What follows belongs to an exercise in optimizing a design on an open flow for small area; a production flow would make more cautious choices.
In this exercise RTL edits were held to simulation tests only and were not proved equivalent to the original.
Some runs may be left out. An edit can pass the tests and still lose a function that they never use.

Run 1, sequential cells grouped by signal name:
Drawn at 2 px/um. Other sequential cells in the stronger gray, the rest of the logic in the fainter gray.
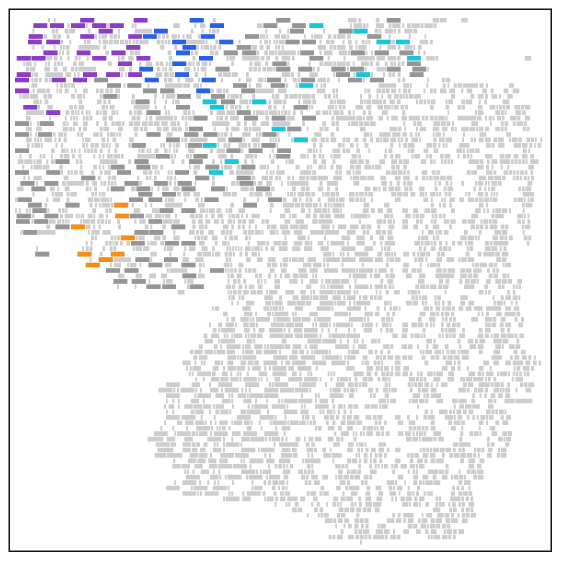
Run 1, PDN straps and rails:
Drawn at 1.5 px/um. Pins as bars on the die edge.
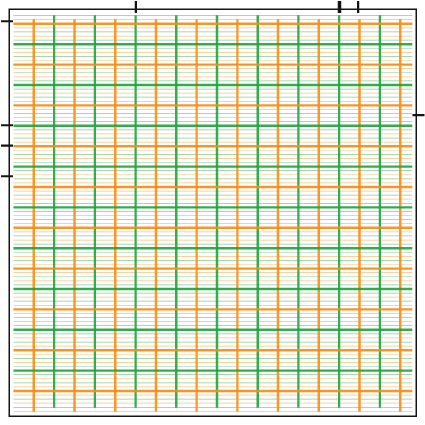
Run 1, routing view:
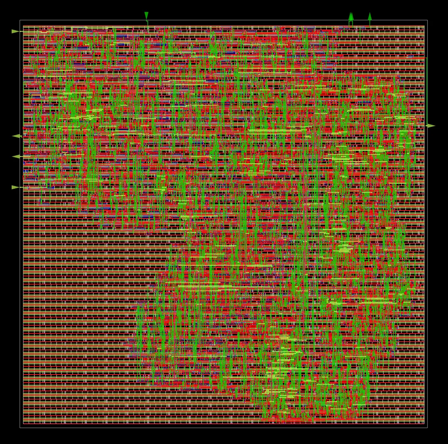
[flow/design.v]
module pwm_led #(
  parameter integer CLK_HZ      = 25_000_000,
  parameter integer PWM_FREQ_HZ = 1_000,
  parameter integer MIN_MM      = 50,     
  parameter integer MAX_MM      = 1000    
)(
  input  wire        clk,
  input  wire        rstn,        
  input  wire [15:0] distance,    
  output wire [3:0]  leds         
);
  localparam integer PWM_PERIOD = (CLK_HZ / PWM_FREQ_HZ);  
  function integer clog2;
    input integer value; integer i;
    begin
      clog2 = 0;
      for (i = value-1; i > 0; i = i >> 1) clog2 = clog2 + 1;
    end
  endfunction
  localparam integer CNT_W = (PWM_PERIOD <= 1) ? 1 : clog2(PWM_PERIOD);
  reg [CNT_W-1:0] pwm_cnt;
  reg [CNT_W-1:0] duty0, duty1, duty2, duty3;
  integer denom;
  integer rel;             
  integer scaled;          
  integer lvl;             
  integer frac_num;        
  integer numer;
  integer partial;         
  localparam integer full = PWM_PERIOD - 1;
  always @(posedge clk) begin
    denom = MAX_MM - MIN_MM;
    if (denom <= 0) begin
      duty0 <= 0;
      duty1 <= 0;
      duty2 <= 0;
      duty3 <= 0;
    end else begin
      if ($unsigned(distance) <= MIN_MM) begin
        rel = 0;
      end else if ($unsigned(distance) >= MAX_MM) begin
        rel = denom;
      end else begin
        rel = $signed($unsigned(distance)) - MIN_MM;
      end
      if (rel == denom) begin
        duty0 <= full;
        duty1 <= full;
        duty2 <= full;
        duty3 <= full;
      end else begin
        scaled = rel * 4;  
        lvl = scaled / denom;          
        frac_num = scaled % denom;     
        numer = frac_num * full;
        partial = (numer + (denom/2)) / denom;  
        case (lvl)
          0: begin duty0 <= partial; duty1 <= 0;      duty2 <= 0;      duty3 <= 0;      end
          1: begin duty0 <= full;    duty1 <= partial; duty2 <= 0;      duty3 <= 0;      end
          2: begin duty0 <= full;    duty1 <= full;    duty2 <= partial; duty3 <= 0;      end
          3: begin duty0 <= full;    duty1 <= full;    duty2 <= full;    duty3 <= partial; end
          default: begin duty0 <= 0; duty1 <= 0; duty2 <= 0; duty3 <= 0; end
        endcase
      end
    end
  end
  always @(posedge clk) begin
    if (!rstn) pwm_cnt <= {CNT_W{1'b0}};
    else begin
      if (pwm_cnt == (PWM_PERIOD - 1)) pwm_cnt <= {CNT_W{1'b0}};
      else pwm_cnt <= pwm_cnt + 1'b1;
    end
  end
  assign leds[0] = (pwm_cnt < duty0);
  assign leds[1] = (pwm_cnt < duty1);
  assign leds[2] = (pwm_cnt < duty2);
  assign leds[3] = (pwm_cnt < duty3);
endmodule
module top(
    input wire fastclk,  
    input wire rstn,
    input wire sda_in,   
    output reg sda_t,    
    output reg scl_t,    
	output wire [3:0] led
);
    localparam integer HALF = 125;  
    reg [15:0] por;
    wire rst = (!rstn) || (por != 16'hFFFF);
    always @(posedge fastclk)
        if (!rstn) por <= 16'd0;
        else if (por != 16'hFFFF) por <= por + 16'd1;
    localparam [6:0] ADDRESS7 = 7'h29;  
    localparam [7:0] REG_TESTE = 8'hC2;  
    localparam integer GAP_TCKS = 500;  
    reg [15:0] cnt;     
    reg [3:0] state;   
    reg [3:0] bitidx;  
    reg [7:0] tx_byte;      
    reg [7:0] rx_byte;      
    reg rx_ready;           
    reg ack_ok;
    reg [31:0] gap;         
    reg [1:0] desired_read_len;   
    reg [1:0] rx_remaining;       
    reg [1:0] rx_byte_idx;        
    localparam [3:0]
        S_IDLE = 4'd0,
        S_START = 4'd1,
        S_TX_BIT_PRE = 4'd2,  
        S_TX_BIT_HIGH = 4'd3,  
        S_TX_ACK = 4'd4,  
        S_STOP = 4'd5,
        S_REP_START = 4'd6,
        S_RX_BIT_PRE = 4'd7,  
        S_RX_BIT_HIGH = 4'd8,  
        S_RX_LAST_ACK = 4'd9, 
        S_DONE = 4'd10;
    reg [3:0] fstate;
    reg ack_from_slave;
    reg send_data_after_reg;  
    reg [7:0] write_data;     
    reg [7:0] reg_target;     
    reg [2:0] seq_state;      
    reg [7:0] msb, lsb;
    reg [15:0] distance;
    localparam [2:0]
        SEQ_IDLE      = 3'd0,
        SEQ_START_WR  = 3'd1,
        SEQ_POLL_INT  = 3'd2,
        SEQ_READ_MSB  = 3'd3, 
        SEQ_CLEAR_INT = 3'd5,
        SEQ_DONE      = 3'd6;
    always @(posedge fastclk) begin
        if (rst) begin
            cnt <= 16'd0;
            state <= S_IDLE;
            tx_byte <= {ADDRESS7, 1'b0};  
            bitidx <= 4'd7;
            sda_t <= 1'b1;
            scl_t <= 1'b1;
            gap <= 32'd0;
            rx_byte <= 8'd0;
            ack_from_slave <= 1'b1;
            rx_ready <= 1'b0;
            ack_ok <= 1'b1;
            send_data_after_reg <= 1'b0;
            write_data <= 8'h00;
            reg_target <= REG_TESTE;
            seq_state <= SEQ_IDLE;
            msb <= 8'h00;
            lsb <= 8'h00;
            distance <= 16'h0000;
            desired_read_len <= 2'd1;
            rx_remaining     <= 2'd0;
            rx_byte_idx      <= 2'd0;
        end else begin
            if (cnt < HALF-1) cnt <= cnt + 16'd1;
            else cnt <= 16'd0;
            rx_ready <= 1'b0;
            case (state)
                S_IDLE: begin
                    sda_t <= 1'b1;
                    scl_t <= 1'b1;
                    if (cnt == 16'd0) begin
                        if (gap < GAP_TCKS) gap <= gap + 32'd1;
                        else begin
                            gap <= 32'd0;
                            tx_byte <= {ADDRESS7, 1'b0};
                            bitidx <= 4'd7;
                            state <= S_START;
                            cnt <= 16'd0;
                        end
                    end
                end
                S_START: begin
                    sda_t <= 1'b0;  
                    scl_t <= 1'b1;  
                    if (cnt == HALF-1) begin
                        state <= S_TX_BIT_PRE;
                        cnt <= 16'd0;
                    end
                end
                S_TX_BIT_PRE: begin
                    scl_t <= 1'b0;  
                    if (cnt == 16'd0) begin
                        sda_t <= tx_byte[bitidx] ? 1'b1 : 1'b0;
                    end
                    if (cnt == HALF-1) begin
                        state <= S_TX_BIT_HIGH;
                        cnt <= 16'd0;
                    end
                end
                S_TX_BIT_HIGH: begin
                    if (cnt == 16'd0) scl_t <= 1'b1;  
                    if (cnt == HALF-1) begin
                        scl_t <= 1'b0;
                        if (bitidx == 0) begin
                            state <= S_TX_ACK;
                            cnt <= 16'd0;
                        end else begin
                            bitidx <= bitidx - 1'b1;
                            state <= S_TX_BIT_PRE;
                            cnt <= 16'd0;
                        end
                    end
                end
                S_TX_ACK: begin
                    if (cnt == 16'd0) begin
                        sda_t <= 1'b1; 
                        scl_t <= 1'b0;
                    end
                    if (cnt == (HALF/4)) scl_t <= 1'b1;
                    if (cnt == (HALF/2)) ack_from_slave <= sda_in;  
                    if (cnt == HALF-1) begin
                        scl_t <= 1'b0;
                        if (tx_byte == {ADDRESS7,1'b0}) begin
                            tx_byte <= reg_target; bitidx <= 4'd7;
                            state <= S_TX_BIT_PRE; cnt <= 16'd0;
                        end else if (tx_byte == reg_target) begin
                            if (send_data_after_reg) begin
                                tx_byte <= write_data; bitidx <= 4'd7;
                                send_data_after_reg <= 1'b0;
                                state <= S_TX_BIT_PRE; cnt <= 16'd0;
                            end else begin
                                state <= S_STOP; cnt <= 16'd0;
                            end
                        end else if (tx_byte == {ADDRESS7,1'b1}) begin
                            bitidx <= 4'd7; rx_byte <= 8'h00;
                            state <= S_RX_BIT_PRE; cnt <= 16'd0;
                        end else begin
                            state <= S_STOP; cnt <= 16'd0;
                        end
                    end
                end
                S_STOP: begin
                    if (cnt == 16'd0) begin
                        scl_t <= 1'b1;
                        sda_t <= 1'b0;
                    end
                    if (cnt == (HALF/4)) begin
                        sda_t <= 1'b1;  
                        if (tx_byte == reg_target) begin
                            gap <= 32'd0;
                            tx_byte <= {ADDRESS7, 1'b1};
                            rx_remaining <= (desired_read_len == 0) ? 2'd1 : desired_read_len;
                            rx_byte_idx  <= 2'd0;
                            state <= S_REP_START;
                        end else begin
                            rx_ready <= 1'b1;
                            state <= S_DONE;
                        end
                        cnt <= 16'd0;
                    end
                end
                S_REP_START: begin
                    if (cnt == 16'd0) begin
                        sda_t <= 1'b1;
                        scl_t <= 1'b1;
                    end
                    if (gap < (GAP_TCKS/20)) gap <= gap + 32'd1;
                    else begin
                        sda_t <= 1'b0;
                        scl_t <= 1'b1;
                        bitidx <= 4'd7;
                        cnt <= 16'd0;
                        state <= S_TX_BIT_PRE;
                    end
                end
                S_RX_BIT_PRE: begin
                    scl_t <= 1'b0;
                    if (cnt == 16'd0) begin
                        sda_t <= 1'b1;  
                    end
                    if (cnt == HALF-1) begin
                        state <= S_RX_BIT_HIGH;
                        cnt <= 16'd0;
                    end
                end
                S_RX_BIT_HIGH: begin
                    if (cnt == 16'd0) scl_t <= 1'b1;
                    if (cnt == (HALF/2)) begin
                        rx_byte[bitidx] <= sda_in;
                    end
                    if (cnt == HALF-1) begin
                        scl_t <= 1'b0;
                        if (bitidx == 0) begin
                            state <= S_RX_LAST_ACK;
                            cnt <= 16'd0;
                        end else begin
                            bitidx <= bitidx - 1'b1;
                            state <= S_RX_BIT_PRE;
                            cnt <= 16'd0;
                        end
                    end
                end
                S_RX_LAST_ACK: begin
                    if (cnt == 16'd0) begin
                        if (rx_byte_idx == 2'd0) msb <= rx_byte; else lsb <= rx_byte;
                        if (rx_remaining > 1) sda_t <= 1'b0; else sda_t <= 1'b1;  
                        scl_t <= 1'b0;
                    end
                    if (cnt == (HALF/4)) scl_t <= 1'b1;
                    if (cnt == HALF-1) begin
                        scl_t <= 1'b0;
                        if (rx_remaining > 1) begin
                            rx_remaining <= rx_remaining - 1'b1;
                            rx_byte_idx  <= rx_byte_idx + 1'b1;
                            bitidx <= 4'd7;
                            state  <= S_RX_BIT_PRE;
                            cnt    <= 16'd0;
                        end else begin
                            state <= S_STOP;
                            cnt   <= 16'd0;
                        end
                    end
                end
                S_DONE: begin
                    if (cnt == 16'd0) begin
                        if (gap < GAP_TCKS) gap <= gap + 32'd1;
                        else begin
                            gap <= 32'd0;
                            tx_byte <= {ADDRESS7, 1'b0};
                            bitidx <= 4'd7;
                            state <= S_IDLE;
                        end
                    end
                end
                default: begin
                    state <= S_IDLE;
                end
            endcase
            case (seq_state)
                SEQ_IDLE: begin
                    reg_target <= 8'h00;  
                    send_data_after_reg <= 1'b1;
                    write_data <= 8'h01;
                    desired_read_len <= 2'd1;
                    seq_state <= SEQ_START_WR;
                end
                SEQ_START_WR: begin
                    if (rx_ready) begin
                        reg_target <= 8'h13;  
                        send_data_after_reg <= 1'b0;
                        desired_read_len <= 2'd1;
                        seq_state <= SEQ_POLL_INT;
                    end
                end
                SEQ_POLL_INT: begin
                    if (rx_ready) begin
                        if (rx_byte != 8'h00) begin
                            reg_target <= 8'h1E;  
                            send_data_after_reg <= 1'b0;
                            desired_read_len <= 2'd2;  
                            seq_state <= SEQ_READ_MSB;
                        end else begin
                            reg_target <= 8'h13;
                            send_data_after_reg <= 1'b0;
                            desired_read_len <= 2'd1;
                        end
                    end
                end
                SEQ_READ_MSB: begin
                    if (rx_ready) begin
                        reg_target <= 8'h0B;
                        send_data_after_reg <= 1'b1;
                        write_data <= 8'h01;
                        desired_read_len <= 2'd1;
                        seq_state <= SEQ_CLEAR_INT;
                    end
                end
                SEQ_CLEAR_INT: begin
                    if (rx_ready) begin
						if({msb, lsb} != 16'h0014) begin
                        distance <= {msb, lsb};
						end
                        seq_state <= SEQ_DONE;
                    end
                end
                SEQ_DONE: begin
                    seq_state <= SEQ_IDLE;
                end
                default: seq_state <= SEQ_IDLE;
            endcase
        end
    end
	pwm_led #(
	  .CLK_HZ(25_000_000),
	  .PWM_FREQ_HZ(1000),
	  .MIN_MM(50),
	  .MAX_MM(1000)
	) u_bar (
	  .clk      (fastclk),
	  .rstn     (!rst),       
	  .distance (distance),
	  .leds     (led)       
	);
endmodule
[flow/run.sh]
#!/bin/bash
# synth_recipe.tcl (not shown) runs the flow's synth.tcl, then flattens the netlist and writes it again
# the make line also repeats each setting of config.mk as NAME=value (left out here)
make -C /OpenROAD-flow-scripts/flow DESIGN_CONFIG=/design/flow/config.mk WORK_HOME=/design/flow/orfs CLKGATE_MAP_FILE= SYNTH_SCRIPT=/design/flow/synth_recipe.tcl finish
[flow/config.mk]
export PLATFORM = sky130hd
export DESIGN_NAME = top
export DESIGN_NICKNAME = top
export VERILOG_FILES = /design/flow/design.v
export SDC_FILE = /design/flow/constraint.sdc
export NUM_CORES = 4
export LEC_CHECK = 0
export CAP_MARGIN = 20
export CORE_MARGIN = 2
export CORE_UTILIZATION = 40
export SLEW_MARGIN = 20
[flow/constraint.sdc]
create_clock -name core_clock -period 40.0 [get_ports {fastclk}]
set_input_delay 8.0000 -clock core_clock [delete_from_list [all_inputs] [get_ports {fastclk}]]
set_output_delay 8.0000 -clock core_clock [all_outputs]
set_load 0.01 [all_outputs]
==> summary.txt, run 1 <==
- Status: timing/DRC/antenna clean
- Drt first pass iters: 6
- Setup bufs post-CTS: 0
- R2r setup slk: 3560 ps
- Total core area: 0.0701 mm^2
- Initial core utilization: 40.4%
- Most instantiated library cell after synthesis: nor2_1
- Largest register FFs: 32
- Largest family of logic cells by synthesized area: compound AO/OA/AOI/OAI gates
- R2R Path Start: distance[1]$_SDFFE_PP0P_
- Final #Nets: between 3000 and 4000
- Worst skew pair latency: 530 ps
- Final-report hold violation count: 0
- Critical Path RT: 40360 ps
- Largest area contributor in the netlist: dfxtp_1
- Slowest-stage cell, CP: a211oi_2
- Final Critical Period: between 30000 and 40000 ps
- Kind of critical path: flop to flop
- Number of nets with antenna violations after routing: 0
- Synth top area share: between 10% and 20%
- Met1 Routed Length: 36000 um
- R2r worst-path depth: about 120
- Share of cells above drive strength 1: 5.92%
- Critical path startpoint category: flop
- Fin cells: 4604
- ClkCell Share: roughly 2.4%
- Placed cell area: 0.0293 mm^2
- Max-cap violations: 0
- Critical R2R Capture: u_bar.duty0[4]$_SDFF_PP0_
- Worst Setup End Kind: flop
- Sequential cell area share: between 10% and 20%
- DP Cell Count: approximately 4600
- Crit path top cell by count: ha_1
- Compound-cell area share of the yosys netlist: 24.6%
- Root Driver: clkbuf_16
- H-tree depth: 1
- FF/Latch Area: between 0.004 and 0.005 mm^2
- Chip width: 270 um
- WHS: 457 ps
- YS warnings: 2
- Total length of routed met2 wires: 32100 um
- Final setup violation count: 0
- Synth Area in Simple Gates: 22.5%
- Register area share after synthesis: between 10% and 20%
- Final Wtd Congestion: around 0.9
- Asr flop ratio synth: 0%
- Slew headroom: 28.5%
- Worst-path clk slew: 60 ps
- Fin util: 42.7%
- List of most frequent post-synthesis cells: 402 x nor2_1, 356 x inv_1, 262 x nand2_1
- CP Launch Point: distance[1]$_SDFFE_PP0P_
- Crit Path Max Fanout: 51
- CTS Buf Count: 23
- GR Layer Usage met3: 1.44%
- Multi-input combinational area share: 74.1%
- Wire length on met3: 2650 um
- Dominant cells by area after synthesis: dfxtp_1 15%, ha_1 9.4%, fa_1 8.3%, xnor2_1 6.0%, nor2_1 5.3%
- Multi-input gates: 3022
- Pins Over Slew Limit: 0
- Via density: 5.64
- FMAX: 27.4 MHz
- Commonest non-fill, non-tap cell in the layout: nor2_1
- RSZ-0062 raised after global routing: no
- Non-clock buffer area fraction after layout: 0.843%
- Tightest Pin Transition: 1070 ps
- Syn Area/Cell: 7.62 um^2
- Gr busiest metal: met2
- Largest net degree at the start of global routing: 63
- Adder-cell area share of the yosys netlist: 18.0%
- Seq Cell Count: between 200 and 250
- Global-route wire length before repair: 121000 um
- WP depth: 115
- Commonest cells after routing, fill and taps aside: 402 x nor2_1, 356 x inv_1, 262 x nand2_1
- DRC: 0
- Invs w/o clock: roughly 360
- Final WS setup: 3560 ps
- Setup TNS: 0 ps
- Hold Path Class: flop to flop
- Mapped Area: ~0.028 mm^2
- CTS tree: built
- WP buf/inv: 6
- Antenna diodes: 0
- Crit path capture: u_bar.duty0[4]$_SDFF_PP0_
- Well Taps: 940
- Top reg by flops: gap
- Number of synthesized flops with an enable pin: 0
- Met1 Use GR: a little over a quarter
- Area Overhead vs Synth: 5.69%
- Worst hold start: rx_byte_idx[1]$_SDFFE_PP0P_
- Dpl hpwl: 57000 um
- Yosys cell types: 129
- IO Pins: 9
- Initial detailed-routing violation count: roughly 2000
- CP max stage delay: 840 ps
- CTS resizes: 0
- Multi-input logic area: 0.0222 mm^2
- Multiplexer area fraction after synthesis: 4.08%
- Die footprint: about 0.073 mm^2
- Arr. time, crit path: between 30000 and 40000 ps
- Number of cell rows: just under 100
- Final period util: 91.1%
- Final Instance Area: about 0.03 mm^2
- CP delay by family, top: compound AO/OA/AOI/OAI gates
- Die Height: 270 um
- Clock Path Buffers: 3
- Cts hold-fix bufs: 0
- Worst Clk Skew: about 34 ps
- Synth Area in XOR/XNOR: 8.92%
- Area-dominant class: multi-input gates
- Top FF cell, synth: dfxtp_1
- Hold Crit Depth: 2
- PortBufs: 8
- Vias in the first global route: ~24000
- Fill cell count: 7320
- Final-layout clock buffer total: 31
- Place WS: roughly 4000 ps
- Grt met2 use: 31.4%
- WHS Endpoint: rx_byte_idx[1]$_SDFFE_PP0P_
- CTS Sinks: 214
- Synthesized flop and latch total: 214
- Synth Instances: about 3700
- GRT overflow: 0
- Initial antenna violation count: 0
- Non-clk bufs: 31
Back to the opening pictures, 'sequential cells grouped by signal name':
[orange] rx_byte | flops: 8 | where: west
[cyan] u_bar.duty1 | flops: 15 | where: north
[purple] gap | flops: 32 | where: north-west
[blue] por | flops: 16
not colored: 143

Back to the opening pictures, 'PDN straps and rails':
[green] VDD
[orange] VSS
met5 straps: 19
rows: 97

Back to the opening pictures, 'routing view':
Top Metal Used: met4
final WL: 72000 um
Tot GR Track Use: 19.1%
Vias: 26000
wire length per cell: 15.6 um

Run 1, clock wiring as the flow saved it:
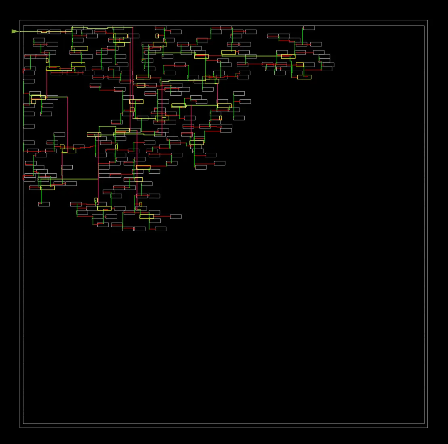

==> run 2: a larger rewrite; changed files in full <==
==> flow/design.v <==
module pwm_led(
    input  wire        clk,
    input  wire        rstn,
    output wire        rst,      
    input  wire [15:0] dval,     
    input  wire        init,     
    input  wire        run,      
    input  wire        upd,      
    output wire        dec,      
    output wire [3:0]  leds
);
    reg [14:0] pwm;
    reg pe;
    reg on;
    assign rst = !rstn || !on;
    wire pwm_end = (pwm == 15'd24999);
    always @(posedge clk) begin
        if (!rstn) begin
            on <= 1'b0;
            {pe, pwm} <= 16'd1;
        end else if (!on) begin
            {pe, pwm} <= {pe, pwm} + 16'd1;
            if ({pe, pwm} == 16'hFFFF) on <= 1'b1;
        end else
            pwm <= pwm_end ? 15'd0 : pwm + 15'd1;
    end
    reg [2:0]  lvl_w;
    reg [14:0] p_w;
    reg [9:0]  r_w;
    reg [15:0] d;
    wire active = run && (dval > 16'd50) && !lvl_w[2];
    wire c = (r_w >= 10'd704);
    wire [14:0] pp = p_w + 15'd105 + {14'd0, c};
    wire w = (pp >= 15'd24999);
    always @(posedge clk) begin
        if (init) begin
            lvl_w <= 3'd0;
            p_w <= 15'd0;
            r_w <= 10'd475;
        end else if (active) begin
            r_w <= c ? r_w - 10'd704 : r_w + 10'd246;
            p_w <= w ? pp - 15'd24999 : pp;
            lvl_w <= lvl_w + {2'd0, w};
        end
    end
    assign dec = active;
    reg rst_d;
    reg [2:0]  lvl;
    reg [14:0] p;
    always @(posedge clk) begin
        rst_d <= rst;
        if (rst_d) begin
            lvl <= 3'd0;
            p <= 15'd0;
        end else if (upd) begin
            lvl <= lvl_w;
            p <= p_w;
        end
    end
    wire full = !pwm_end;
    wire part = (pwm < p);
    assign leds[0] = (lvl > 3'd0) ? full : (lvl == 3'd0) & part;
    assign leds[1] = (lvl > 3'd1) ? full : (lvl == 3'd1) & part;
    assign leds[2] = (lvl > 3'd2) ? full : (lvl == 3'd2) & part;
    assign leds[3] = (lvl > 3'd3) ? full : (lvl == 3'd3) & part;
endmodule
module top(
    input wire fastclk,  
    input wire rstn,
    input wire sda_in,   
    output reg sda_t,    
    output reg scl_t,    
    output wire [3:0] led
);
    localparam [3:0]
        S_IDLE = 4'd0, S_START = 4'd1, S_TXP = 4'd2, S_TXH = 4'd3, S_TXA = 4'd4,
        S_STOP = 4'd5, S_REP = 4'd6, S_RXP = 4'd7, S_RXH = 4'd8, S_RXA = 4'd9,
        S_DONE = 4'd10;
    localparam [1:0] T_W00 = 2'd0, T_R13 = 2'd1, T_R1E = 2'd3, T_W0B = 2'd2;
    wire rst, dec;             
    reg [3:0] state;
    reg [6:0] cnt;        
    reg [8:0] gap;        
    reg [2:0] bitidx;
    reg [1:0] pos;        
    reg [1:0] txn;
    reg [15:0] sh;        
    wire is_rd = txn[0];
    wire c0   = (cnt == 7'd0);
    wire c31  = (cnt == 7'd31);
    wire c62  = (cnt == 7'd62);
    wire c124 = (cnt == 7'd124);
    reg [7:0] txb;
    always @* begin
        case (pos)
            2'd0: txb = 8'h52;
            2'd1: case (txn)
                      T_W00: txb = 8'h00;
                      T_R13: txb = 8'h13;
                      T_R1E: txb = 8'h1E;
                      default: txb = 8'h0B;
                  endcase
            default: txb = is_rd ? 8'h53 : 8'h01;
        endcase
    end
    wire ack2 = (txn == T_R1E) && (pos == 2'd2);  
    always @(posedge fastclk) begin
        if (rst) begin
            state <= S_IDLE;
            cnt <= 7'd0;
            gap <= 9'd0;
            bitidx <= 3'd7;
            pos <= 2'd0;
            txn <= T_W00;
            sda_t <= 1'b1;
            scl_t <= 1'b1;
            sh <= 16'd0;
        end else begin
            cnt <= c124 ? 7'd0 : cnt + 7'd1;
            case (state)
                S_IDLE, S_DONE: begin
                    if (c0) begin
                        if (gap != 9'd500) gap <= gap + 9'd1;
                        else begin
                            gap <= 9'd0;
                            pos <= 2'd0;
                            bitidx <= 3'd7;
                            if (state == S_IDLE) begin
                                state <= S_START;
                                cnt <= 7'd0;
                            end else state <= S_IDLE;
                        end
                    end
                end
                S_START: begin
                    if (c0) sda_t <= 1'b0;
                    if (c124) state <= S_TXP;
                end
                S_TXP: begin
                    if (c0) begin
                        scl_t <= 1'b0;
                        sda_t <= txb[bitidx];
                    end
                    if (c124) state <= S_TXH;
                end
                S_TXH, S_RXH: begin
                    if (c0) scl_t <= 1'b1;
                    if (c62 && state == S_RXH) sh <= {sh[14:0], sda_in};
                    if (c124) begin
                        scl_t <= 1'b0;
                        bitidx <= bitidx - 3'd1;
                        if (bitidx == 3'd0) state <= (state == S_TXH) ? S_TXA : S_RXA;
                        else state <= (state == S_TXH) ? S_TXP : S_RXP;
                    end
                end
                S_TXA, S_RXA: begin
                    if (c0) sda_t <= (state == S_RXA) ? !ack2 : 1'b1;
                    if (c31) scl_t <= 1'b1;
                    if (c124) begin
                        scl_t <= 1'b0;
                        bitidx <= 3'd7;
                        if (state == S_RXA) begin
                            if (ack2) begin
                                pos <= 2'd3;
                                state <= S_RXP;
                            end else state <= S_STOP;
                        end else if (pos == 2'd0) begin
                            pos <= 2'd1;
                            state <= S_TXP;
                        end else if (pos == 2'd1) begin
                            if (is_rd) state <= S_STOP;
                            else begin
                                pos <= 2'd2;
                                state <= S_TXP;
                            end
                        end else begin
                            state <= is_rd ? S_RXP : S_STOP;
                        end
                    end
                end
                S_STOP: begin
                    if (c0) begin
                        scl_t <= 1'b1;
                        sda_t <= 1'b0;
                    end
                    if (c31) begin
                        sda_t <= 1'b1;
                        cnt <= 7'd0;
                        if (pos == 2'd1) begin
                            pos <= 2'd2;
                            gap <= 9'd25;
                            state <= S_REP;
                        end else begin
                            state <= S_DONE;
                            case (txn)
                                T_W00: txn <= T_R13;
                                T_R13: if (sh[7:0] != 8'd0) txn <= T_R1E;
                                T_R1E: txn <= T_W0B;
                                default: txn <= T_W00;
                            endcase
                        end
                    end
                end
                S_REP: begin
                    if (cnt == 7'd25) begin
                        sda_t <= 1'b0;
                        cnt <= 7'd0;
                        bitidx <= 3'd7;
                        state <= S_TXP;
                    end
                end
                S_RXP: begin
                    if (c0) sda_t <= 1'b1;
                    if (c124) state <= S_RXH;
                end
                default: state <= S_IDLE;
            endcase
            if (dec) sh <= sh - 16'd1;
        end
    end
    wire upd = (state == S_DONE) && (txn == T_W00) && (cnt == 7'd1) && (gap == 9'd1) &&
               (sh != 16'h0014);
    pwm_led u_bar (
        .clk   (fastclk),
        .rstn  (rstn),
        .rst   (rst),
        .dval  (sh),
        .init  (txn == T_R1E),
        .run   (txn == T_W0B),
        .upd   (upd),
        .dec   (dec),
        .leds  (led)
    );
endmodule
Run 2, clock wiring as the flow saved it:
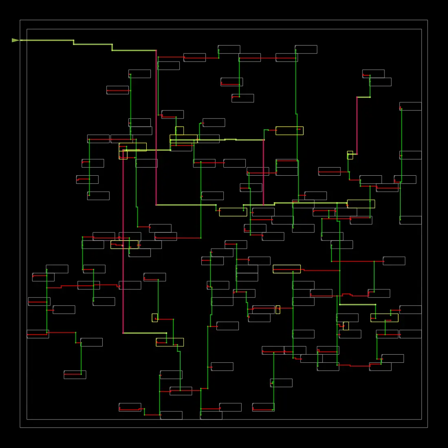
Worst Clk Skew: 8.49 ps
CTS Sinks: 108
CTS Buf Count: 9

Run 2, PDN straps and rails:
Drawn at 3 px/um. Pins as bars on the die edge.
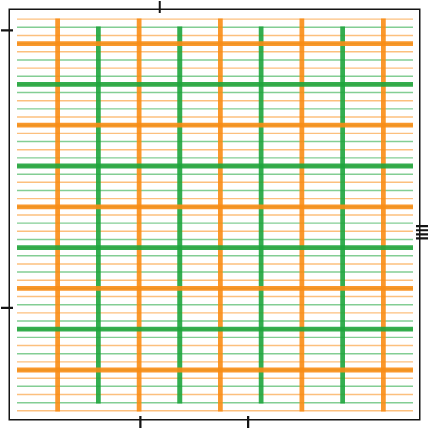
[green] VDD
[orange] VSS
met4 straps: 9
met5 straps: 9

==> run 2 against run 1 <==
Effect of this change:
- die area decreased by 75%
- cell area decreased by 75%
- sequential cell count decreased by 106
- core utilization increased by 0.66 points
- cell count decreased by 76%
- register-to-register slack improved by 32000 ps
- critical endpoint is now led[3]
- largest cell class unchanged
- highest routed layer unchanged
==> summary.txt, run 2 <==
- Adder-cell area share of the yosys netlist: 7.82% (was 18.0%)
- Vias in the first global route: 5732 (was 24200)
- Multiplexer area fraction after synthesis: 4.41% (was 4.08%)
- Synthesized flop and latch total: 108 (was 214)
- H-tree depth: 3 (was 1)
- Hold Crit Depth: 2 (unchanged)
- Crit Path Max Fanout: 3 (was 51)
- Largest register FFs: 16 (was 32)
- Yosys cell types: 79 (was 129)
- Area Overhead vs Synth: 6.81% (was 5.69%)
- CTS tree: built (unchanged)
- GR Layer Usage met3: 3.28% (was 1.44%)
- Antenna diodes: 0 (unchanged)
- Crit path top cell by count: a21o_1 (was ha_1)
- Fin cells: 1111 (was 4604)
- Grt met2 use: 30.1% (was 31.4%)
- Multi-input logic area: 0.00450 mm^2 (was 0.0222 mm^2)
- Non-clock buffer area fraction after layout: 1.57% (was 0.843%)
- Max-cap violations: 0 (unchanged)
- Invs w/o clock: 42 (was 359)
- Total length of routed met2 wires: 7520 um (was 32100 um)
- Synth Area in XOR/XNOR: 4.63% (was 8.92%)
- RSZ-0062 raised after global routing: no (unchanged)
- Dpl hpwl: 11500 um (was 57000 um)
- WHS Endpoint: u_bar.lvl_w[0]$_SDFFE_PN0P_ (was rx_byte_idx[1]$_SDFFE_PP0P_)
- WP depth: 10 (was 115)
- Register area share after synthesis: 30.9% (was 15.1%)
- Synth top area share: 30.9% (was 15.1%)
- PortBufs: 8 (unchanged)
- Worst hold start: u_bar.lvl_w[0]$_SDFFE_PN0P_ (was rx_byte_idx[1]$_SDFFE_PP0P_)
- Largest family of logic cells by synthesized area: simple AND/OR/NAND/NOR gates (was compound AO/OA/AOI/OAI gates)
- Critical R2R Capture: u_bar.p_w[4]$_SDFFE_PN0P_ (was u_bar.duty0[4]$_SDFF_PP0_)
- Root Driver: clkbuf_16 (unchanged)
- Status: timing/DRC/antenna clean (unchanged)
- Final Instance Area: 0.00748 mm^2 (was 0.0300 mm^2)
- Sequential cell area share: 28.9% (was 14.3%)
- Final WL: 16200 um (was 72000 um)
- Final WS setup: 28900 ps (was 3560 ps)
- Via density: 5.60 (was 5.64)
- Most instantiated library cell after synthesis: nor2_1 (unchanged)
- Place WS: 29080 ps (was 4020 ps)
- Worst-path clk slew: 70 ps (was 60 ps)
- WP buf/inv: 2 (was 6)
- DP Cell Count: 1096 (was 4566)
- Worst Setup End Kind: primary output (was flop)
- Number of synthesized flops with an enable pin: 0 (unchanged)
- R2r worst-path depth: 13 (was 115)
- Final Critical Period: 11100 ps (was 36440 ps)
- CP delay by family, top: compound AO/OA/AOI/OAI gates (unchanged)
- Crit path capture: led[3] (was u_bar.duty0[4]$_SDFF_PP0_)
- Synth Instances: 903 (was 3721)
- CTS resizes: 0 (unchanged)
- Share of cells above drive strength 1: 5.08% (was 5.92%)
- CP Launch Point: u_bar.p[1]$_SDFFE_PP0P_ (was distance[1]$_SDFFE_PP0P_)
- Non-clk bufs: 13 (was 31)
- Seq Cell Count: 108 (was 214)
- Chip width: 136 um (was 270 um)
- Slew headroom: 40.3% (was 28.5%)
- Synth Area in Simple Gates: 25.3% (was 22.5%)
- Kind of critical path: flop to primary output (was flop to flop)
- Initial core utilization: 40.6% (was 40.4%)
- Die footprint: 0.0186 mm^2 (was 0.0731 mm^2)
- Arr. time, crit path: 3100 ps (was 36810 ps)
- Top Metal Used: met4 (unchanged)
- Final-layout clock buffer total: 10 (was 31)
- List of most frequent post-synthesis cells: 111 x nor2_1, 108 x dfxtp_1, 74 x nand2_1 (was 402 x nor2_1, 356 x inv_1, 262 x nand2_1)
- Final-report hold violation count: 0 (unchanged)
- CP max stage delay: 570 ps (was 840 ps)
- R2R Path Start: u_bar.r_w[7]$_SDFFE_PN1P_ (was distance[1]$_SDFFE_PP0P_)
- Number of cell rows: 48 (was 97)
- Tightest Pin Transition: 889 ps (was 1070 ps)
- WHS: 487 ps (was 457 ps)
- Top reg by flops: sh (was gap)
- Final period util: 27.8% (was 91.1%)
- Dominant cells by area after synthesis: dfxtp_1 31%, ha_1 7.7%, nor2_1 5.9%, a21oi_1 4.8%, o21ai_0 4.8% (was dfxtp_1 15%, ha_1 9.4%, fa_1 8.3%, xnor2_1 6.0%, nor2_1 5.3%)
- Well Taps: 225 (was 940)
- GRT overflow: 0 (unchanged)
- Worst skew pair latency: 360 ps (was 530 ps)
- Final setup violation count: 0 (unchanged)
- Final Wtd Congestion: 0.847 (was 0.894)
- Area-dominant class: multi-input gates (unchanged)
- Hold Path Class: flop to flop (unchanged)
- Cts hold-fix bufs: 0 (unchanged)
- IO Pins: 9 (unchanged)
- Setup bufs post-CTS: 0 (unchanged)
- R2r setup slk: 35750 ps (was 3560 ps)
- Die Height: 136 um (was 270 um)
- Slowest-stage cell, CP: clkdlybuf4s50_1 (was a211oi_2)
- Fill cell count: 1719 (was 7320)
- Multi-input gates: 708 (was 3022)
- Clock Path Buffers: 2 (was 3)
- Gr busiest metal: met2 (unchanged)
- FMAX: 90.1 MHz (was 27.4 MHz)
- Drt first pass iters: 5 (was 6)
- Largest net degree at the start of global routing: 41 (was 63)
- Global-route wire length before repair: 27800 um (was 121000 um)
- Setup TNS: 0 ps (unchanged)
Run 2, routing view:
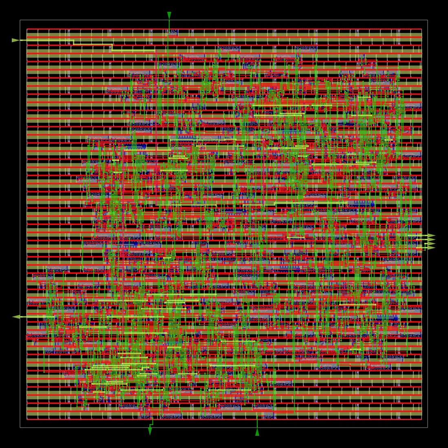
wire length per cell: 14.6 um
Met1 Routed Length: 7900 um
Tot GR Track Use: 18.4%

Run 2, sequential cells grouped by signal name:
Drawn at 4 px/um. Other sequential cells in the stronger gray, the rest of the logic in the fainter gray.
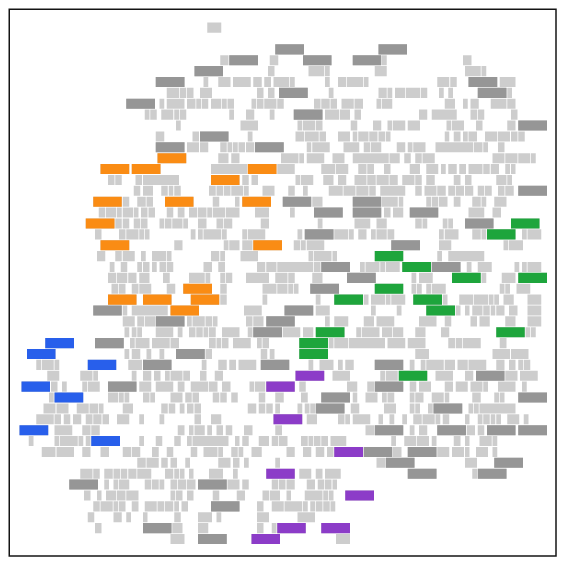

==> run 3: a larger rewrite; changed files in full <==
removed: flow/run.sh
==> flow/design.v <==
module pwm_led(
    input  wire        clk,
    input  wire        rstn,
    output wire        rst,      
    input  wire        upd,      
    input  wire [2:0]  lvl_n,    
    input  wire [14:0] p_n,      
    output wire [3:0]  leds
);
    reg [14:0] pwm;
    reg pe;
    reg on;
    assign rst = !rstn || !on;
    wire pwm_end = (pwm == 15'd24999);
    always @(posedge clk) begin
        if (!rstn) begin
            on <= 1'b0;
            {pe, pwm} <= 16'd1;
        end else if (!on) begin
            {pe, pwm} <= {pe, pwm} + 16'd1;
            if ({pe, pwm} == 16'hFFFF) on <= 1'b1;
        end else
            pwm <= pwm_end ? 15'd0 : pwm + 15'd1;
    end
    reg [2:0]  lvl;
    reg [14:0] p;
    always @(posedge clk) begin
        if (!on) begin
            lvl <= 3'd0;
            p <= 15'd0;
        end else if (upd) begin
            lvl <= lvl_n;
            p <= p_n;
        end
    end
    wire full = !pwm_end;
    wire part = (pwm < p);
    assign leds[0] = (lvl > 3'd0) ? full : (lvl == 3'd0) & part;
    assign leds[1] = (lvl > 3'd1) ? full : (lvl == 3'd1) & part;
    assign leds[2] = (lvl > 3'd2) ? full : (lvl == 3'd2) & part;
    assign leds[3] = (lvl > 3'd3) ? full : (lvl == 3'd3) & part;
endmodule
module top(
    input wire fastclk,  
    input wire rstn,
    input wire sda_in,   
    output reg sda_t,    
    output reg scl_t,    
    output wire [3:0] led
);
    localparam [2:0] S_GAP = 3'd0, S_START = 3'd1, S_P = 3'd2, S_H = 3'd3,
                     S_A = 3'd4, S_STOP = 3'd5, S_REP = 3'd6;
    localparam [1:0] T_W00 = 2'b00, T_R13 = 2'b01, T_R1E = 2'b11, T_W0B = 2'b10;
    wire rst;
    reg [2:0] state;
    reg rx;               
    reg [2:0] hi;         
    reg [4:0] lo;         
    reg [9:0] gap;
    localparam [9:0] G_1 = 10'd1, G_501 = 10'd694, G_1001 = 10'd712;
    wire [9:0] gap_n = {gap[8:0], ~(gap[9] ^ gap[6])};
    reg [2:0] bitidx;
    reg [1:0] pos;        
    reg [1:0] txn;
    reg [9:0] sh;         
    wire rd = txn[0];
    wire lo0 = (lo == 5'd0);
    wire lo24 = (lo == 5'd24);
    wire c0   = (hi == 3'd0) && lo0;
    wire c31  = (hi == 3'd1) && (lo == 5'd6);
    wire c62  = (hi == 3'd2) && (lo == 5'd12);
    wire c124 = (hi == 3'd4) && lo24;
    wire c25  = (hi == 3'd1) && lo0;
    wire p0 = (pos == 2'd0), p1 = (pos == 2'd1), p2 = pos[1];
    reg txbit;
    always @* begin
        case (bitidx)
            3'd6: txbit = p0 | (p2 & rd);
            3'd4: txbit = p0 | rd;
            3'd3: txbit = p1 & txn[1];
            3'd2: txbit = p1 & txn[1] & txn[0];
            3'd1: txbit = p0 | (p2 & rd) | (p1 & (txn != T_W00));
            3'd0: txbit = p2 | (p1 & (txn[1] ^ txn[0]));
            default: txbit = 1'b0;
        endcase
    end
    wire ack2 = rx && !pos[0] && txn[1];  
    wire gap_end = (gap == G_1001);
    reg [24:0] X;
    reg [2:0]  lvl_w;
    reg c;                
    reg w;                
    reg cy;               
    reg lc;               
    reg bw;               
    reg act_q;
    reg ip;
    wire run = (txn == T_W0B);
    wire act = lo0 ? run && (ip || ((sh > 10'd50) && !lvl_w[2])) : act_q;
    wire fr = (lo <= 5'd9);   
    reg kr, lr, kp, lp;
    always @* begin
        lr = (lo == 5'd6) || (lo == 5'd8);                                       
        kr = ip ? (lo != 5'd2) && (lo != 5'd5) && (lo != 5'd9)                   
           : c ? lr : (lo == 5'd1) || (lo == 5'd2) || (lo == 5'd4) ||
                      (lo == 5'd5) || (lo == 5'd6) || (lo == 5'd7);              
        lp = (lo == 5'd11) || (lo == 5'd16) || (lo == 5'd17) || (lo == 5'd19) ||
             (lo == 5'd20) || (lo == 5'd21) || (lo == 5'd22);                    
        kp = !ip && (w ? lp : (lo == 5'd10) || (lo == 5'd13) || (lo == 5'd15) ||
                               (lo == 5'd16));                                   
    end
    wire ka = act && (fr ? kr : kp);
    wire la = fr ? lr : lp;
    wire a = X[0] & !ip;
    wire sum = a ^ ka ^ cy;
    wire cyo = (a & ka) | (a & cy) | (ka & cy);
    wire lco = (sum & la) | (sum & lc) | (la & lc);
    wire sdec = act && !ip && fr;    
    wire s0 = sh[0] ^ bw;
    always @(posedge fastclk) begin
        X <= {sum, X[24:1]};
        act_q <= act;
        if (txn == T_R1E) begin
            c <= 1'b0;
            w <= 1'b0;
            cy <= 1'b0;
            ip <= 1'b1;
            if (state == S_A && c0 && ack2) lvl_w <= {|sh[7:2], 2'b00};
        end else if (act) begin
            if (lo == 5'd9) begin
                cy <= c;
                lc <= lco;
                if (!ip) c <= lco;
            end else if (lo24) begin
                cy <= 1'b0;
                lc <= 1'b0;
                ip <= 1'b0;
                if (!ip) begin
                    w <= lco;
                    lvl_w <= lvl_w + {2'd0, w};
                end
            end else begin
                cy <= cyo;
                lc <= lco;
            end
        end
        bw <= lo24 | (bw & !(sdec & sh[0]));
    end
    always @(posedge fastclk) begin
        if (rst) begin
            state <= S_GAP;
            hi <= 3'd0;
            lo <= 5'd0;
            gap <= G_501;
            bitidx <= 3'd7;
            txn <= T_W00;
            sda_t <= 1'b1;
            scl_t <= 1'b1;
        end else begin
            if (lo24) begin
                lo <= 5'd0;
                hi <= (hi == 3'd4) ? 3'd0 : hi + 3'd1;
            end else lo <= lo + 5'd1;
            case (state)
                S_GAP: begin
                    if (c0) begin
                        if (gap_end) begin
                            gap <= 10'd0;
                            pos <= 2'd0;
                            rx <= 1'b0;
                            state <= S_START;
                            hi <= 3'd0;
                            lo <= 5'd0;
                        end else gap <= gap_n;
                    end
                end
                S_START: begin
                    if (c0) sda_t <= 1'b0;
                    if (c124) state <= S_P;
                end
                S_P: begin
                    if (c0) begin
                        scl_t <= 1'b0;
                        sda_t <= rx | txbit;
                    end
                    if (c124) state <= S_H;
                end
                S_H: begin
                    if (c0) scl_t <= 1'b1;
                    if (c124) begin
                        scl_t <= 1'b0;
                        bitidx <= bitidx - 3'd1;
                        state <= (bitidx == 3'd0) ? S_A : S_P;
                    end
                end
                S_A: begin
                    if (c0) sda_t <= !ack2;
                    if (c31) scl_t <= 1'b1;
                    if (c124) begin
                        scl_t <= 1'b0;
                        state <= S_P;
                        if (rx) begin
                            if (ack2) pos <= 2'd3;
                            else state <= S_STOP;
                        end else if (pos == 2'd0) begin
                            pos <= 2'd1;
                        end else if (pos == 2'd1) begin
                            if (rd) state <= S_STOP;
                            else pos <= 2'd2;
                        end else begin
                            if (rd) rx <= 1'b1;
                            else state <= S_STOP;
                        end
                    end
                end
                S_STOP: begin
                    if (c0) begin
                        scl_t <= 1'b1;
                        sda_t <= 1'b0;
                    end
                    if (c31) begin
                        sda_t <= 1'b1;
                        hi <= 3'd0;
                        lo <= 5'd0;
                        if (pos == 2'd1) begin
                            pos <= 2'd2;
                            state <= S_REP;
                        end else begin
                            state <= S_GAP;
                            txn[0] <= !txn[1];
                            txn[1] <= txn[0] & (txn[1] | (sh[7:0] != 8'd0));
                        end
                    end
                end
                default: begin  
                    if (c25) begin
                        sda_t <= 1'b0;
                        hi <= 3'd0;
                        lo <= 5'd0;
                        state <= S_P;
                    end else gap <= gap_n;
                end
            endcase
        end
        if (state == S_H && c62 && rx)
            sh <= {sh[8:0], sda_in};
        else if (sdec)
            sh <= {s0, sh[9:1]};
    end
    wire upd = (state == S_GAP) && (txn == T_W00) && (hi == 3'd0) && (lo == 5'd1) &&
               (gap == G_1) && !(!lvl_w[2] && sh == 10'h014);
    pwm_led u_bar (
        .clk   (fastclk),
        .rstn  (rstn),
        .rst   (rst),
        .upd   (upd),
        .lvl_n (lvl_w),
        .p_n   (X[15:1]),
        .leds  (led)
    );
endmodule
==> flow/flow/run.sh <==
#!/bin/bash
# Own layout flow: the standard synthesis, then the combinational logic
# re-mapped for area by Yosys/ABC (registers untouched), then the standard
# layout from the floorplan on. Each tool's output goes to a log file here.
set -euo pipefail
W=$PWD
R=$W/orfs/results/$FLOW_PLATFORM/top/base
LIB=$FLOW_HOME/platforms/$FLOW_PLATFORM/lib/sky130_fd_sc_hd__tt_025C_1v80.lib
YOSYS=$(command -v yosys || true)
[[ -n "$YOSYS" ]] || YOSYS=$FLOW_HOME/../tools/install/yosys/bin/yosys

bash standard.sh synth > $W/1_standard_synth.log 2>&1
cp $R/1_2_yosys.v $W/standard_synth.v
sed -e "s#@LIB@#$LIB#g" -e "s#@IN@#$W/standard_synth.v#g" -e "s#@TOP@#$FLOW_TOP#g" \
    -e "s#@ABC@#$W/flow/strong.abc#g" -e "s#@OUT@#$W/post_synth.v#g" $W/flow/post.ys > $W/post.ys
$YOSYS -s $W/post.ys > $W/2_post_synth_yosys.log 2>&1
cp $W/post_synth.v $R/1_2_yosys.v
rm -f $R/1_synth.odb $R/1_synth.sdc
bash standard.sh > $W/3_standard_layout.log 2>&1
==> flow/flow/post.ys <==
# Re-map the combinational logic of the standard synthesis with a stronger
# area-oriented ABC script. Flip-flops are kept as they are (same instances,
# names and cell types); only the logic between them is re-optimised.
read_liberty -ignore_miss_func @LIB@
setattr -mod -set keep_hierarchy 1 sky130_fd_sc_hd__df* sky130_fd_sc_hd__edf* sky130_fd_sc_hd__sdf* sky130_fd_sc_hd__sedf* sky130_fd_sc_hd__dl*
read_verilog @IN@
hierarchy -top @TOP@
flatten @TOP@
opt_clean
select @TOP@
abc -liberty @LIB@ -dont_use *lpflow* -dont_use *probe* -dont_use *clkbuf* -dont_use *clkinv* -dont_use *conb* -script @ABC@
opt_clean -purge
hilomap -singleton -hicell sky130_fd_sc_hd__conb_1 HI -locell sky130_fd_sc_hd__conb_1 LO
splitnets
opt_clean -purge
insbuf -buf sky130_fd_sc_hd__buf_4 A X
rename -enumerate
tee -o @OUT@.stat stat -liberty @LIB@
write_verilog -noattr -noexpr -nohex -nodec -selected @OUT@
==> flow/flow/strong.abc <==
&get -n
&st
&syn2
&dch -f
&nf -R 1000
&put
mfs2
&get -n
&st
&dch -f
&nf -R 1000
&put
==> flow/standard.sh <==
#!/bin/bash
# synth_recipe.tcl (not shown) runs the flow's synth.tcl, then flattens the netlist and writes it again
# the make line also repeats each setting of config.mk as NAME=value (left out here)
make -C /OpenROAD-flow-scripts/flow DESIGN_CONFIG=/design/flow/config.mk WORK_HOME=/design/flow/orfs CLKGATE_MAP_FILE= SYNTH_SCRIPT=/design/flow/synth_recipe.tcl "${@:-finish}"
==> flow/config.mk <==
export PLATFORM = sky130hd
export DESIGN_NAME = top
export DESIGN_NICKNAME = top
export VERILOG_FILES = /design/flow/design.v
export SDC_FILE = /design/flow/constraint.sdc
export NUM_CORES = 4
export LEC_CHECK = 0
export CAP_MARGIN = 20
export CORE_MARGIN = 2
export CORE_UTILIZATION = 40
export CTS_BUF_LIST = sky130_fd_sc_hd__clkbuf_8
export SLEW_MARGIN = 20
Run 3, sequential cells grouped by signal name:
Drawn at 6 px/um. Other sequential cells in the stronger gray, the rest of the logic in the fainter gray.
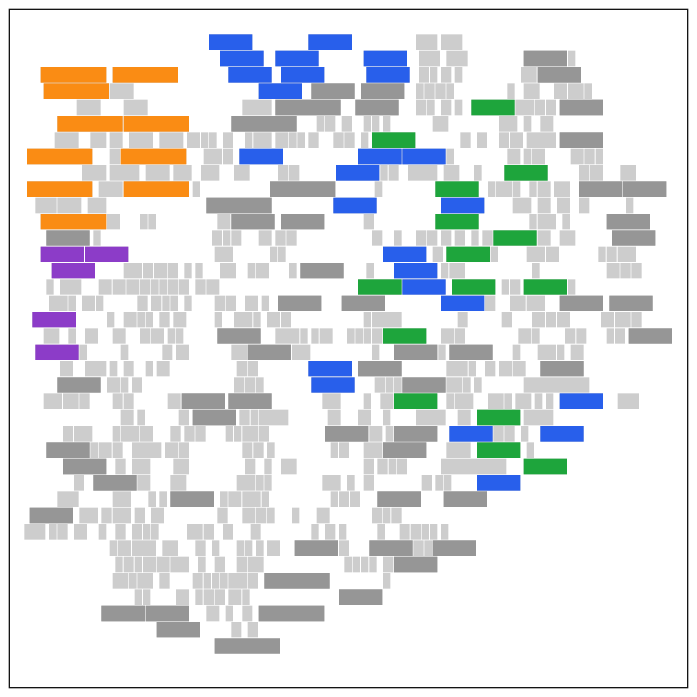
[blue] X | flops: 25
[purple] lo | flops: 5 | where: west
[green] u_bar.p | flops: 15
[orange] sh | flops: 10 | where: north-west
not colored: 56

Run 3, selected gate families:
Drawn at 4 px/um.
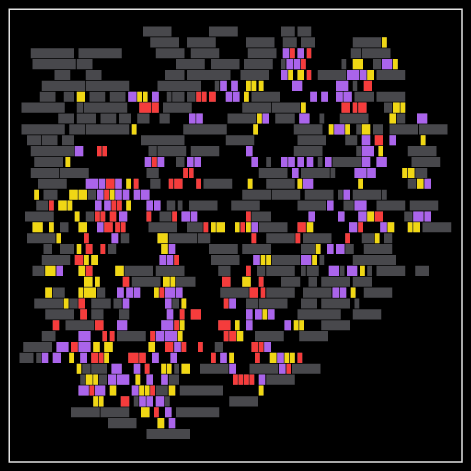
[yellow] NOR gates | cells: 112 | where: widely spread
[red] NAND gates | cells: 95
[purple] inverting AOI/OAI gates | cells: 135

Run 3, PDN straps and rails:
Drawn at 4 px/um. Pins as bars on the die edge.
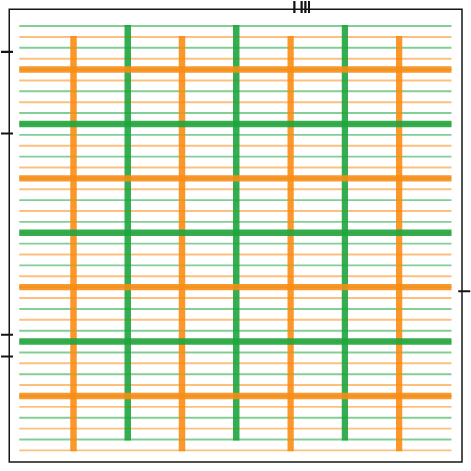
[orange] VSS
[green] VDD
met1 rails: 40
signal pins: 9
rows: 39
total core area: 0.0115 mm^2
Die Height: 113 um
chip width: 113 um

==> run 3 against run 2 <==
Effect of this change:
- area after synthesis fell by 32%
- critical path depth rose by 3
- critical endpoint is now led[2]
- clock skew is 5.8 ps higher
==> summary.txt, run 3 <==
- GR Layer Usage met3: 4.87% (was 3.28%)
- Largest register FFs: 25 (was 16)
- DRC: 0 (unchanged)
- Commonest non-fill, non-tap cell in the layout: dfxtp_1 (was nor2_1)
- WP depth: 13 (was 10)
- Final #Nets: 563 (was 928)
- Arr. time, crit path: 3150 ps (was 3100 ps)
- Tightest Pin Transition: 635 ps (was 889 ps)
- Die footprint: 0.0127 mm^2 (was 0.0186 mm^2)
- Top Metal Used: met4 (unchanged)
- Final WS setup: 28850 ps (was 28900 ps)
- Fin util: 45.3% (was 43.4%)
- Multi-input logic area: 0.00223 mm^2 (was 0.00450 mm^2)
- Synth Instances: 543 (was 903)
- Syn Area/Cell: 8.72 um^2 (was 7.76 um^2)
- Worst skew pair latency: 380 ps (was 360 ps)
- IO Pins: 9 (unchanged)
- Place WS: 29260 ps (was 29080 ps)
- CTS Sinks: 111 (was 108)
- CP Launch Point: u_bar.pwm[0]$_SDFF_PN1_ (was u_bar.p[1]$_SDFFE_PP0P_)
- Worst hold start: X[18]$_DFF_P_ (was u_bar.lvl_w[0]$_SDFFE_PN0P_)
- Crit path top cell by count: a21oi_1 (was a21o_1)
- Gr busiest metal: met2 (unchanged)
- Wire length per cell: 14.1 um (was 14.6 um)
- Worst Clk Skew: 14.2 ps (was 8.49 ps)
- Final Critical Period: 11150 ps (was 11100 ps)
- Number of cell rows: 39 (was 48)
- Final WL: 9980 um (was 16200 um)
- Crit path capture: led[2] (was led[3])
- Final Instance Area: 0.00520 mm^2 (was 0.00748 mm^2)
- Mapped Area: 0.00474 mm^2 (was 0.00700 mm^2)
- Number of nets with antenna violations after routing: 0 (unchanged)
- CP max stage delay: 560 ps (was 570 ps)
- Placed cell area: 0.00497 mm^2 (was 0.00722 mm^2)
- Multi-input combinational area share: 42.9% (was 60.2%)
- Non-clock buffer area fraction after layout: 1.90% (was 1.57%)
- DP Cell Count: 691 (was 1096)
- Via density: 5.50 (was 5.60)
- Initial core utilization: 41.3% (was 40.6%)
- Critical path startpoint category: flop (unchanged)
- CTS resizes: 0 (unchanged)
- CP delay by family, top: compound AO/OA/AOI/OAI gates (unchanged)
- Antenna diodes: 0 (unchanged)
- Slowest-stage cell, CP: clkdlybuf4s50_1 (unchanged)
- Well Taps: 143 (was 225)
- Top reg by flops: X (was sh)
- R2R Path Start: lo[4]$_SDFF_PN0_ (was u_bar.r_w[7]$_SDFFE_PN1P_)
- Wire length on met3: 421 um (was 621 um)
- Max-cap violations: 0 (unchanged)
- Area-dominant class: registers (was multi-input gates)
- WHS Endpoint: X[17]$_DFF_P_ (was u_bar.lvl_w[0]$_SDFFE_PN0P_)
- Commonest cells after routing, fill and taps aside: 94 x dfxtp_1, 71 x nor2_1, 62 x nand2_1 (was 111 x nor2_1, 108 x dfxtp_1, 74 x nand2_1)
- Kind of critical path: flop to primary output (unchanged)
- Non-clk bufs: 10 (was 13)
- R2r worst-path depth: 9 (was 13)
- FMAX: 89.7 MHz (was 90.1 MHz)
- Hold Crit Depth: 0 (was 2)
- ClkCell Share: 4.12% (was 3.46%)
- Largest net degree at the start of global routing: 31 (was 41)
- Setup bufs post-CTS: 0 (unchanged)
- Status: timing/DRC/antenna clean (unchanged)
- Crit Path Max Fanout: 5 (was 3)
- GRT overflow: 0 (unchanged)
- Final period util: 27.9% (was 27.8%)
- Fin cells: 708 (was 1111)
- Share of cells above drive strength 1: 3.01% (was 5.08%)
- Total length of routed met2 wires: 4650 um (was 7520 um)
- Tot GR Track Use: 16.3% (was 18.4%)
- Worst-path clk slew: 100 ps (was 70 ps)
- Final-layout clock buffer total: 9 (was 10)
- CTS Buf Count: 9 (unchanged)
- PortBufs: 8 (unchanged)
- Multi-input gates: 405 (was 708)
- Seq Cell Count: 111 (was 108)
- WP buf/inv: 1 (was 2)
- Invs w/o clock: 23 (was 42)
- Vias: 3894 (was 6219)
- Initial antenna violation count: 0 (unchanged)
- Root Driver: clkbuf_8 (was clkbuf_16)
- CTS tree: built (unchanged)
- Setup TNS: 0 ps (unchanged)
- Area Overhead vs Synth: 9.75% (was 6.81%)
- WHS: 335 ps (was 487 ps)
- Sequential cell area share: 46.0% (was 28.9%)
- Grt met2 use: 26.1% (was 30.1%)
- Critical R2R Capture: lo[1]$_SDFF_PN0_ (was u_bar.p_w[4]$_SDFFE_PN0P_)
- Dpl hpwl: 6990 um (was 11500 um)
- Global-route wire length before repair: 17000 um (was 27800 um)
- FF/Latch Area: 0.00239 mm^2 (was 0.00216 mm^2)
- RSZ-0062 raised after global routing: no (unchanged)
- Hold Path Class: flop to flop (unchanged)
- Final-report hold violation count: 0 (unchanged)
- YS warnings: 2 (unchanged)
- Vias in the first global route: 3626 (was 5732)
- Final Wtd Congestion: 0.802 (was 0.847)
- Fill cell count: 1100 (was 1719)
- Pins Over Slew Limit: 0 (unchanged)
- R2r setup slk: 37070 ps (was 35750 ps)
- Critical Path RT: 32000 ps (about the same)
- H-tree depth: 3 (unchanged)
- Drt first pass iters: 4 (was 5)
- Initial detailed-routing violation count: 247 (was 377)
- Clock Path Buffers: 2 (unchanged)
- Cts hold-fix bufs: 0 (unchanged)
- Slew headroom: 57.6% (was 40.3%)
- Top Registers: X x25, u_bar.p x15, u_bar.pwm x15
- Final setup violation count: 0 (unchanged)
- Met1 Routed Length: 4820 um (was 7900 um)
- Met1 Use GR: 21.1% (was 24.8%)
- Worst Setup End Kind: primary output (unchanged)
- Critical path cell sequence: nand2b_1 -> maj3_1 -> a21oi_1 -> or2_0 -> a31oi_1 -> a221oi_1 -> o41ai_1 -> nand4_1 -> o221ai_1 -> nor3_1 -> a21oi_1 -> o21ai_0 -> clkdlybuf4s50_1 (was inv_1 -> ha_1 -> a21o_1 -> a21o_1 -> a21o_1 -> a21o_1 -> a211oi_1 -> o21ai_0 -> o31ai_1 -> clkdlybuf4s50_1)
Run 3, routing view:
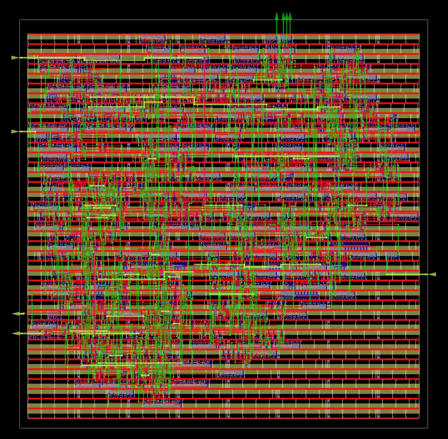

==> inputs of run 4 (changes only) <==
--- a/flow/flow/run.sh
+++ b/flow/flow/run.sh
@@ -16,4 +16,6 @@
 $YOSYS -s $W/post.ys > $W/2_post_synth_yosys.log 2>&1
 cp $W/post_synth.v $R/1_2_yosys.v
 rm -f $R/1_synth.odb $R/1_synth.sdc
+# clock tree: the flow's buffer list, without dummy loads
+if [[ -f $W/flow/cts_args ]]; then export CTS_ARGS="$(cat $W/flow/cts_args)"; fi
 bash standard.sh > $W/3_standard_layout.log 2>&1
==> flow/flow/cts_args (new file) <==
-sink_clustering_enable -repair_clock_nets -buf_list sky130_fd_sc_hd__clkbuf_8 -dont_use_dummy_load
--- a/flow/flow/post.ys
+++ b/flow/flow/post.ys
@@ -6,6 +6,9 @@
 read_verilog @IN@
 hierarchy -top @TOP@
 flatten @TOP@
+select @TOP@
+rename -hide w:*.*
+select -clear
 opt_clean
 select @TOP@
 abc -liberty @LIB@ -dont_use *lpflow* -dont_use *probe* -dont_use *clkbuf* -dont_use *clkinv* -dont_use *conb* -script @ABC@
@@ -13,7 +16,8 @@
 hilomap -singleton -hicell sky130_fd_sc_hd__conb_1 HI -locell sky130_fd_sc_hd__conb_1 LO
 splitnets
 opt_clean -purge
+rename -enumerate -pattern _q%_
 insbuf -buf sky130_fd_sc_hd__buf_4 A X
-rename -enumerate
+rename -enumerate -pattern _q%_
 tee -o @OUT@.stat stat -liberty @LIB@
 write_verilog -noattr -noexpr -nohex -nodec -selected @OUT@
Run 4, routing view:
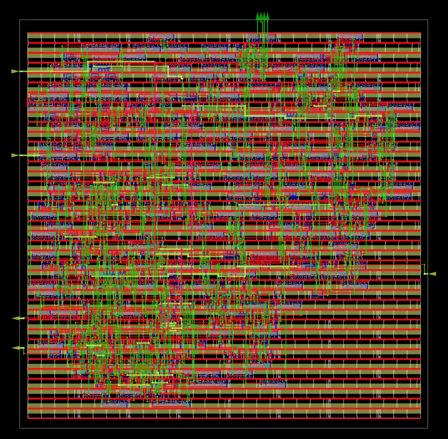
Met1 Routed Length: 4870 um
wire length per cell: 14.2 um

Run 4, sequential cells grouped by signal name:
Drawn at 6 px/um. Other sequential cells in the stronger gray, the rest of the logic in the fainter gray.
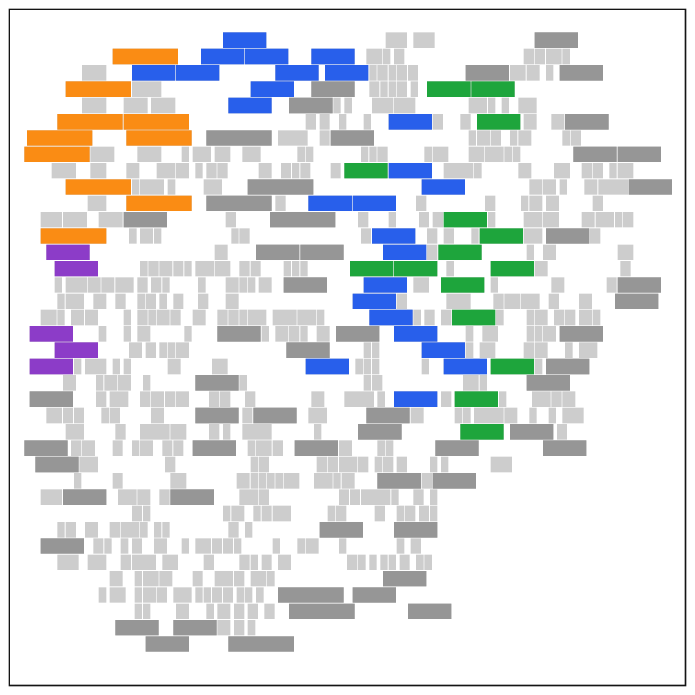
[green] u_bar.p | flops: 15
[purple] lo | flops: 5 | where: west
[orange] sh | flops: 10 | where: north-west
[blue] X | flops: 25
not colored: 56

==> run 4 against run 3 <==
Effect of this change:
- critical endpoint unchanged
- core utilization shrank 0.79 points
- register-to-register slack is essentially flat
- fmax is essentially flat
- cell count shrank 0.99%
- clock skew grew 8.3 ps
- sequential cell count is the same
==> summary.txt, run 4 <==
- Wire length on met3: 348 um (was 421 um)
- CP max stage delay: 560 ps (about the same)
- Status: timing/DRC/antenna clean (unchanged)
- Arr. time, crit path: 3150 ps (about the same)
- Clock Path Buffers: 2 (unchanged)
- Dpl hpwl: 7020 um (was 6990 um)
- Top Metal Used: met4 (unchanged)
- Initial antenna violation count: 0 (unchanged)
- Top reg by flops: X (unchanged)
- FMAX: 89.7 MHz (about the same)
- Worst-path clk slew: 110 ps (was 100 ps)
- CP Launch Point: u_bar.pwm[0]$_SDFF_PN1_ (unchanged)
- R2r worst-path depth: 9 (unchanged)
- Tightest Pin Transition: 658 ps (was 635 ps)
- Worst Clk Skew: 22.5 ps (was 14.2 ps)
- ClkCell Share: 2.43% (was 4.12%)
- CTS Buf Count: 9 (unchanged)
- Fin util: 44.5% (was 45.3%)
- Critical R2R Capture: lo[1]$_SDFF_PN0_ (unchanged)
- DP Cell Count: 691 (unchanged)
- Multi-input logic area: 0.00223 mm^2 (unchanged)
- DRC: 0 (unchanged)
- Crit Path Max Fanout: 5 (unchanged)
- Total length of routed met2 wires: 4590 um (was 4650 um)
- Worst hold start: X[20]$_DFF_P_ (was X[18]$_DFF_P_)
- Setup bufs post-CTS: 0 (unchanged)
- Placed cell area: 0.00497 mm^2 (unchanged)
- Final-report hold violation count: 0 (unchanged)
- Kind of critical path: flop to primary output (unchanged)
- Hold Path Class: flop to flop (unchanged)
- Total core area: 0.0115 mm^2 (unchanged)
- Antenna diodes: 0 (unchanged)
- CTS Sinks: 111 (unchanged)
- Root Driver: clkbuf_8 (unchanged)
- Share of cells above drive strength 1: 1.97% (was 3.01%)
- Place WS: 29210 ps (was 29260 ps)
- Die Height: 112 um (was 113 um)
- Non-clk bufs: 10 (unchanged)
- WP buf/inv: 1 (unchanged)
- Final-layout clock buffer total: 9 (unchanged)
- Final Critical Period: 11150 ps (about the same)
- Vias in the first global route: 3504 (was 3626)
- Worst Setup End Kind: primary output (unchanged)
- IO Pins: 9 (unchanged)
- Gr busiest metal: met2 (unchanged)
- Slowest-stage cell, CP: clkdlybuf4s50_1 (unchanged)
- Commonest non-fill, non-tap cell in the layout: dfxtp_1 (unchanged)
- WP depth: 13 (unchanged)
- Top Registers: X x25, u_bar.p x15, u_bar.pwm x15 (unchanged)
- Number of nets with antenna violations after routing: 0 (unchanged)
- Vias: 3903 (was 3894)
- Final Instance Area: 0.00511 mm^2 (was 0.00520 mm^2)
- Final Wtd Congestion: 0.823 (was 0.802)
- Multi-input gates: 405 (unchanged)
- FF/Latch Area: 0.00239 mm^2 (unchanged)
- Final setup violation count: 0 (unchanged)
- Syn Area/Cell: 8.73 um^2 (was 8.72 um^2)
- CTS tree: built (unchanged)
- WHS Endpoint: X[19]$_DFF_P_ (was X[17]$_DFF_P_)
- CTS resizes: 0 (unchanged)
- Area-dominant class: registers (unchanged)
- Multi-input combinational area share: 43.6% (was 42.9%)
- PortBufs: 8 (unchanged)
- Seq Cell Count: 111 (unchanged)
- Initial core utilization: 41.0% (was 41.3%)
- Invs w/o clock: 23 (unchanged)
- Cts hold-fix bufs: 0 (unchanged)
- Critical Path RT: 32000 ps (about the same)
- Drt first pass iters: 5 (was 4)
- Crit path capture: led[2] (unchanged)
- Well Taps: 143 (unchanged)
- Critical path cell sequence: nand2b_1 -> maj3_1 -> a21oi_1 -> or2_0 -> a31oi_1 -> a221oi_1 -> o41ai_1 -> nand4_1 -> o221ai_1 -> nor3_1 -> a21oi_1 -> o21ai_0 -> clkdlybuf4s50_1 (unchanged)
- R2r setup slk: 37060 ps (was 37070 ps)
- Largest net degree at the start of global routing: 31 (unchanged)
- Mapped Area: 0.00471 mm^2 (was 0.00474 mm^2)
- Setup TNS: 0 ps (unchanged)
- Number of cell rows: 39 (unchanged)
- R2R Path Start: lo[4]$_SDFF_PN0_ (unchanged)
- Die footprint: 0.0126 mm^2 (was 0.0127 mm^2)
- Non-clock buffer area fraction after layout: 1.94% (was 1.90%)
- Crit path top cell by count: a21oi_1 (unchanged)
- Initial detailed-routing violation count: 218 (was 247)
- RSZ-0062 raised after global routing: no (unchanged)
- Final WL: 9970 um (was 9980 um)
- Chip width: 112 um (was 113 um)
- Final period util: 27.9% (about the same)
- Sequential cell area share: 46.8% (was 46.0%)
- Largest register FFs: 25 (unchanged)
- Max-cap violations: 0 (unchanged)
- Final #Nets: 563 (unchanged)
- Hold Crit Depth: 0 (unchanged)
- Slew headroom: 55.5% (was 57.6%)
- Tot GR Track Use: 16.2% (was 16.3%)
- Fin cells: 701 (was 708)
- WHS: 322 ps (was 335 ps)
- Worst skew pair latency: 380 ps (about the same)
- Commonest cells after routing, fill and taps aside: 94 x dfxtp_1, 71 x nor2_1, 62 x nand2_1 (unchanged)
- Grt met2 use: 25.8% (was 26.1%)
- Pins Over Slew Limit: 0 (unchanged)
- H-tree depth: 3 (unchanged)
- Synth Instances: 539 (was 543)
- Fill cell count: 1132 (was 1100)
- Via density: 5.57 (was 5.50)
- YS warnings: 2 (unchanged)
- Area Overhead vs Synth: 8.54% (was 9.75%)
- GRT overflow: 0 (unchanged)
- Met1 Use GR: 21.4% (was 21.1%)
- CP delay by family, top: compound AO/OA/AOI/OAI gates (unchanged)
- GR Layer Usage met3: 4.81% (was 4.87%)
- Final WS setup: 28850 ps (about the same)
Run 4, selected gate families:
Drawn at 4 px/um.
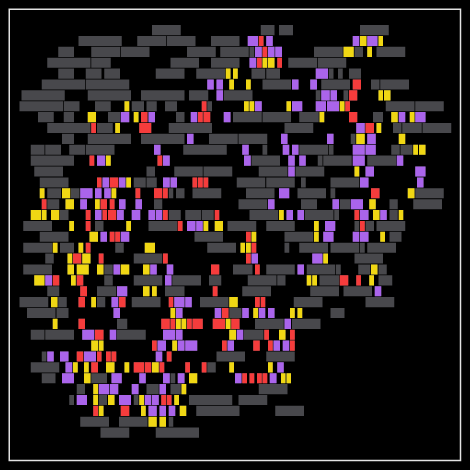
[yellow] NOR gates | cells: 112 | where: widely spread
[red] NAND gates | cells: 95
[purple] inverting AOI/OAI gates | cells: 135

Run 4, ports around the boundary:
Drawn at 3 px/um. Pins as bars across the die edge, other pins in gray.
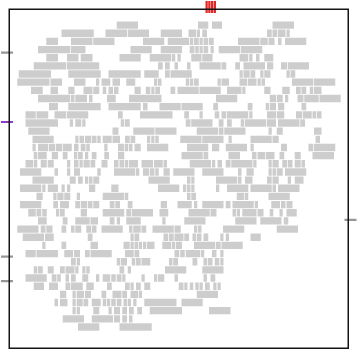

==> inputs of run 5 (changes only) <==
==> flow/flow/run.sh (replaced) <==
#!/bin/bash
# Own layout flow: the standard synthesis, then the combinational logic
# re-mapped for area by Yosys/ABC (registers untouched, result proven equal to
# the standard netlist, else the standard netlist is kept), then the standard flow's
# standard layout from the floorplan on. Each tool's output goes to a log file here.
set -euo pipefail
W=$PWD
R=$W/orfs/results/$FLOW_PLATFORM/top/base
LIB=$FLOW_HOME/platforms/$FLOW_PLATFORM/lib/sky130_fd_sc_hd__tt_025C_1v80.lib
YOSYS=$(command -v yosys || true)
[[ -n "$YOSYS" ]] || YOSYS=$FLOW_HOME/../tools/install/yosys/bin/yosys

bash standard.sh synth > $W/1_standard_synth.log 2>&1
cp $R/1_2_yosys.v $W/standard_synth.v
sed -e "s#@LIB@#$LIB#g" -e "s#@IN@#$W/standard_synth.v#g" -e "s#@TOP@#$FLOW_TOP#g" \
    -e "s#@ABC@#$W/flow/area.abc#g" -e "s#@OUT@#$W/post_synth.v#g" $W/flow/post.ys > $W/post.ys
sed -e "s#@LIB@#$LIB#g" -e "s#@GOLD@#$W/standard_synth.v#g" -e "s#@GATE@#$W/post_synth.v#g" \
    -e "s#@TOP@#$FLOW_TOP#g" $W/flow/equiv.ys > $W/equiv.ys
if $YOSYS -s $W/post.ys > $W/2_post_synth_yosys.log 2>&1 &&
   $YOSYS -s $W/equiv.ys > $W/3_post_synth_equiv.log 2>&1; then
  cp $W/post_synth.v $R/1_2_yosys.v
  rm -f $R/1_synth.odb $R/1_synth.sdc
  echo "re-mapped netlist used" > $W/post_synth_status.txt
else
  echo "re-mapping failed or not proven: standard netlist kept" > $W/post_synth_status.txt
fi
# clock tree: the flow's buffer list, without dummy loads
if [[ -f $W/flow/cts_args ]]; then export CTS_ARGS="$(cat $W/flow/cts_args)"; fi
bash standard.sh > $W/4_standard_layout.log 2>&1
==> flow/flow/area.abc (new file) <==
strash
&get -n
&deepsyn -T 60
&put
dch -f
amap
mfs2
&get -n
&st
&dch -f
&nf -R 1000
&put
==> flow/flow/equiv.ys (new file) <==
# Prove the re-mapped netlist equal to the standard synthesis (same registers).
read_liberty -ignore_miss_func @LIB@
read_verilog @GOLD@
rename @TOP@ gold
read_verilog @GATE@
rename @TOP@ gate
flatten gold gate
opt_clean
equiv_make gold gate equiv
hierarchy -top equiv
equiv_simple -seq 2
equiv_induct
equiv_status -assert
removed: flow/flow/strong.abc
Run 5, ports around the boundary:
Drawn at 3 px/um. Pins as bars across the die edge, other pins in gray.
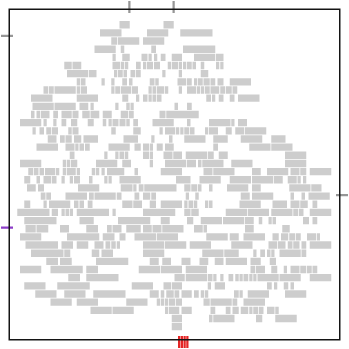
[purple] sda_in | pins: 1 | direction: input | edge: west
[red] led | pins: 4 | direction: output | edge: south
all pins by edge: 4 south, 2 west, 2 north, 1 east

Run 5, clock wiring as the flow saved it:
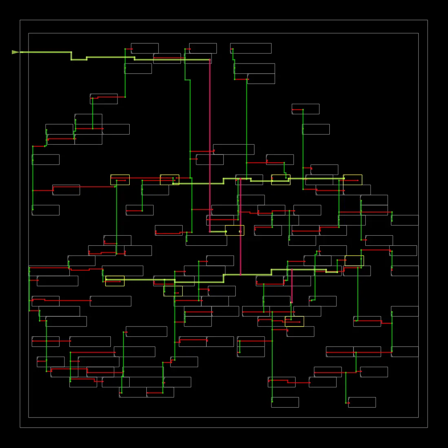
Seq Cell Count: 111
Worst Clk Skew: 32.5 ps
worst skew pair latency: 380 ps

Run 5, sequential cells grouped by signal name:
Drawn at 6 px/um. Other sequential cells in the stronger gray, the rest of the logic in the fainter gray.
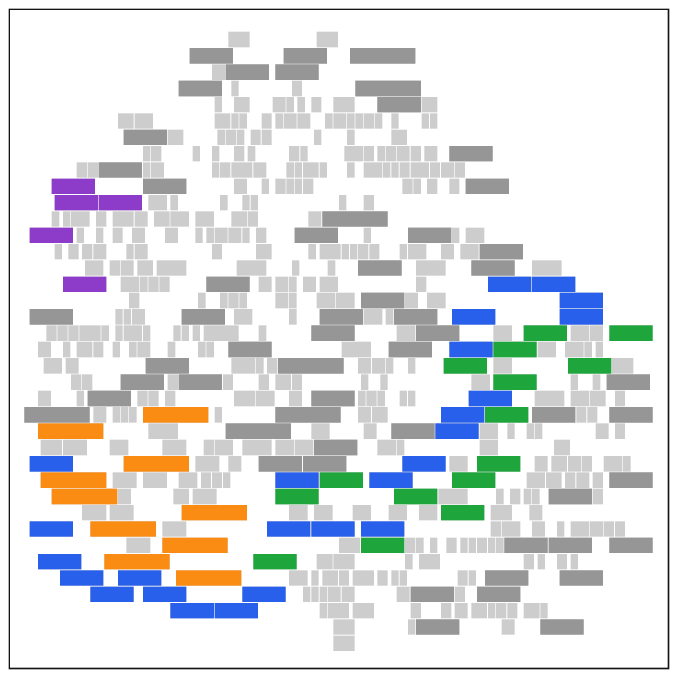
[orange] sh | flops: 10 | where: south-west
[green] u_bar.p | flops: 15
[blue] X | flops: 25
[purple] lo | flops: 5

==> run 5 against run 4 <==
Effect of this change:
- still clean on timing, DRC and antenna
- first-iteration DRC count up 13%
- clock-buffer cell count did not move
- via count decreased by 14%
- die area decreased by 5.0%
- clock skew up 10 ps
- sequential cell count unchanged
- critical path depth grew 10
- hold slack gained 11 ps
- global-route usage is 0.23 points lower
- highest routed layer unchanged
==> summary.txt, run 5 <==
- Chip width: 110 um (was 112 um)
- Top Metal Used: met4 (unchanged)
- Non-clk bufs: 9 (was 10)
- Crit Path Max Fanout: 3 (was 5)
- Total core area: 0.0108 mm^2 (was 0.0115 mm^2)
- Grt met2 use: 24.9% (was 25.8%)
- Slowest-stage cell, CP: clkdlybuf4s50_1 (unchanged)
- Tightest Pin Transition: 958 ps (was 658 ps)
- Number of nets with antenna violations after routing: 0 (unchanged)
- Area Overhead vs Synth: 8.83% (was 8.54%)
- FMAX: 80.4 MHz (was 89.7 MHz)
- Global-route wire length before repair: 15000 um (was 16800 um)
- Worst hold start: X[16]$_DFF_P_ (was X[20]$_DFF_P_)
- DRC: 0 (unchanged)
- Final-layout clock buffer total: 9 (unchanged)
- Slew headroom: 36.1% (was 55.5%)
- Pins Over Slew Limit: 0 (unchanged)
- WHS: 332 ps (was 322 ps)
- Drt first pass iters: 5 (unchanged)
- Tot GR Track Use: 16.0% (was 16.2%)
- Wire length per cell: 13.9 um (was 14.2 um)
- Setup TNS: 0 ps (unchanged)
- Final Instance Area: 0.00486 mm^2 (was 0.00511 mm^2)
- Die footprint: 0.0120 mm^2 (was 0.0126 mm^2)
- Number of cell rows: 38 (was 39)
- Well Taps: 140 (was 143)
- Final Critical Period: 12430 ps (was 11150 ps)
- Multi-input combinational area share: 41.3% (was 43.6%)
- CP max stage delay: 590 ps (was 560 ps)
- Initial detailed-routing violation count: 246 (was 218)
- WP depth: 23 (was 13)
- Multi-input gates: 340 (was 405)
- Vias in the first global route: 3119 (was 3504)
- RSZ-0062 raised after global routing: no (unchanged)
- CTS Buf Count: 9 (unchanged)
- Synth Instances: 470 (was 539)
- CTS Sinks: 111 (unchanged)
- Total length of routed met2 wires: 3860 um (was 4590 um)
- Syn Area/Cell: 9.50 um^2 (was 8.73 um^2)
- Final-report hold violation count: 0 (unchanged)
- Critical Path RT: 32000 ps (about the same)
- Crit path capture: led[1] (was led[2])
- Top Registers: X x25, u_bar.p x15, u_bar.pwm x15 (unchanged)
- Largest net degree at the start of global routing: 21 (was 31)
- Critical path startpoint category: flop (unchanged)
- Final setup violation count: 0 (unchanged)
- YS warnings: 2 (unchanged)
- Arr. time, crit path: 4430 ps (was 3150 ps)
- Met1 Routed Length: 4350 um (was 4870 um)
- Invs w/o clock: 19 (was 23)
- R2r setup slk: 36940 ps (was 37060 ps)
- WP buf/inv: 3 (was 1)
- Final WS setup: 27570 ps (was 28850 ps)
- Via density: 5.38 (was 5.57)
- Commonest cells after routing, fill and taps aside: 94 x dfxtp_1, 58 x nor2_1, 52 x nand2_1 (was 94 x dfxtp_1, 71 x nor2_1, 62 x nand2_1)
- CP delay by family, top: compound AO/OA/AOI/OAI gates (unchanged)
- Largest register FFs: 25 (unchanged)
- Place WS: 27990 ps (was 29210 ps)
- Initial core utilization: 41.2% (was 41.0%)
- H-tree depth: 3 (unchanged)
- Vias: 3376 (was 3903)
- Wire length on met3: 391 um (was 348 um)
- CP Launch Point: u_bar.p[1]$_SDFFE_PN0P_ (was u_bar.pwm[0]$_SDFF_PN1_)
- Mapped Area: 0.00446 mm^2 (was 0.00471 mm^2)
- ClkCell Share: 2.55% (was 2.43%)
- Max-cap violations: 0 (unchanged)
- Fill cell count: 1055 (was 1132)
- Hold Path Class: flop to flop (unchanged)
- CTS tree: built (unchanged)
- Dpl hpwl: 6360 um (was 7020 um)
- Multi-input logic area: 0.00201 mm^2 (was 0.00223 mm^2)
- PortBufs: 8 (unchanged)
- Area-dominant class: registers (unchanged)
- Status: timing/DRC/antenna clean (unchanged)
- Kind of critical path: flop to primary output (unchanged)
- Placed cell area: 0.00473 mm^2 (was 0.00497 mm^2)
- R2r worst-path depth: 10 (was 9)
- Share of cells above drive strength 1: 2.25% (was 1.97%)
- IO Pins: 9 (unchanged)
- Final Wtd Congestion: 0.843 (was 0.823)
- Worst Setup End Kind: primary output (unchanged)
- Final WL: 8710 um (was 9970 um)
- GR Layer Usage met3: 4.68% (was 4.81%)
- Final period util: 31.1% (was 27.9%)
- FF/Latch Area: 0.00239 mm^2 (unchanged)
- Antenna diodes: 0 (unchanged)
- Non-clock buffer area fraction after layout: 1.80% (was 1.94%)
- Top reg by flops: X (unchanged)
- Setup bufs post-CTS: 0 (unchanged)
- Hold Crit Depth: 0 (unchanged)
- Sequential cell area share: 49.3% (was 46.8%)
- Die Height: 110 um (was 112 um)
- R2R Path Start: lo[2]$_SDFF_PN0_ (was lo[4]$_SDFF_PN0_)
- GRT overflow: 0 (unchanged)
- CTS resizes: 0 (unchanged)
- WHS Endpoint: X[15]$_DFF_P_ (was X[19]$_DFF_P_)
- Worst-path clk slew: 80 ps (was 110 ps)
- DP Cell Count: 619 (was 691)
- Met1 Use GR: 21.8% (was 21.4%)
- Clock Path Buffers: 2 (unchanged)
- Final #Nets: 493 (was 563)
- Gr busiest metal: met2 (unchanged)
Run 5, PDN straps and rails:
Drawn at 4 px/um. Pins as bars on the die edge.
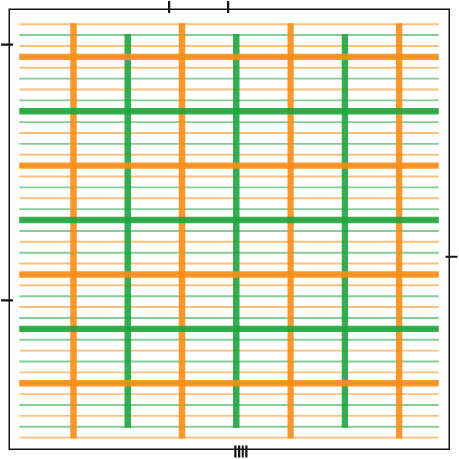

==> inputs of run 6 (changes only) <==
--- a/flow/design.v
+++ b/flow/design.v
@@ -25,15 +25,11 @@
     reg [2:0]  lvl;
     reg [14:0] p;
     always @(posedge clk) begin
-        if (!on) begin
-            lvl <= 3'd0;
-            p <= 15'd0;
-        end else if (upd) begin
-            lvl <= lvl_n;
-            p <= p_n;
-        end
-    end
-    wire full = !pwm_end;
+        if (!on) lvl <= 3'd7;
+        else if (upd) lvl <= lvl_n;
+        if (upd) p <= p_n;
+    end
+    wire full = !pwm_end && (lvl != 3'd7);
     wire part = (pwm < p);
     assign leds[0] = (lvl > 3'd0) ? full : (lvl == 3'd0) & part;
     assign leds[1] = (lvl > 3'd1) ? full : (lvl == 3'd1) & part;
@@ -53,14 +49,14 @@
     localparam [1:0] T_W00 = 2'b00, T_R13 = 2'b01, T_R1E = 2'b11, T_W0B = 2'b10;
     wire rst;
     reg [2:0] state;
-    reg rx;               
     reg [2:0] hi;         
     reg [4:0] lo;         
     reg [9:0] gap;
-    localparam [9:0] G_1 = 10'd1, G_501 = 10'd694, G_1001 = 10'd712;
+    localparam [9:0] G_1 = 10'd1, G_25 = 10'd17, G_501 = 10'd694, G_1001 = 10'd712;
     wire [9:0] gap_n = {gap[8:0], ~(gap[9] ^ gap[6])};
-    reg [2:0] bitidx;
-    reg [1:0] pos;        
+    wire [2:0] bitidx = gap[2:0];
+    wire [1:0] pos = gap[4:3];    
+    wire rx = gap[5];             
     reg [1:0] txn;
     reg [9:0] sh;         
     wire rd = txn[0];
@@ -152,7 +148,6 @@
             hi <= 3'd0;
             lo <= 5'd0;
             gap <= G_501;
-            bitidx <= 3'd7;
             txn <= T_W00;
             sda_t <= 1'b1;
             scl_t <= 1'b1;
@@ -165,9 +160,7 @@
                 S_GAP: begin
                     if (c0) begin
                         if (gap_end) begin
-                            gap <= 10'd0;
-                            pos <= 2'd0;
-                            rx <= 1'b0;
+                            gap <= 10'd7;  
                             state <= S_START;
                             hi <= 3'd0;
                             lo <= 5'd0;
@@ -189,7 +182,7 @@
                     if (c0) scl_t <= 1'b1;
                     if (c124) begin
                         scl_t <= 1'b0;
-                        bitidx <= bitidx - 3'd1;
+                        gap[2:0] <= bitidx - 3'd1;
                         state <= (bitidx == 3'd0) ? S_A : S_P;
                     end
                 end
@@ -200,15 +193,15 @@
                         scl_t <= 1'b0;
                         state <= S_P;
                         if (rx) begin
-                            if (ack2) pos <= 2'd3;
+                            if (ack2) gap[4:3] <= 2'd3;
                             else state <= S_STOP;
                         end else if (pos == 2'd0) begin
-                            pos <= 2'd1;
+                            gap[4:3] <= 2'd1;
                         end else if (pos == 2'd1) begin
                             if (rd) state <= S_STOP;
-                            else pos <= 2'd2;
+                            else gap[4:3] <= 2'd2;
                         end else begin
-                            if (rd) rx <= 1'b1;
+                            if (rd) gap[5] <= 1'b1;
                             else state <= S_STOP;
                         end
                     end
@@ -223,10 +216,11 @@
                         hi <= 3'd0;
                         lo <= 5'd0;
                         if (pos == 2'd1) begin
-                            pos <= 2'd2;
+                            gap[4:3] <= 2'd2;
                             state <= S_REP;
                         end else begin
                             state <= S_GAP;
+                            gap <= rd ? G_25 : 10'd0;
                             txn[0] <= !txn[1];
                             txn[1] <= txn[0] & (txn[1] | (sh[7:0] != 8'd0));
                         end
@@ -238,7 +232,7 @@
                         hi <= 3'd0;
                         lo <= 5'd0;
                         state <= S_P;
-                    end else gap <= gap_n;
+                    end
                 end
             endcase
         end
Run 6, PDN straps and rails:
Drawn at 4 px/um. Pins as bars on the die edge.
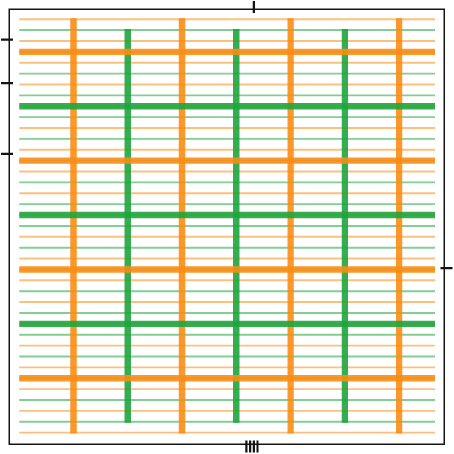
[green] VDD
[orange] VSS
signal pins: 9
rows: 38
met1 rails: 39
met5 straps: 7

Run 6, routing view:
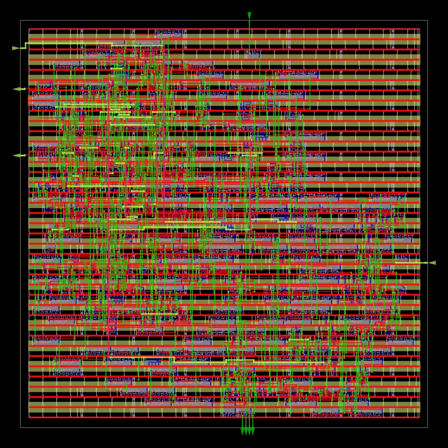
Vias: 3432
Met1 Routed Length: 4360 um
final WL: 9160 um
total length of routed met2 wires: 4280 um
wire length on met3: 343 um

==> run 6 against run 5 <==
Effect of this change:
- die area fell by 2.3%
- via count grew 1.7%
- routed wire length rose by 5.1%
- first-iteration DRC count shrank 28%
- register-to-register slack worse by 580 ps
- largest cell class unchanged
- highest routed layer unchanged
==> summary.txt, run 6 <==
- Worst Setup End Kind: primary output (unchanged)
- Grt met2 use: 27.4% (was 24.9%)
- Via density: 5.56 (was 5.38)
- Wire length per cell: 14.8 um (was 13.9 um)
- Final Wtd Congestion: 0.890 (was 0.843)
- Sequential cell area share: 50.2% (was 49.3%)
- WHS: 327 ps (was 332 ps)
- Area Overhead vs Synth: 9.36% (was 8.83%)
- Final-report hold violation count: 0 (unchanged)
- WP depth: 18 (was 23)
- R2r worst-path depth: 9 (was 10)
- RSZ-0062 raised after global routing: no (unchanged)
- Top Registers: X x25, u_bar.p x15, u_bar.pwm x15 (unchanged)
- DRC: 0 (unchanged)
- Initial detailed-routing violation count: 178 (was 246)
- Critical path startpoint category: flop (unchanged)
- Hold Crit Depth: 0 (unchanged)
- Vias in the first global route: 3221 (was 3119)
- CTS Buf Count: 9 (unchanged)
- R2r setup slk: 36360 ps (was 36940 ps)
- Non-clk bufs: 11 (was 9)
- FMAX: 85.1 MHz (was 80.4 MHz)
- Max-cap violations: 0 (unchanged)
- Final Critical Period: 11750 ps (was 12430 ps)
- Commonest cells after routing, fill and taps aside: 76 x dfxtp_1, 50 x nand2_1, 48 x nor2_1 (was 94 x dfxtp_1, 58 x nor2_1, 52 x nand2_1)
- Slowest-stage cell, CP: clkdlybuf4s50_1 (unchanged)
- Mapped Area: 0.00436 mm^2 (was 0.00446 mm^2)
- Share of cells above drive strength 1: 2.73% (was 2.25%)
- Die footprint: 0.0117 mm^2 (was 0.0120 mm^2)
- Synth Instances: 457 (was 470)
- Fin util: 44.4% (was 44.8%)
- Critical Path RT: 32000 ps (about the same)
- Top reg by flops: X (unchanged)
- Setup TNS: 0 ps (unchanged)
- Gr busiest metal: met2 (unchanged)
- Well Taps: 140 (unchanged)
- Hold Path Class: flop to flop (unchanged)
- Clock Path Buffers: 2 (unchanged)
- Dpl hpwl: 6380 um (was 6360 um)
- Critical R2R Capture: state[1]$_SDFFE_PP0P_ (was state[2]$_SDFFE_PN0P_)
- Critical path cell sequence: inv_1 -> o21ai_0 -> o221ai_1 -> a31oi_1 -> a221oi_1 -> o2bb2ai_1 -> o21ai_0 -> a222oi_1 -> nor2_1 -> a221oi_1 -> a2bb2oi_1 -> maj3_1 -> nor2_1 -> o21ai_0 -> nor2_1 -> a21oi_1 -> nor2_1 -> clkdlybuf4s50_1 (was inv_1 -> a22oi_1 -> a2bb2oi_1 -> a21boi_0 -> o21a_1 -> o2bb2ai_1 -> nor2_1 -> o21ai_0 -> maj3_1 -> nor2_1 -> o21ai_0 -> nor2_1 -> o21ai_0 -> maj3_1 -> nor2_1 -> o21ai_0 -> nor2_1 -> o21ai_0 -> maj3_1 -> inv_1 -> nand2_1 -> o31ai_1 -> clkdlybuf4s50_1)
- Arr. time, crit path: 3750 ps (was 4430 ps)
- Global-route wire length before repair: 15500 um (was 15000 um)
- Syn Area/Cell: 9.54 um^2 (was 9.50 um^2)
- Initial core utilization: 40.6% (was 41.2%)
- CP delay by family, top: compound AO/OA/AOI/OAI gates (unchanged)
- Final setup violation count: 0 (unchanged)
- CP max stage delay: 490 ps (was 590 ps)
- Final Instance Area: 0.00477 mm^2 (was 0.00486 mm^2)
- Number of nets with antenna violations after routing: 0 (unchanged)
- Root Driver: clkbuf_8 (unchanged)
- ClkCell Share: 2.60% (was 2.55%)
- Status: timing/DRC/antenna clean (unchanged)
- Fin cells: 617 (was 628)
- Crit Path Max Fanout: 5 (was 3)
- Number of cell rows: 38 (unchanged)
- Setup bufs post-CTS: 0 (unchanged)
- WP buf/inv: 2 (was 3)
- Chip width: 108 um (was 110 um)
- Multi-input logic area: 0.00189 mm^2 (was 0.00201 mm^2)
- Worst skew pair latency: 380 ps (about the same)
- Antenna diodes: 0 (unchanged)
- IO Pins: 9 (unchanged)
- Final period util: 29.4% (was 31.1%)
- Top Metal Used: met4 (unchanged)
- WHS Endpoint: X[19]$_DFF_P_ (was X[15]$_DFF_P_)
- GR Layer Usage met3: 4.22% (was 4.68%)
- Final WS setup: 28250 ps (was 27570 ps)
- Worst hold start: X[20]$_DFF_P_ (was X[16]$_DFF_P_)
- Kind of critical path: flop to primary output (unchanged)
- Tot GR Track Use: 17.0% (was 16.0%)
- Pins Over Slew Limit: 0 (unchanged)
- Worst-path clk slew: 90 ps (was 80 ps)
- CP Launch Point: u_bar.pwm[1]$_SDFF_PN0_ (was u_bar.p[1]$_SDFFE_PN0P_)
- Crit path capture: led[3] (was led[1])
- Die Height: 108 um (was 110 um)
- Initial antenna violation count: 0 (unchanged)
- CTS tree: built (unchanged)
- Non-clock buffer area fraction after layout: 2.15% (was 1.80%)
- Fill cell count: 1075 (was 1055)
- GRT overflow: 0 (unchanged)
- Final #Nets: 482 (was 493)
- Total core area: 0.0107 mm^2 (was 0.0108 mm^2)
- Drt first pass iters: 5 (unchanged)
- CTS resizes: 0 (unchanged)
- Crit path top cell by count: nor2_1
- Met1 Use GR: 22.0% (was 21.8%)
- PortBufs: 8 (unchanged)
- Commonest non-fill, non-tap cell in the layout: dfxtp_1 (unchanged)
- DP Cell Count: 608 (was 619)
Run 6, clock wiring as the flow saved it:
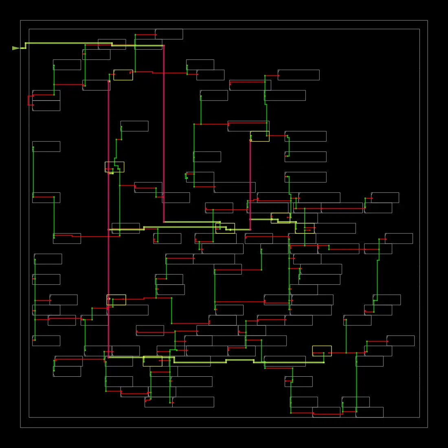
CTS Sinks: 105
final-layout clock buffer total: 9
Worst Clk Skew: 29.1 ps

Run 6, selected gate families:
Drawn at 6 px/um.
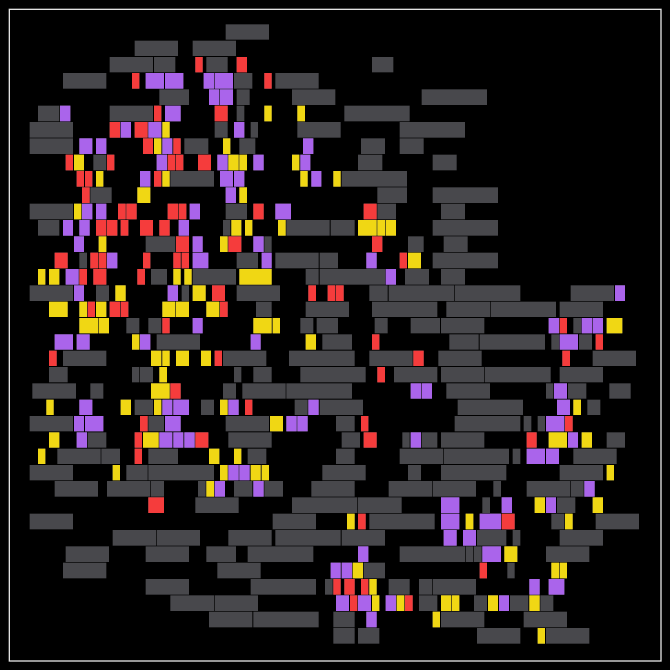

==> inputs of run 7 (changes only) <==
--- a/flow/design.v
+++ b/flow/design.v
@@ -1,27 +1,13 @@
 module pwm_led(
     input  wire        clk,
-    input  wire        rstn,
-    output wire        rst,      
+    input  wire        on,       
+    input  wire [14:0] pwm,      
+    input  wire        pwm_end,  
     input  wire        upd,      
     input  wire [2:0]  lvl_n,    
     input  wire [14:0] p_n,      
     output wire [3:0]  leds
 );
-    reg [14:0] pwm;
-    reg pe;
-    reg on;
-    assign rst = !rstn || !on;
-    wire pwm_end = (pwm == 15'd24999);
-    always @(posedge clk) begin
-        if (!rstn) begin
-            on <= 1'b0;
-            {pe, pwm} <= 16'd1;
-        end else if (!on) begin
-            {pe, pwm} <= {pe, pwm} + 16'd1;
-            if ({pe, pwm} == 16'hFFFF) on <= 1'b1;
-        end else
-            pwm <= pwm_end ? 15'd0 : pwm + 15'd1;
-    end
     reg [2:0]  lvl;
     reg [14:0] p;
     always @(posedge clk) begin
@@ -90,7 +76,7 @@
     reg lc;               
     reg bw;               
     reg act_q;
-    reg ip;
+    wire ip = &lvl_w;     
     wire run = (txn == T_W0B);
     wire act = lo0 ? run && (ip || ((sh > 10'd50) && !lvl_w[2])) : act_q;
     wire fr = (lo <= 5'd9);   
@@ -118,10 +104,8 @@
         act_q <= act;
         if (txn == T_R1E) begin
             c <= 1'b0;
-            w <= 1'b0;
             cy <= 1'b0;
-            ip <= 1'b1;
-            if (state == S_A && c0 && ack2) lvl_w <= {|sh[7:2], 2'b00};
+            if (state == S_A && c0 && ack2) lvl_w <= (|sh[7:2]) ? 3'd4 : 3'd7;
         end else if (act) begin
             if (lo == 5'd9) begin
                 cy <= c;
@@ -130,17 +114,34 @@
             end else if (lo24) begin
                 cy <= 1'b0;
                 lc <= 1'b0;
-                ip <= 1'b0;
-                if (!ip) begin
-                    w <= lco;
-                    lvl_w <= lvl_w + {2'd0, w};
-                end
+                lvl_w <= ip ? 3'd0 : lvl_w + {2'd0, w};
             end else begin
                 cy <= cyo;
                 lc <= lco;
             end
         end
         bw <= lo24 | (bw & !(sdec & sh[0]));
+    end
+    reg [14:0] pwm;
+    reg on;
+    assign rst = !rstn || !on;
+    wire pwm_end = (pwm == 15'd24999);
+    wire [15:0] por_n = {w, pwm} + 16'd1;
+    always @(posedge fastclk) begin
+        if (!rstn) begin
+            on <= 1'b0;
+            pwm <= 15'd1;
+        end else if (!on) begin
+            pwm <= por_n[14:0];
+            if ({w, pwm} == 16'hFFFF) on <= 1'b1;
+        end else
+            pwm <= pwm_end ? 15'd0 : pwm + 15'd1;
+    end
+    always @(posedge fastclk) begin
+        if (!rstn) w <= 1'b0;
+        else if (!on) w <= por_n[15];
+        else if (txn == T_R1E) w <= 1'b0;
+        else if (act && lo24 && !ip) w <= lco;
     end
     always @(posedge fastclk) begin
         if (rst) begin
@@ -245,8 +246,9 @@
                (gap == G_1) && !(!lvl_w[2] && sh == 10'h014);
     pwm_led u_bar (
         .clk   (fastclk),
-        .rstn  (rstn),
-        .rst   (rst),
+        .on    (on),
+        .pwm   (pwm),
+        .pwm_end (pwm_end),
         .upd   (upd),
         .lvl_n (lvl_w),
         .p_n   (X[15:1]),
==> flow/flow/area.abc (replaced) <==
strash
&get -n
&deepsyn -I 4 -T 30
&put
dch -f
amap
mfs2
&get -n
&st
&dch -f
&nf -R 1000
&put
Run 7, selected gate families:
Drawn at 6 px/um.
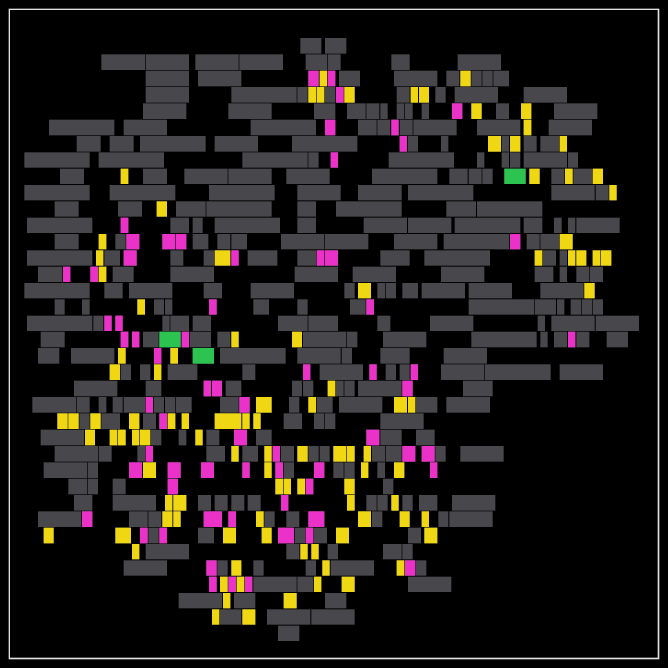
[magenta] NAND gates | cells: 66
[yellow] NOR gates | cells: 102 | where: widely spread
[green] adder and majority cells | cells: 3
fin cells: 613
commonest non-fill, non-tap cell in the layout: dfxtp_1
multi-input combinational area share: 39.9%

Run 7, PDN straps and rails:
Drawn at 4 px/um. Pins as bars on the die edge.
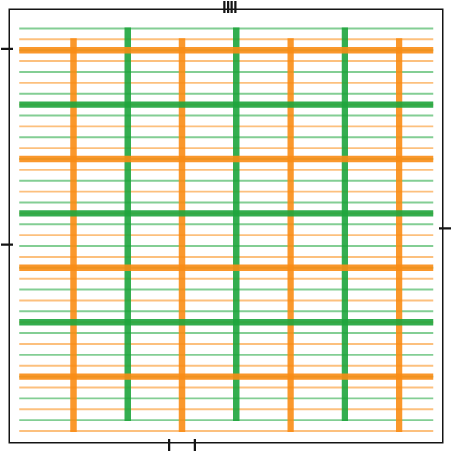
[green] VDD
[orange] VSS
met4 straps: 7
rows: 37
Die Height: 108 um
chip width: 108 um
total core area: 0.0104 mm^2

Run 7, clock wiring as the flow saved it:
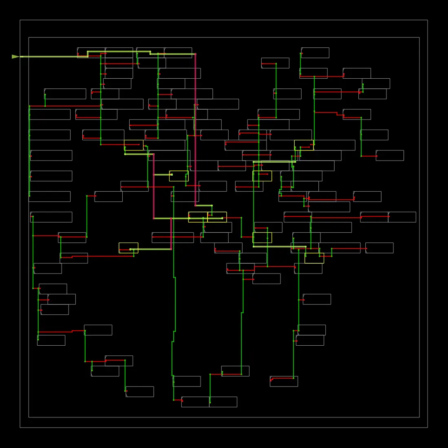
CTS Sinks: 103
Worst Clk Skew: 29.7 ps

==> run 7 against run 6 <==
Effect of this change:
- still clean on timing, DRC and antenna
- clock skew rose by 0.62 ps
- sequential cell count fell by 2
- non-clock buffer count did not move
- routed wire length fell by 7.3%
- via count fell by 3.6%
- first-iteration DRC count rose by 29%
- critical path depth fell by 1
- global-route usage fell by 1.2 points
==> summary.txt, run 7 <==
- Status: timing/DRC/antenna clean (unchanged)
- DRC: 0 (unchanged)
- Tot GR Track Use: 15.8% (was 17.0%)
- Top Metal Used: met4 (unchanged)
- Multi-input logic area: 0.00189 mm^2 (about the same)
- Synth Instances: 457 (unchanged)
- R2r worst-path depth: 14 (was 9)
- Hold Crit Depth: 0 (unchanged)
- CP max stage delay: 490 ps (about the same)
- Critical Path RT: 32000 ps (about the same)
- Global-route wire length before repair: 14700 um (was 15500 um)
- Wire length per cell: 13.8 um (was 14.8 um)
- DP Cell Count: 604 (was 608)
- Largest register FFs: 25 (unchanged)
- WP buf/inv: 2 (unchanged)
- CP Launch Point: pwm[2]$_SDFF_PN0_ (was u_bar.pwm[1]$_SDFF_PN0_)
- Clock Path Buffers: 2 (unchanged)
- Grt met2 use: 25.2% (was 27.4%)
- WP depth: 17 (was 18)
- Non-clk bufs: 11 (unchanged)
- Invs w/o clock: 24 (was 23)
- Arr. time, crit path: 3650 ps (was 3750 ps)
- GRT overflow: 0 (unchanged)
- Final Wtd Congestion: 0.902 (was 0.890)
- H-tree depth: 3 (unchanged)
- Final-report hold violation count: 0 (unchanged)
- Gr busiest metal: met2 (unchanged)
- Final WL: 8490 um (was 9160 um)
- Slew headroom: 58.3% (was 41.3%)
- Max-cap violations: 0 (unchanged)
- Hold Path Class: flop to flop (unchanged)
- Well Taps: 136 (was 140)
- Crit Path Max Fanout: 3 (was 5)
- Multi-input gates: 330 (was 329)
- Fill cell count: 1032 (was 1075)
- Tightest Pin Transition: 623 ps (was 868 ps)
- Final setup violation count: 0 (unchanged)
- Worst-path clk slew: 100 ps (was 90 ps)
- Worst hold start: X[6]$_DFF_P_ (was X[20]$_DFF_P_)
- CTS tree: built (unchanged)
- Via density: 5.39 (was 5.56)
- Top reg by flops: X (unchanged)
- Wire length on met3: 273 um (was 343 um)
- Setup bufs post-CTS: 0 (unchanged)
- Syn Area/Cell: 9.46 um^2 (was 9.54 um^2)
- Placed cell area: 0.00460 mm^2 (was 0.00464 mm^2)
- Final WS setup: 28350 ps (was 28250 ps)
- Pins Over Slew Limit: 0 (unchanged)
- GR Layer Usage met3: 3.13% (was 4.22%)
- Mapped Area: 0.00432 mm^2 (was 0.00436 mm^2)
- Commonest cells after routing, fill and taps aside: 74 x dfxtp_1, 56 x nor2_1, 39 x nand2_1 (was 76 x dfxtp_1, 50 x nand2_1, 48 x nor2_1)
- Initial core utilization: 41.5% (was 40.6%)
- Share of cells above drive strength 1: 2.73% (unchanged)
- Vias in the first global route: 3022 (was 3221)
- FF/Latch Area: 0.00235 mm^2 (was 0.00239 mm^2)
- Largest net degree at the start of global routing: 19 (unchanged)
- CP delay by family, top: compound AO/OA/AOI/OAI gates (unchanged)
- Crit path top cell by count: nor2_1 (unchanged)
- Initial antenna violation count: 0 (unchanged)
- Met1 Use GR: 21.9% (was 22.0%)
- Non-clock buffer area fraction after layout: 2.17% (was 2.15%)
- Worst skew pair latency: 350 ps (was 380 ps)
- RSZ-0062 raised after global routing: no (unchanged)
- Critical path cell sequence: inv_1 -> a2bb2oi_1 -> a222oi_1 -> nor2_1 -> a221oi_1 -> o2bb2ai_1 -> maj3_1 -> a21oi_1 -> o2bb2ai_1 -> o21ai_0 -> a31oi_1 -> a221oi_1 -> a2bb2oi_1 -> nor2_1 -> a21oi_1 -> nor2_1 -> clkdlybuf4s50_1 (was inv_1 -> o21ai_0 -> o221ai_1 -> a31oi_1 -> a221oi_1 -> o2bb2ai_1 -> o21ai_0 -> a222oi_1 -> nor2_1 -> a221oi_1 -> a2bb2oi_1 -> maj3_1 -> nor2_1 -> o21ai_0 -> nor2_1 -> a21oi_1 -> nor2_1 -> clkdlybuf4s50_1)
- Number of cell rows: 37 (was 38)
- Dpl hpwl: 6110 um (was 6380 um)
- Final #Nets: 482 (unchanged)
- Area Overhead vs Synth: 9.32% (was 9.36%)
Run 7, routing view:
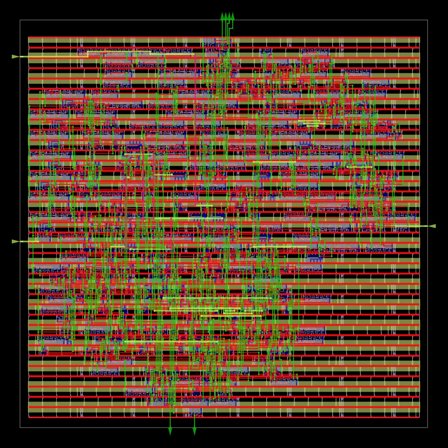

==> inputs of run 8 (changes only) <==
==> flow/flow/area.abc (replaced) <==
strash
&get -n
&deepsyn -I 1 -J 300
&put
dch -f
amap
mfs2
&get -n
&st
&dch -f
&nf -R 1000
&put
Run 8, routing view:
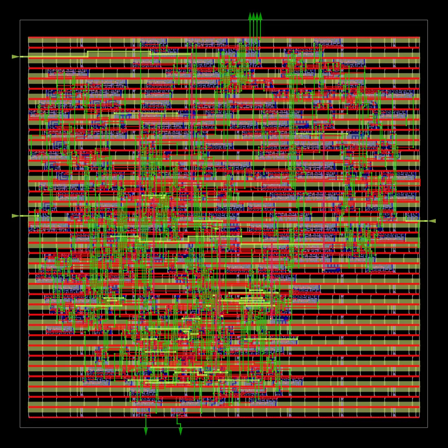
wire length on met3: 340 um
wire length per cell: 14.2 um
final WL: 8780 um
Met1 Routed Length: 4220 um
Tot GR Track Use: 16.2%

Run 8, clock wiring as the flow saved it:
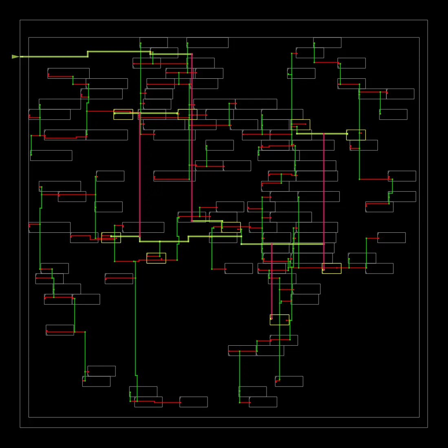
Seq Cell Count: 103
worst skew pair latency: 370 ps
Worst Clk Skew: 24.8 ps

==> run 8 against run 7 <==
Effect of this change:
- die area hardly changed
- area after synthesis hardly changed
- clock skew is 4.9 ps lower
- register-to-register slack got worse by 200 ps
- cell area about the same
- via count is 2.5% higher
- fmax barely moved
==> summary.txt, run 8 <==
- Status: timing/DRC/antenna clean (unchanged)
- Top reg by flops: X (unchanged)
- Critical path startpoint category: flop (unchanged)
- Share of cells above drive strength 1: 2.71% (was 2.73%)
- Final period util: 29.1% (about the same)
- WHS Endpoint: X[18]$_DFF_P_ (was X[5]$_DFF_P_)
- CTS Buf Count: 9 (unchanged)
- Total length of routed met2 wires: 4020 um (was 3890 um)
- Pins Over Slew Limit: 0 (unchanged)
- CTS resizes: 0 (unchanged)
- Hold Crit Depth: 0 (unchanged)
- Largest net degree at the start of global routing: 19 (unchanged)
- Final-report hold violation count: 0 (unchanged)
- Initial core utilization: 41.5% (about the same)
- Setup TNS: 0 ps (unchanged)
- Global-route wire length before repair: 14800 um (was 14700 um)
- Critical R2R Capture: lo[4]$_SDFF_PP0_ (was state[1]$_SDFFE_PP0P_)
- Number of cell rows: 37 (unchanged)
- Root Driver: clkbuf_8 (unchanged)
- Slowest-stage cell, CP: clkdlybuf4s50_1 (unchanged)
- Clock Path Buffers: 2 (unchanged)
- Largest register FFs: 25 (unchanged)
- GRT overflow: 0 (unchanged)
- Slew headroom: 54.5% (was 58.3%)
- Worst-path clk slew: 100 ps (about the same)
- CP max stage delay: 480 ps (was 490 ps)
- Critical Path RT: 32000 ps (about the same)
- RSZ-0062 raised after global routing: no (unchanged)
- PortBufs: 8 (unchanged)
- Final-layout clock buffer total: 9 (unchanged)
- Fill cell count: 1038 (was 1032)
- YS warnings: 2 (unchanged)
- Multi-input combinational area share: 40.1% (was 39.9%)
- WP depth: 21 (was 17)
- DP Cell Count: 607 (was 604)
- Worst hold start: X[19]$_DFF_P_ (was X[6]$_DFF_P_)
- Placed cell area: 0.00460 mm^2 (about the same)
- Commonest non-fill, non-tap cell in the layout: dfxtp_1 (unchanged)
- Chip width: 108 um (about the same)
- WP buf/inv: 2 (unchanged)
- Max-cap violations: 0 (unchanged)
- Setup bufs post-CTS: 0 (unchanged)
- Hold Path Class: flop to flop (unchanged)
- Met1 Use GR: 21.3% (was 21.9%)
- CTS tree: built (unchanged)
- Tightest Pin Transition: 675 ps (was 623 ps)
- ClkCell Share: 2.62% (about the same)
- Arr. time, crit path: 3650 ps (about the same)
- FMAX: 85.8 MHz (was 85.9 MHz)
- Multi-input logic area: 0.00190 mm^2 (was 0.00189 mm^2)
- Area Overhead vs Synth: 9.31% (was 9.32%)
- Vias: 3390 (was 3307)
- Grt met2 use: 25.5% (was 25.2%)
- Final WS setup: 28350 ps (about the same)
- Worst Setup End Kind: primary output (unchanged)
Run 8, ports around the boundary:
Drawn at 3 px/um. Pins as bars across the die edge, other pins in gray.
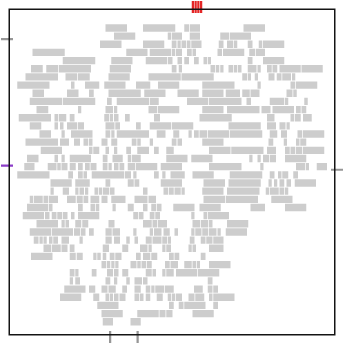
[red] led | pins: 4 | direction: output | edge: north
[purple] sda_in | pins: 1 | direction: input | edge: west
all pins by edge: 4 north, 2 west, 2 south, 1 east

Run 8, sequential cells grouped by signal name:
Drawn at 6 px/um. Other sequential cells in the stronger gray, the rest of the logic in the fainter gray.
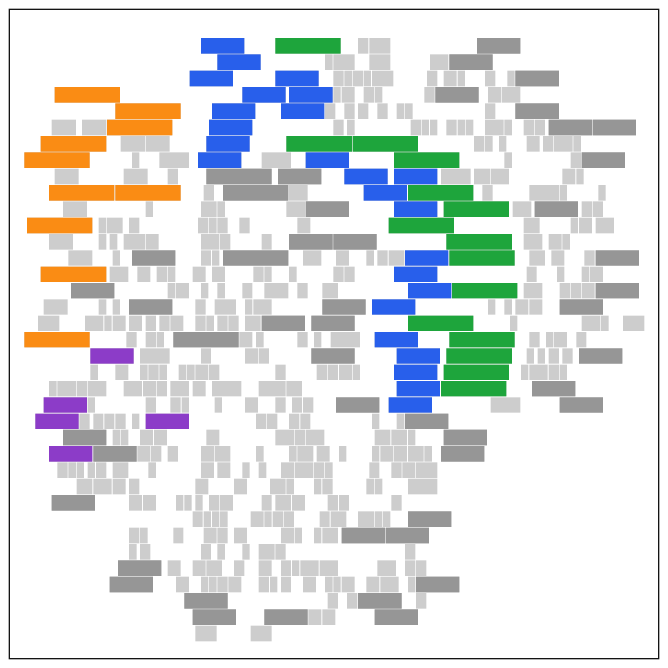

==> inputs of run 9 (changes only) <==
==> flow/flow/area.abc (replaced) <==
strash
&get -n
&deepsyn -I 1 -J 300
&put
dch -f
amap
mfs2 -a
&get -n
&st
&dch -f
&nf -R 1000
&put
mfs2 -a
&get -n
&st
&dch -f
&nf -R 1000
&put
mfs2 -a
&get -n
&st
&dch -f
&nf -R 1000
&put
mfs2 -a
&get -n
&st
&dch -f
&nf -R 1000
&put
mfs2 -a
&get -n
&st
&dch -f
&nf -R 1000
&put
Run 9, sequential cells grouped by signal name:
Drawn at 6 px/um. Other sequential cells in the stronger gray, the rest of the logic in the fainter gray.
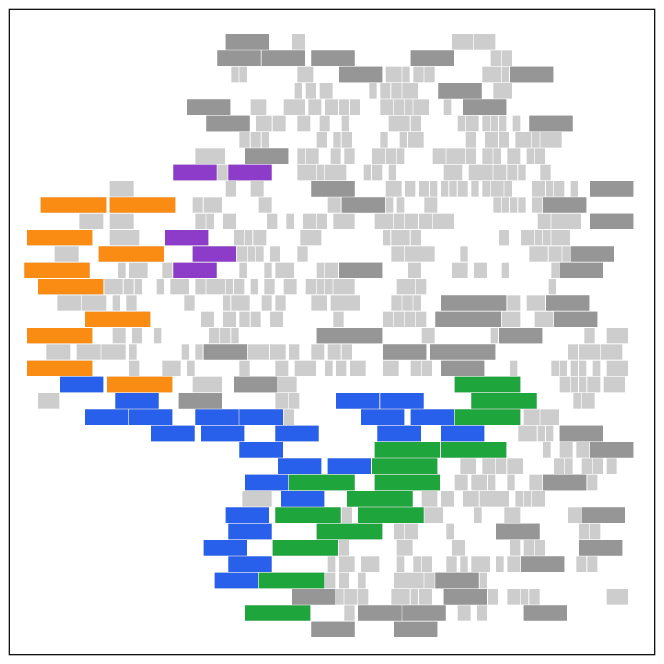
[blue] X | flops: 25
[orange] sh | flops: 10 | where: west
[green] u_bar.p | flops: 15
[purple] lo | flops: 5
not colored: 48
FF/Latch Area: 0.00235 mm^2
fin util: 45.2%

Run 9, ports around the boundary:
Drawn at 3 px/um. Pins as bars across the die edge, other pins in gray.
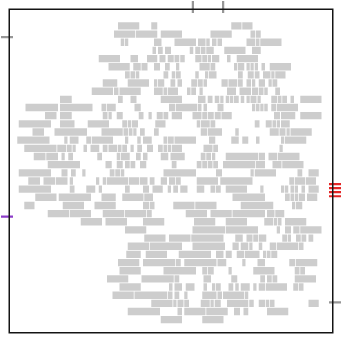
[purple] sda_in | pins: 1 | direction: input | edge: west
[red] led | pins: 4 | direction: output | edge: east
all pins by edge: 5 east, 2 west, 2 north

Run 9, clock wiring as the flow saved it:
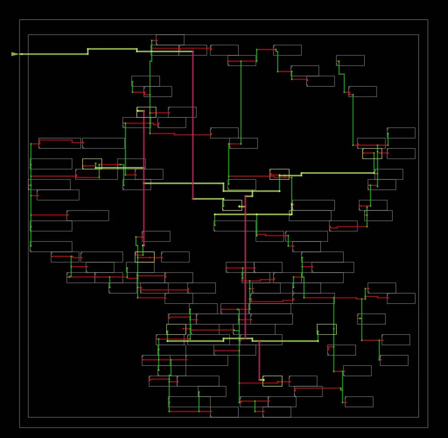
worst skew pair latency: 380 ps

==> run 9 against run 8 <==
Effect of this change:
- still clean on timing, DRC and antenna
- register-to-register slack about the same
- setup slack better by 570 ps
- cell area fell by 1.4%
- critical path depth shrank 6
- routed wire length grew 2.8%
- area after synthesis decreased by 1.3%
- via count decreased by 2.2%
==> summary.txt, run 9 <==
- Status: timing/DRC/antenna clean (unchanged)
- R2r worst-path depth: 12 (unchanged)
- Final WL: 9020 um (was 8780 um)
- Hold Crit Depth: 0 (unchanged)
- Commonest cells after routing, fill and taps aside: 74 x dfxtp_1, 42 x nor2_1, 37 x a21oi_1, 37 x nand2_1, 29 x edfxtp_1 (was 74 x dfxtp_1, 46 x nor2_1, 45 x nand2_1)
- Final period util: 27.7% (was 29.1%)
- Root Driver: clkbuf_8 (unchanged)
- Fill cell count: 980 (was 1038)
- CTS Buf Count: 9 (unchanged)
- Final #Nets: 467 (was 485)
- PortBufs: 8 (unchanged)
- Global-route wire length before repair: 15400 um (was 14800 um)
- CP delay by family, top: compound AO/OA/AOI/OAI gates (unchanged)
- DP Cell Count: 589 (was 607)
- Crit path capture: led[2] (was led[3])
- ClkCell Share: 2.66% (was 2.62%)
- Top reg by flops: X (unchanged)
- CTS Sinks: 103 (unchanged)
- Setup bufs post-CTS: 0 (unchanged)
- Commonest non-fill, non-tap cell in the layout: dfxtp_1 (unchanged)
- CTS resizes: 0 (unchanged)
- RSZ-0062 raised after global routing: no (unchanged)
- IO Pins: 9 (unchanged)
- DRC: 0 (unchanged)
- Final-layout clock buffer total: 9 (unchanged)
- WP depth: 15 (was 21)
- Final WS setup: 28910 ps (was 28350 ps)
- Final Instance Area: 0.00466 mm^2 (was 0.00473 mm^2)
- GR Layer Usage met3: 4.78% (was 3.74%)
- Met1 Use GR: 25.8% (was 21.3%)
- Worst Setup End Kind: primary output (unchanged)
- Vias in the first global route: 3127 (unchanged)
- Setup TNS: 0 ps (unchanged)
- WP buf/inv: 2 (unchanged)
- Met1 Routed Length: 4660 um (was 4220 um)
- Drt first pass iters: 5 (unchanged)
- Wire length on met3: 534 um (was 340 um)
- Final Wtd Congestion: 0.887 (was 0.862)
- Grt met2 use: 23.4% (was 25.5%)
- Final Critical Period: 11090 ps (was 11650 ps)
- YS warnings: 2 (unchanged)
- Seq Cell Count: 103 (unchanged)
- Dpl hpwl: 6530 um (was 6320 um)
- Max-cap violations: 0 (unchanged)
- Invs w/o clock: 25 (was 22)
- Slowest-stage cell, CP: clkdlybuf4s50_1 (unchanged)
- Worst-path clk slew: 100 ps (about the same)
- Wire length per cell: 15.1 um (was 14.2 um)
- Multi-input combinational area share: 39.2% (was 40.1%)
- Mapped Area: 0.00427 mm^2 (was 0.00433 mm^2)
- Chip width: 107 um (was 108 um)
- Antenna diodes: 0 (unchanged)
- WHS: 321 ps (was 314 ps)
- Fin cells: 598 (was 616)
- Multi-input logic area: 0.00183 mm^2 (was 0.00190 mm^2)
- Die footprint: 0.0115 mm^2 (was 0.0117 mm^2)
- GRT overflow: 0 (unchanged)
- R2R Path Start: lo[0]$_SDFF_PP0_ (unchanged)
- Total length of routed met2 wires: 3690 um (was 4020 um)
- H-tree depth: 3 (unchanged)
- Largest net degree at the start of global routing: 19 (unchanged)
- Number of nets with antenna violations after routing: 0 (unchanged)
- Worst Clk Skew: 27.0 ps (was 24.8 ps)
- Clock Path Buffers: 2 (unchanged)
- Crit Path Max Fanout: 5 (unchanged)
- Non-clock buffer area fraction after layout: 2.04% (was 2.17%)
- Hold Path Class: flop to flop (unchanged)
- Arr. time, crit path: 3090 ps (was 3650 ps)
- Initial detailed-routing violation count: 234 (was 302)
- FMAX: 90.2 MHz (was 85.8 MHz)
- Vias: 3314 (was 3390)
- Critical path startpoint category: flop (unchanged)
- Critical path cell sequence: inv_1 -> o21ai_0 -> o21ai_0 -> o221ai_1 -> a21oi_1 -> a221oi_1 -> o21a_1 -> o21a_1 -> o21ai_0 -> o221ai_1 -> o2bb2ai_1 -> nor2_1 -> nand2_1 -> o22ai_1 -> clkdlybuf4s50_1 (was inv_1 -> o21ai_0 -> o221ai_1 -> a31oi_1 -> o21ai_0 -> o221ai_1 -> a2bb2oi_1 -> o21ai_0 -> o2bb2ai_1 -> nand2_1 -> a21oi_1 -> nand2_1 -> a21oi_1 -> nor2_1 -> o21ai_0 -> nor2_1 -> o21ai_0 -> nor2_1 -> a21oi_1 -> nor2_1 -> clkdlybuf4s50_1)
- Sequential cell area share: 50.4% (was 49.7%)
- Share of cells above drive strength 1: 2.60% (was 2.71%)
- Pins Over Slew Limit: 0 (unchanged)
- Non-clk bufs: 10 (was 11)
- Syn Area/Cell: 9.64 um^2 (was 9.40 um^2)
- CTS tree: built (unchanged)
- CP Launch Point: pwm[1]$_SDFF_PN0_ (unchanged)
- CP max stage delay: 550 ps (was 480 ps)
- R2r setup slk: 36440 ps (was 36450 ps)
- Number of cell rows: 37 (unchanged)
- Die Height: 107 um (was 108 um)
- Well Taps: 136 (unchanged)
- Tot GR Track Use: 17.2% (was 16.2%)
- Tightest Pin Transition: 900 ps (was 675 ps)
- Gr busiest metal: met1 (was met2)
- Area-dominant class: registers (unchanged)
- Slew headroom: 39.2% (was 54.5%)
- Place WS: 29300 ps (was 28750 ps)
- Initial antenna violation count: 0 (unchanged)
- Initial core utilization: 41.4% (was 41.5%)
- WHS Endpoint: X[15]$_DFF_P_ (was X[18]$_DFF_P_)
- Synth Instances: 443 (was 460)
- Multi-input gates: 315 (was 335)
- Largest register FFs: 25 (unchanged)
- Worst hold start: X[16]$_DFF_P_ (was X[19]$_DFF_P_)
- Top Registers: X x25, pwm x15, u_bar.p x15 (unchanged)
- Top Metal Used: met4 (unchanged)
- Placed cell area: 0.00454 mm^2 (was 0.00460 mm^2)
- Kind of critical path: flop to primary output (unchanged)
- Crit path top cell by count: o21ai_0 (unchanged)
- Critical Path RT: 32000 ps (about the same)
- Final setup violation count: 0 (unchanged)
- Area Overhead vs Synth: 9.23% (was 9.31%)
- Via density: 5.54 (was 5.50)
- Cts hold-fix bufs: 0 (unchanged)
- Final-report hold violation count: 0 (unchanged)
- Critical R2R Capture: gap[0]$_SDFFE_PP0P_ (was lo[4]$_SDFF_PP0_)
- Total core area: 0.0103 mm^2 (was 0.0104 mm^2)

==> gallery <==
Ports around the boundary.
shot_01.png
Drawn at 3 px/um. Pins as bars across the die edge, other pins in gray.
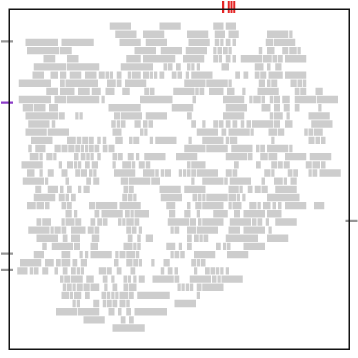
shot_02.png
Drawn at 1.5 px/um. Pins as bars across the die edge, other pins in gray.
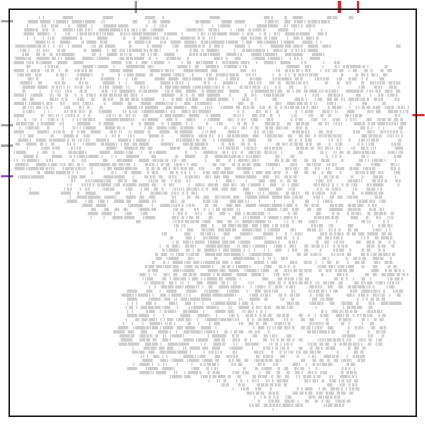
shot_03.png
Drawn at 3 px/um. Pins as bars across the die edge, other pins in gray.
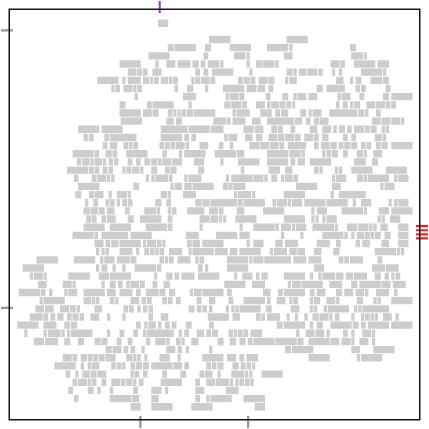
shot_04.png
Drawn at 3 px/um. Pins as bars across the die edge, other pins in gray.
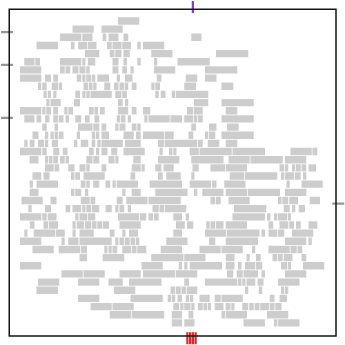
shot_04.png is run 6.
shot_03.png is run 2.
shot_02.png is run 1.
shot_01.png is run 3.
Of these, largest die: shot_02.png

Key to shot_04.png:
[red] led | pins: 4 | direction: output | edge: south
[purple] sda_in | pins: 1 | direction: input | edge: north

re-timing with driven ports:
How much do the figures lean on ideal ports? The routed layouts below were timed once more, with nothing changed but the port constraints.
Step 1 assumes that a clkbuf_16 drives the clock port and a buf_2 every other input.
Step 2 times the ports against the registers' clock, not the clock port: input delays grow and output delays shrink by t, the midpoint of the rising clock arrivals with the driver on.
Slacks: ideal ports / drivers / drivers and shift; pairs: ideal ports / drivers.
| run | shift t [ns] | setup slack, ns | clock arrival spread, ns | worst slew at a driven data input, ns |
|---|---|---|---|---|
| run 1 | 0.564 | 3.558 / 3.558 / 3.558 | 0.035 / 0.034 | 0.04 |
| run 2 | 0.397 | 28.899 / 28.858 / 29.146 | 0.008 / 0.009 | 0.03 |
| run 3 | 0.402 | 28.847 / 28.814 / 29.217 | 0.015 / 0.015 | 0.03 |
| run 4 | 0.406 | 28.848 / 28.810 / 29.216 | 0.032 / 0.032 | 0.03 |
| run 5 | 0.394 | 27.568 / 27.534 / 27.928 | 0.032 / 0.032 | 0.03 |
| run 6 | 0.405 | 28.253 / 28.217 / 28.622 | 0.029 / 0.030 | 0.03 |
| run 7 | 0.371 | 28.352 / 28.319 / 28.690 | 0.030 / 0.030 | 0.03 |
| run 8 | 0.392 | 28.346 / 28.311 / 28.703 | 0.026 / 0.025 | 0.03 |
| run 9 | 0.402 | 28.912 / 28.878 / 29.280 | 0.027 / 0.028 | 0.03 |
After both steps setup and hold are still met in every run listed.
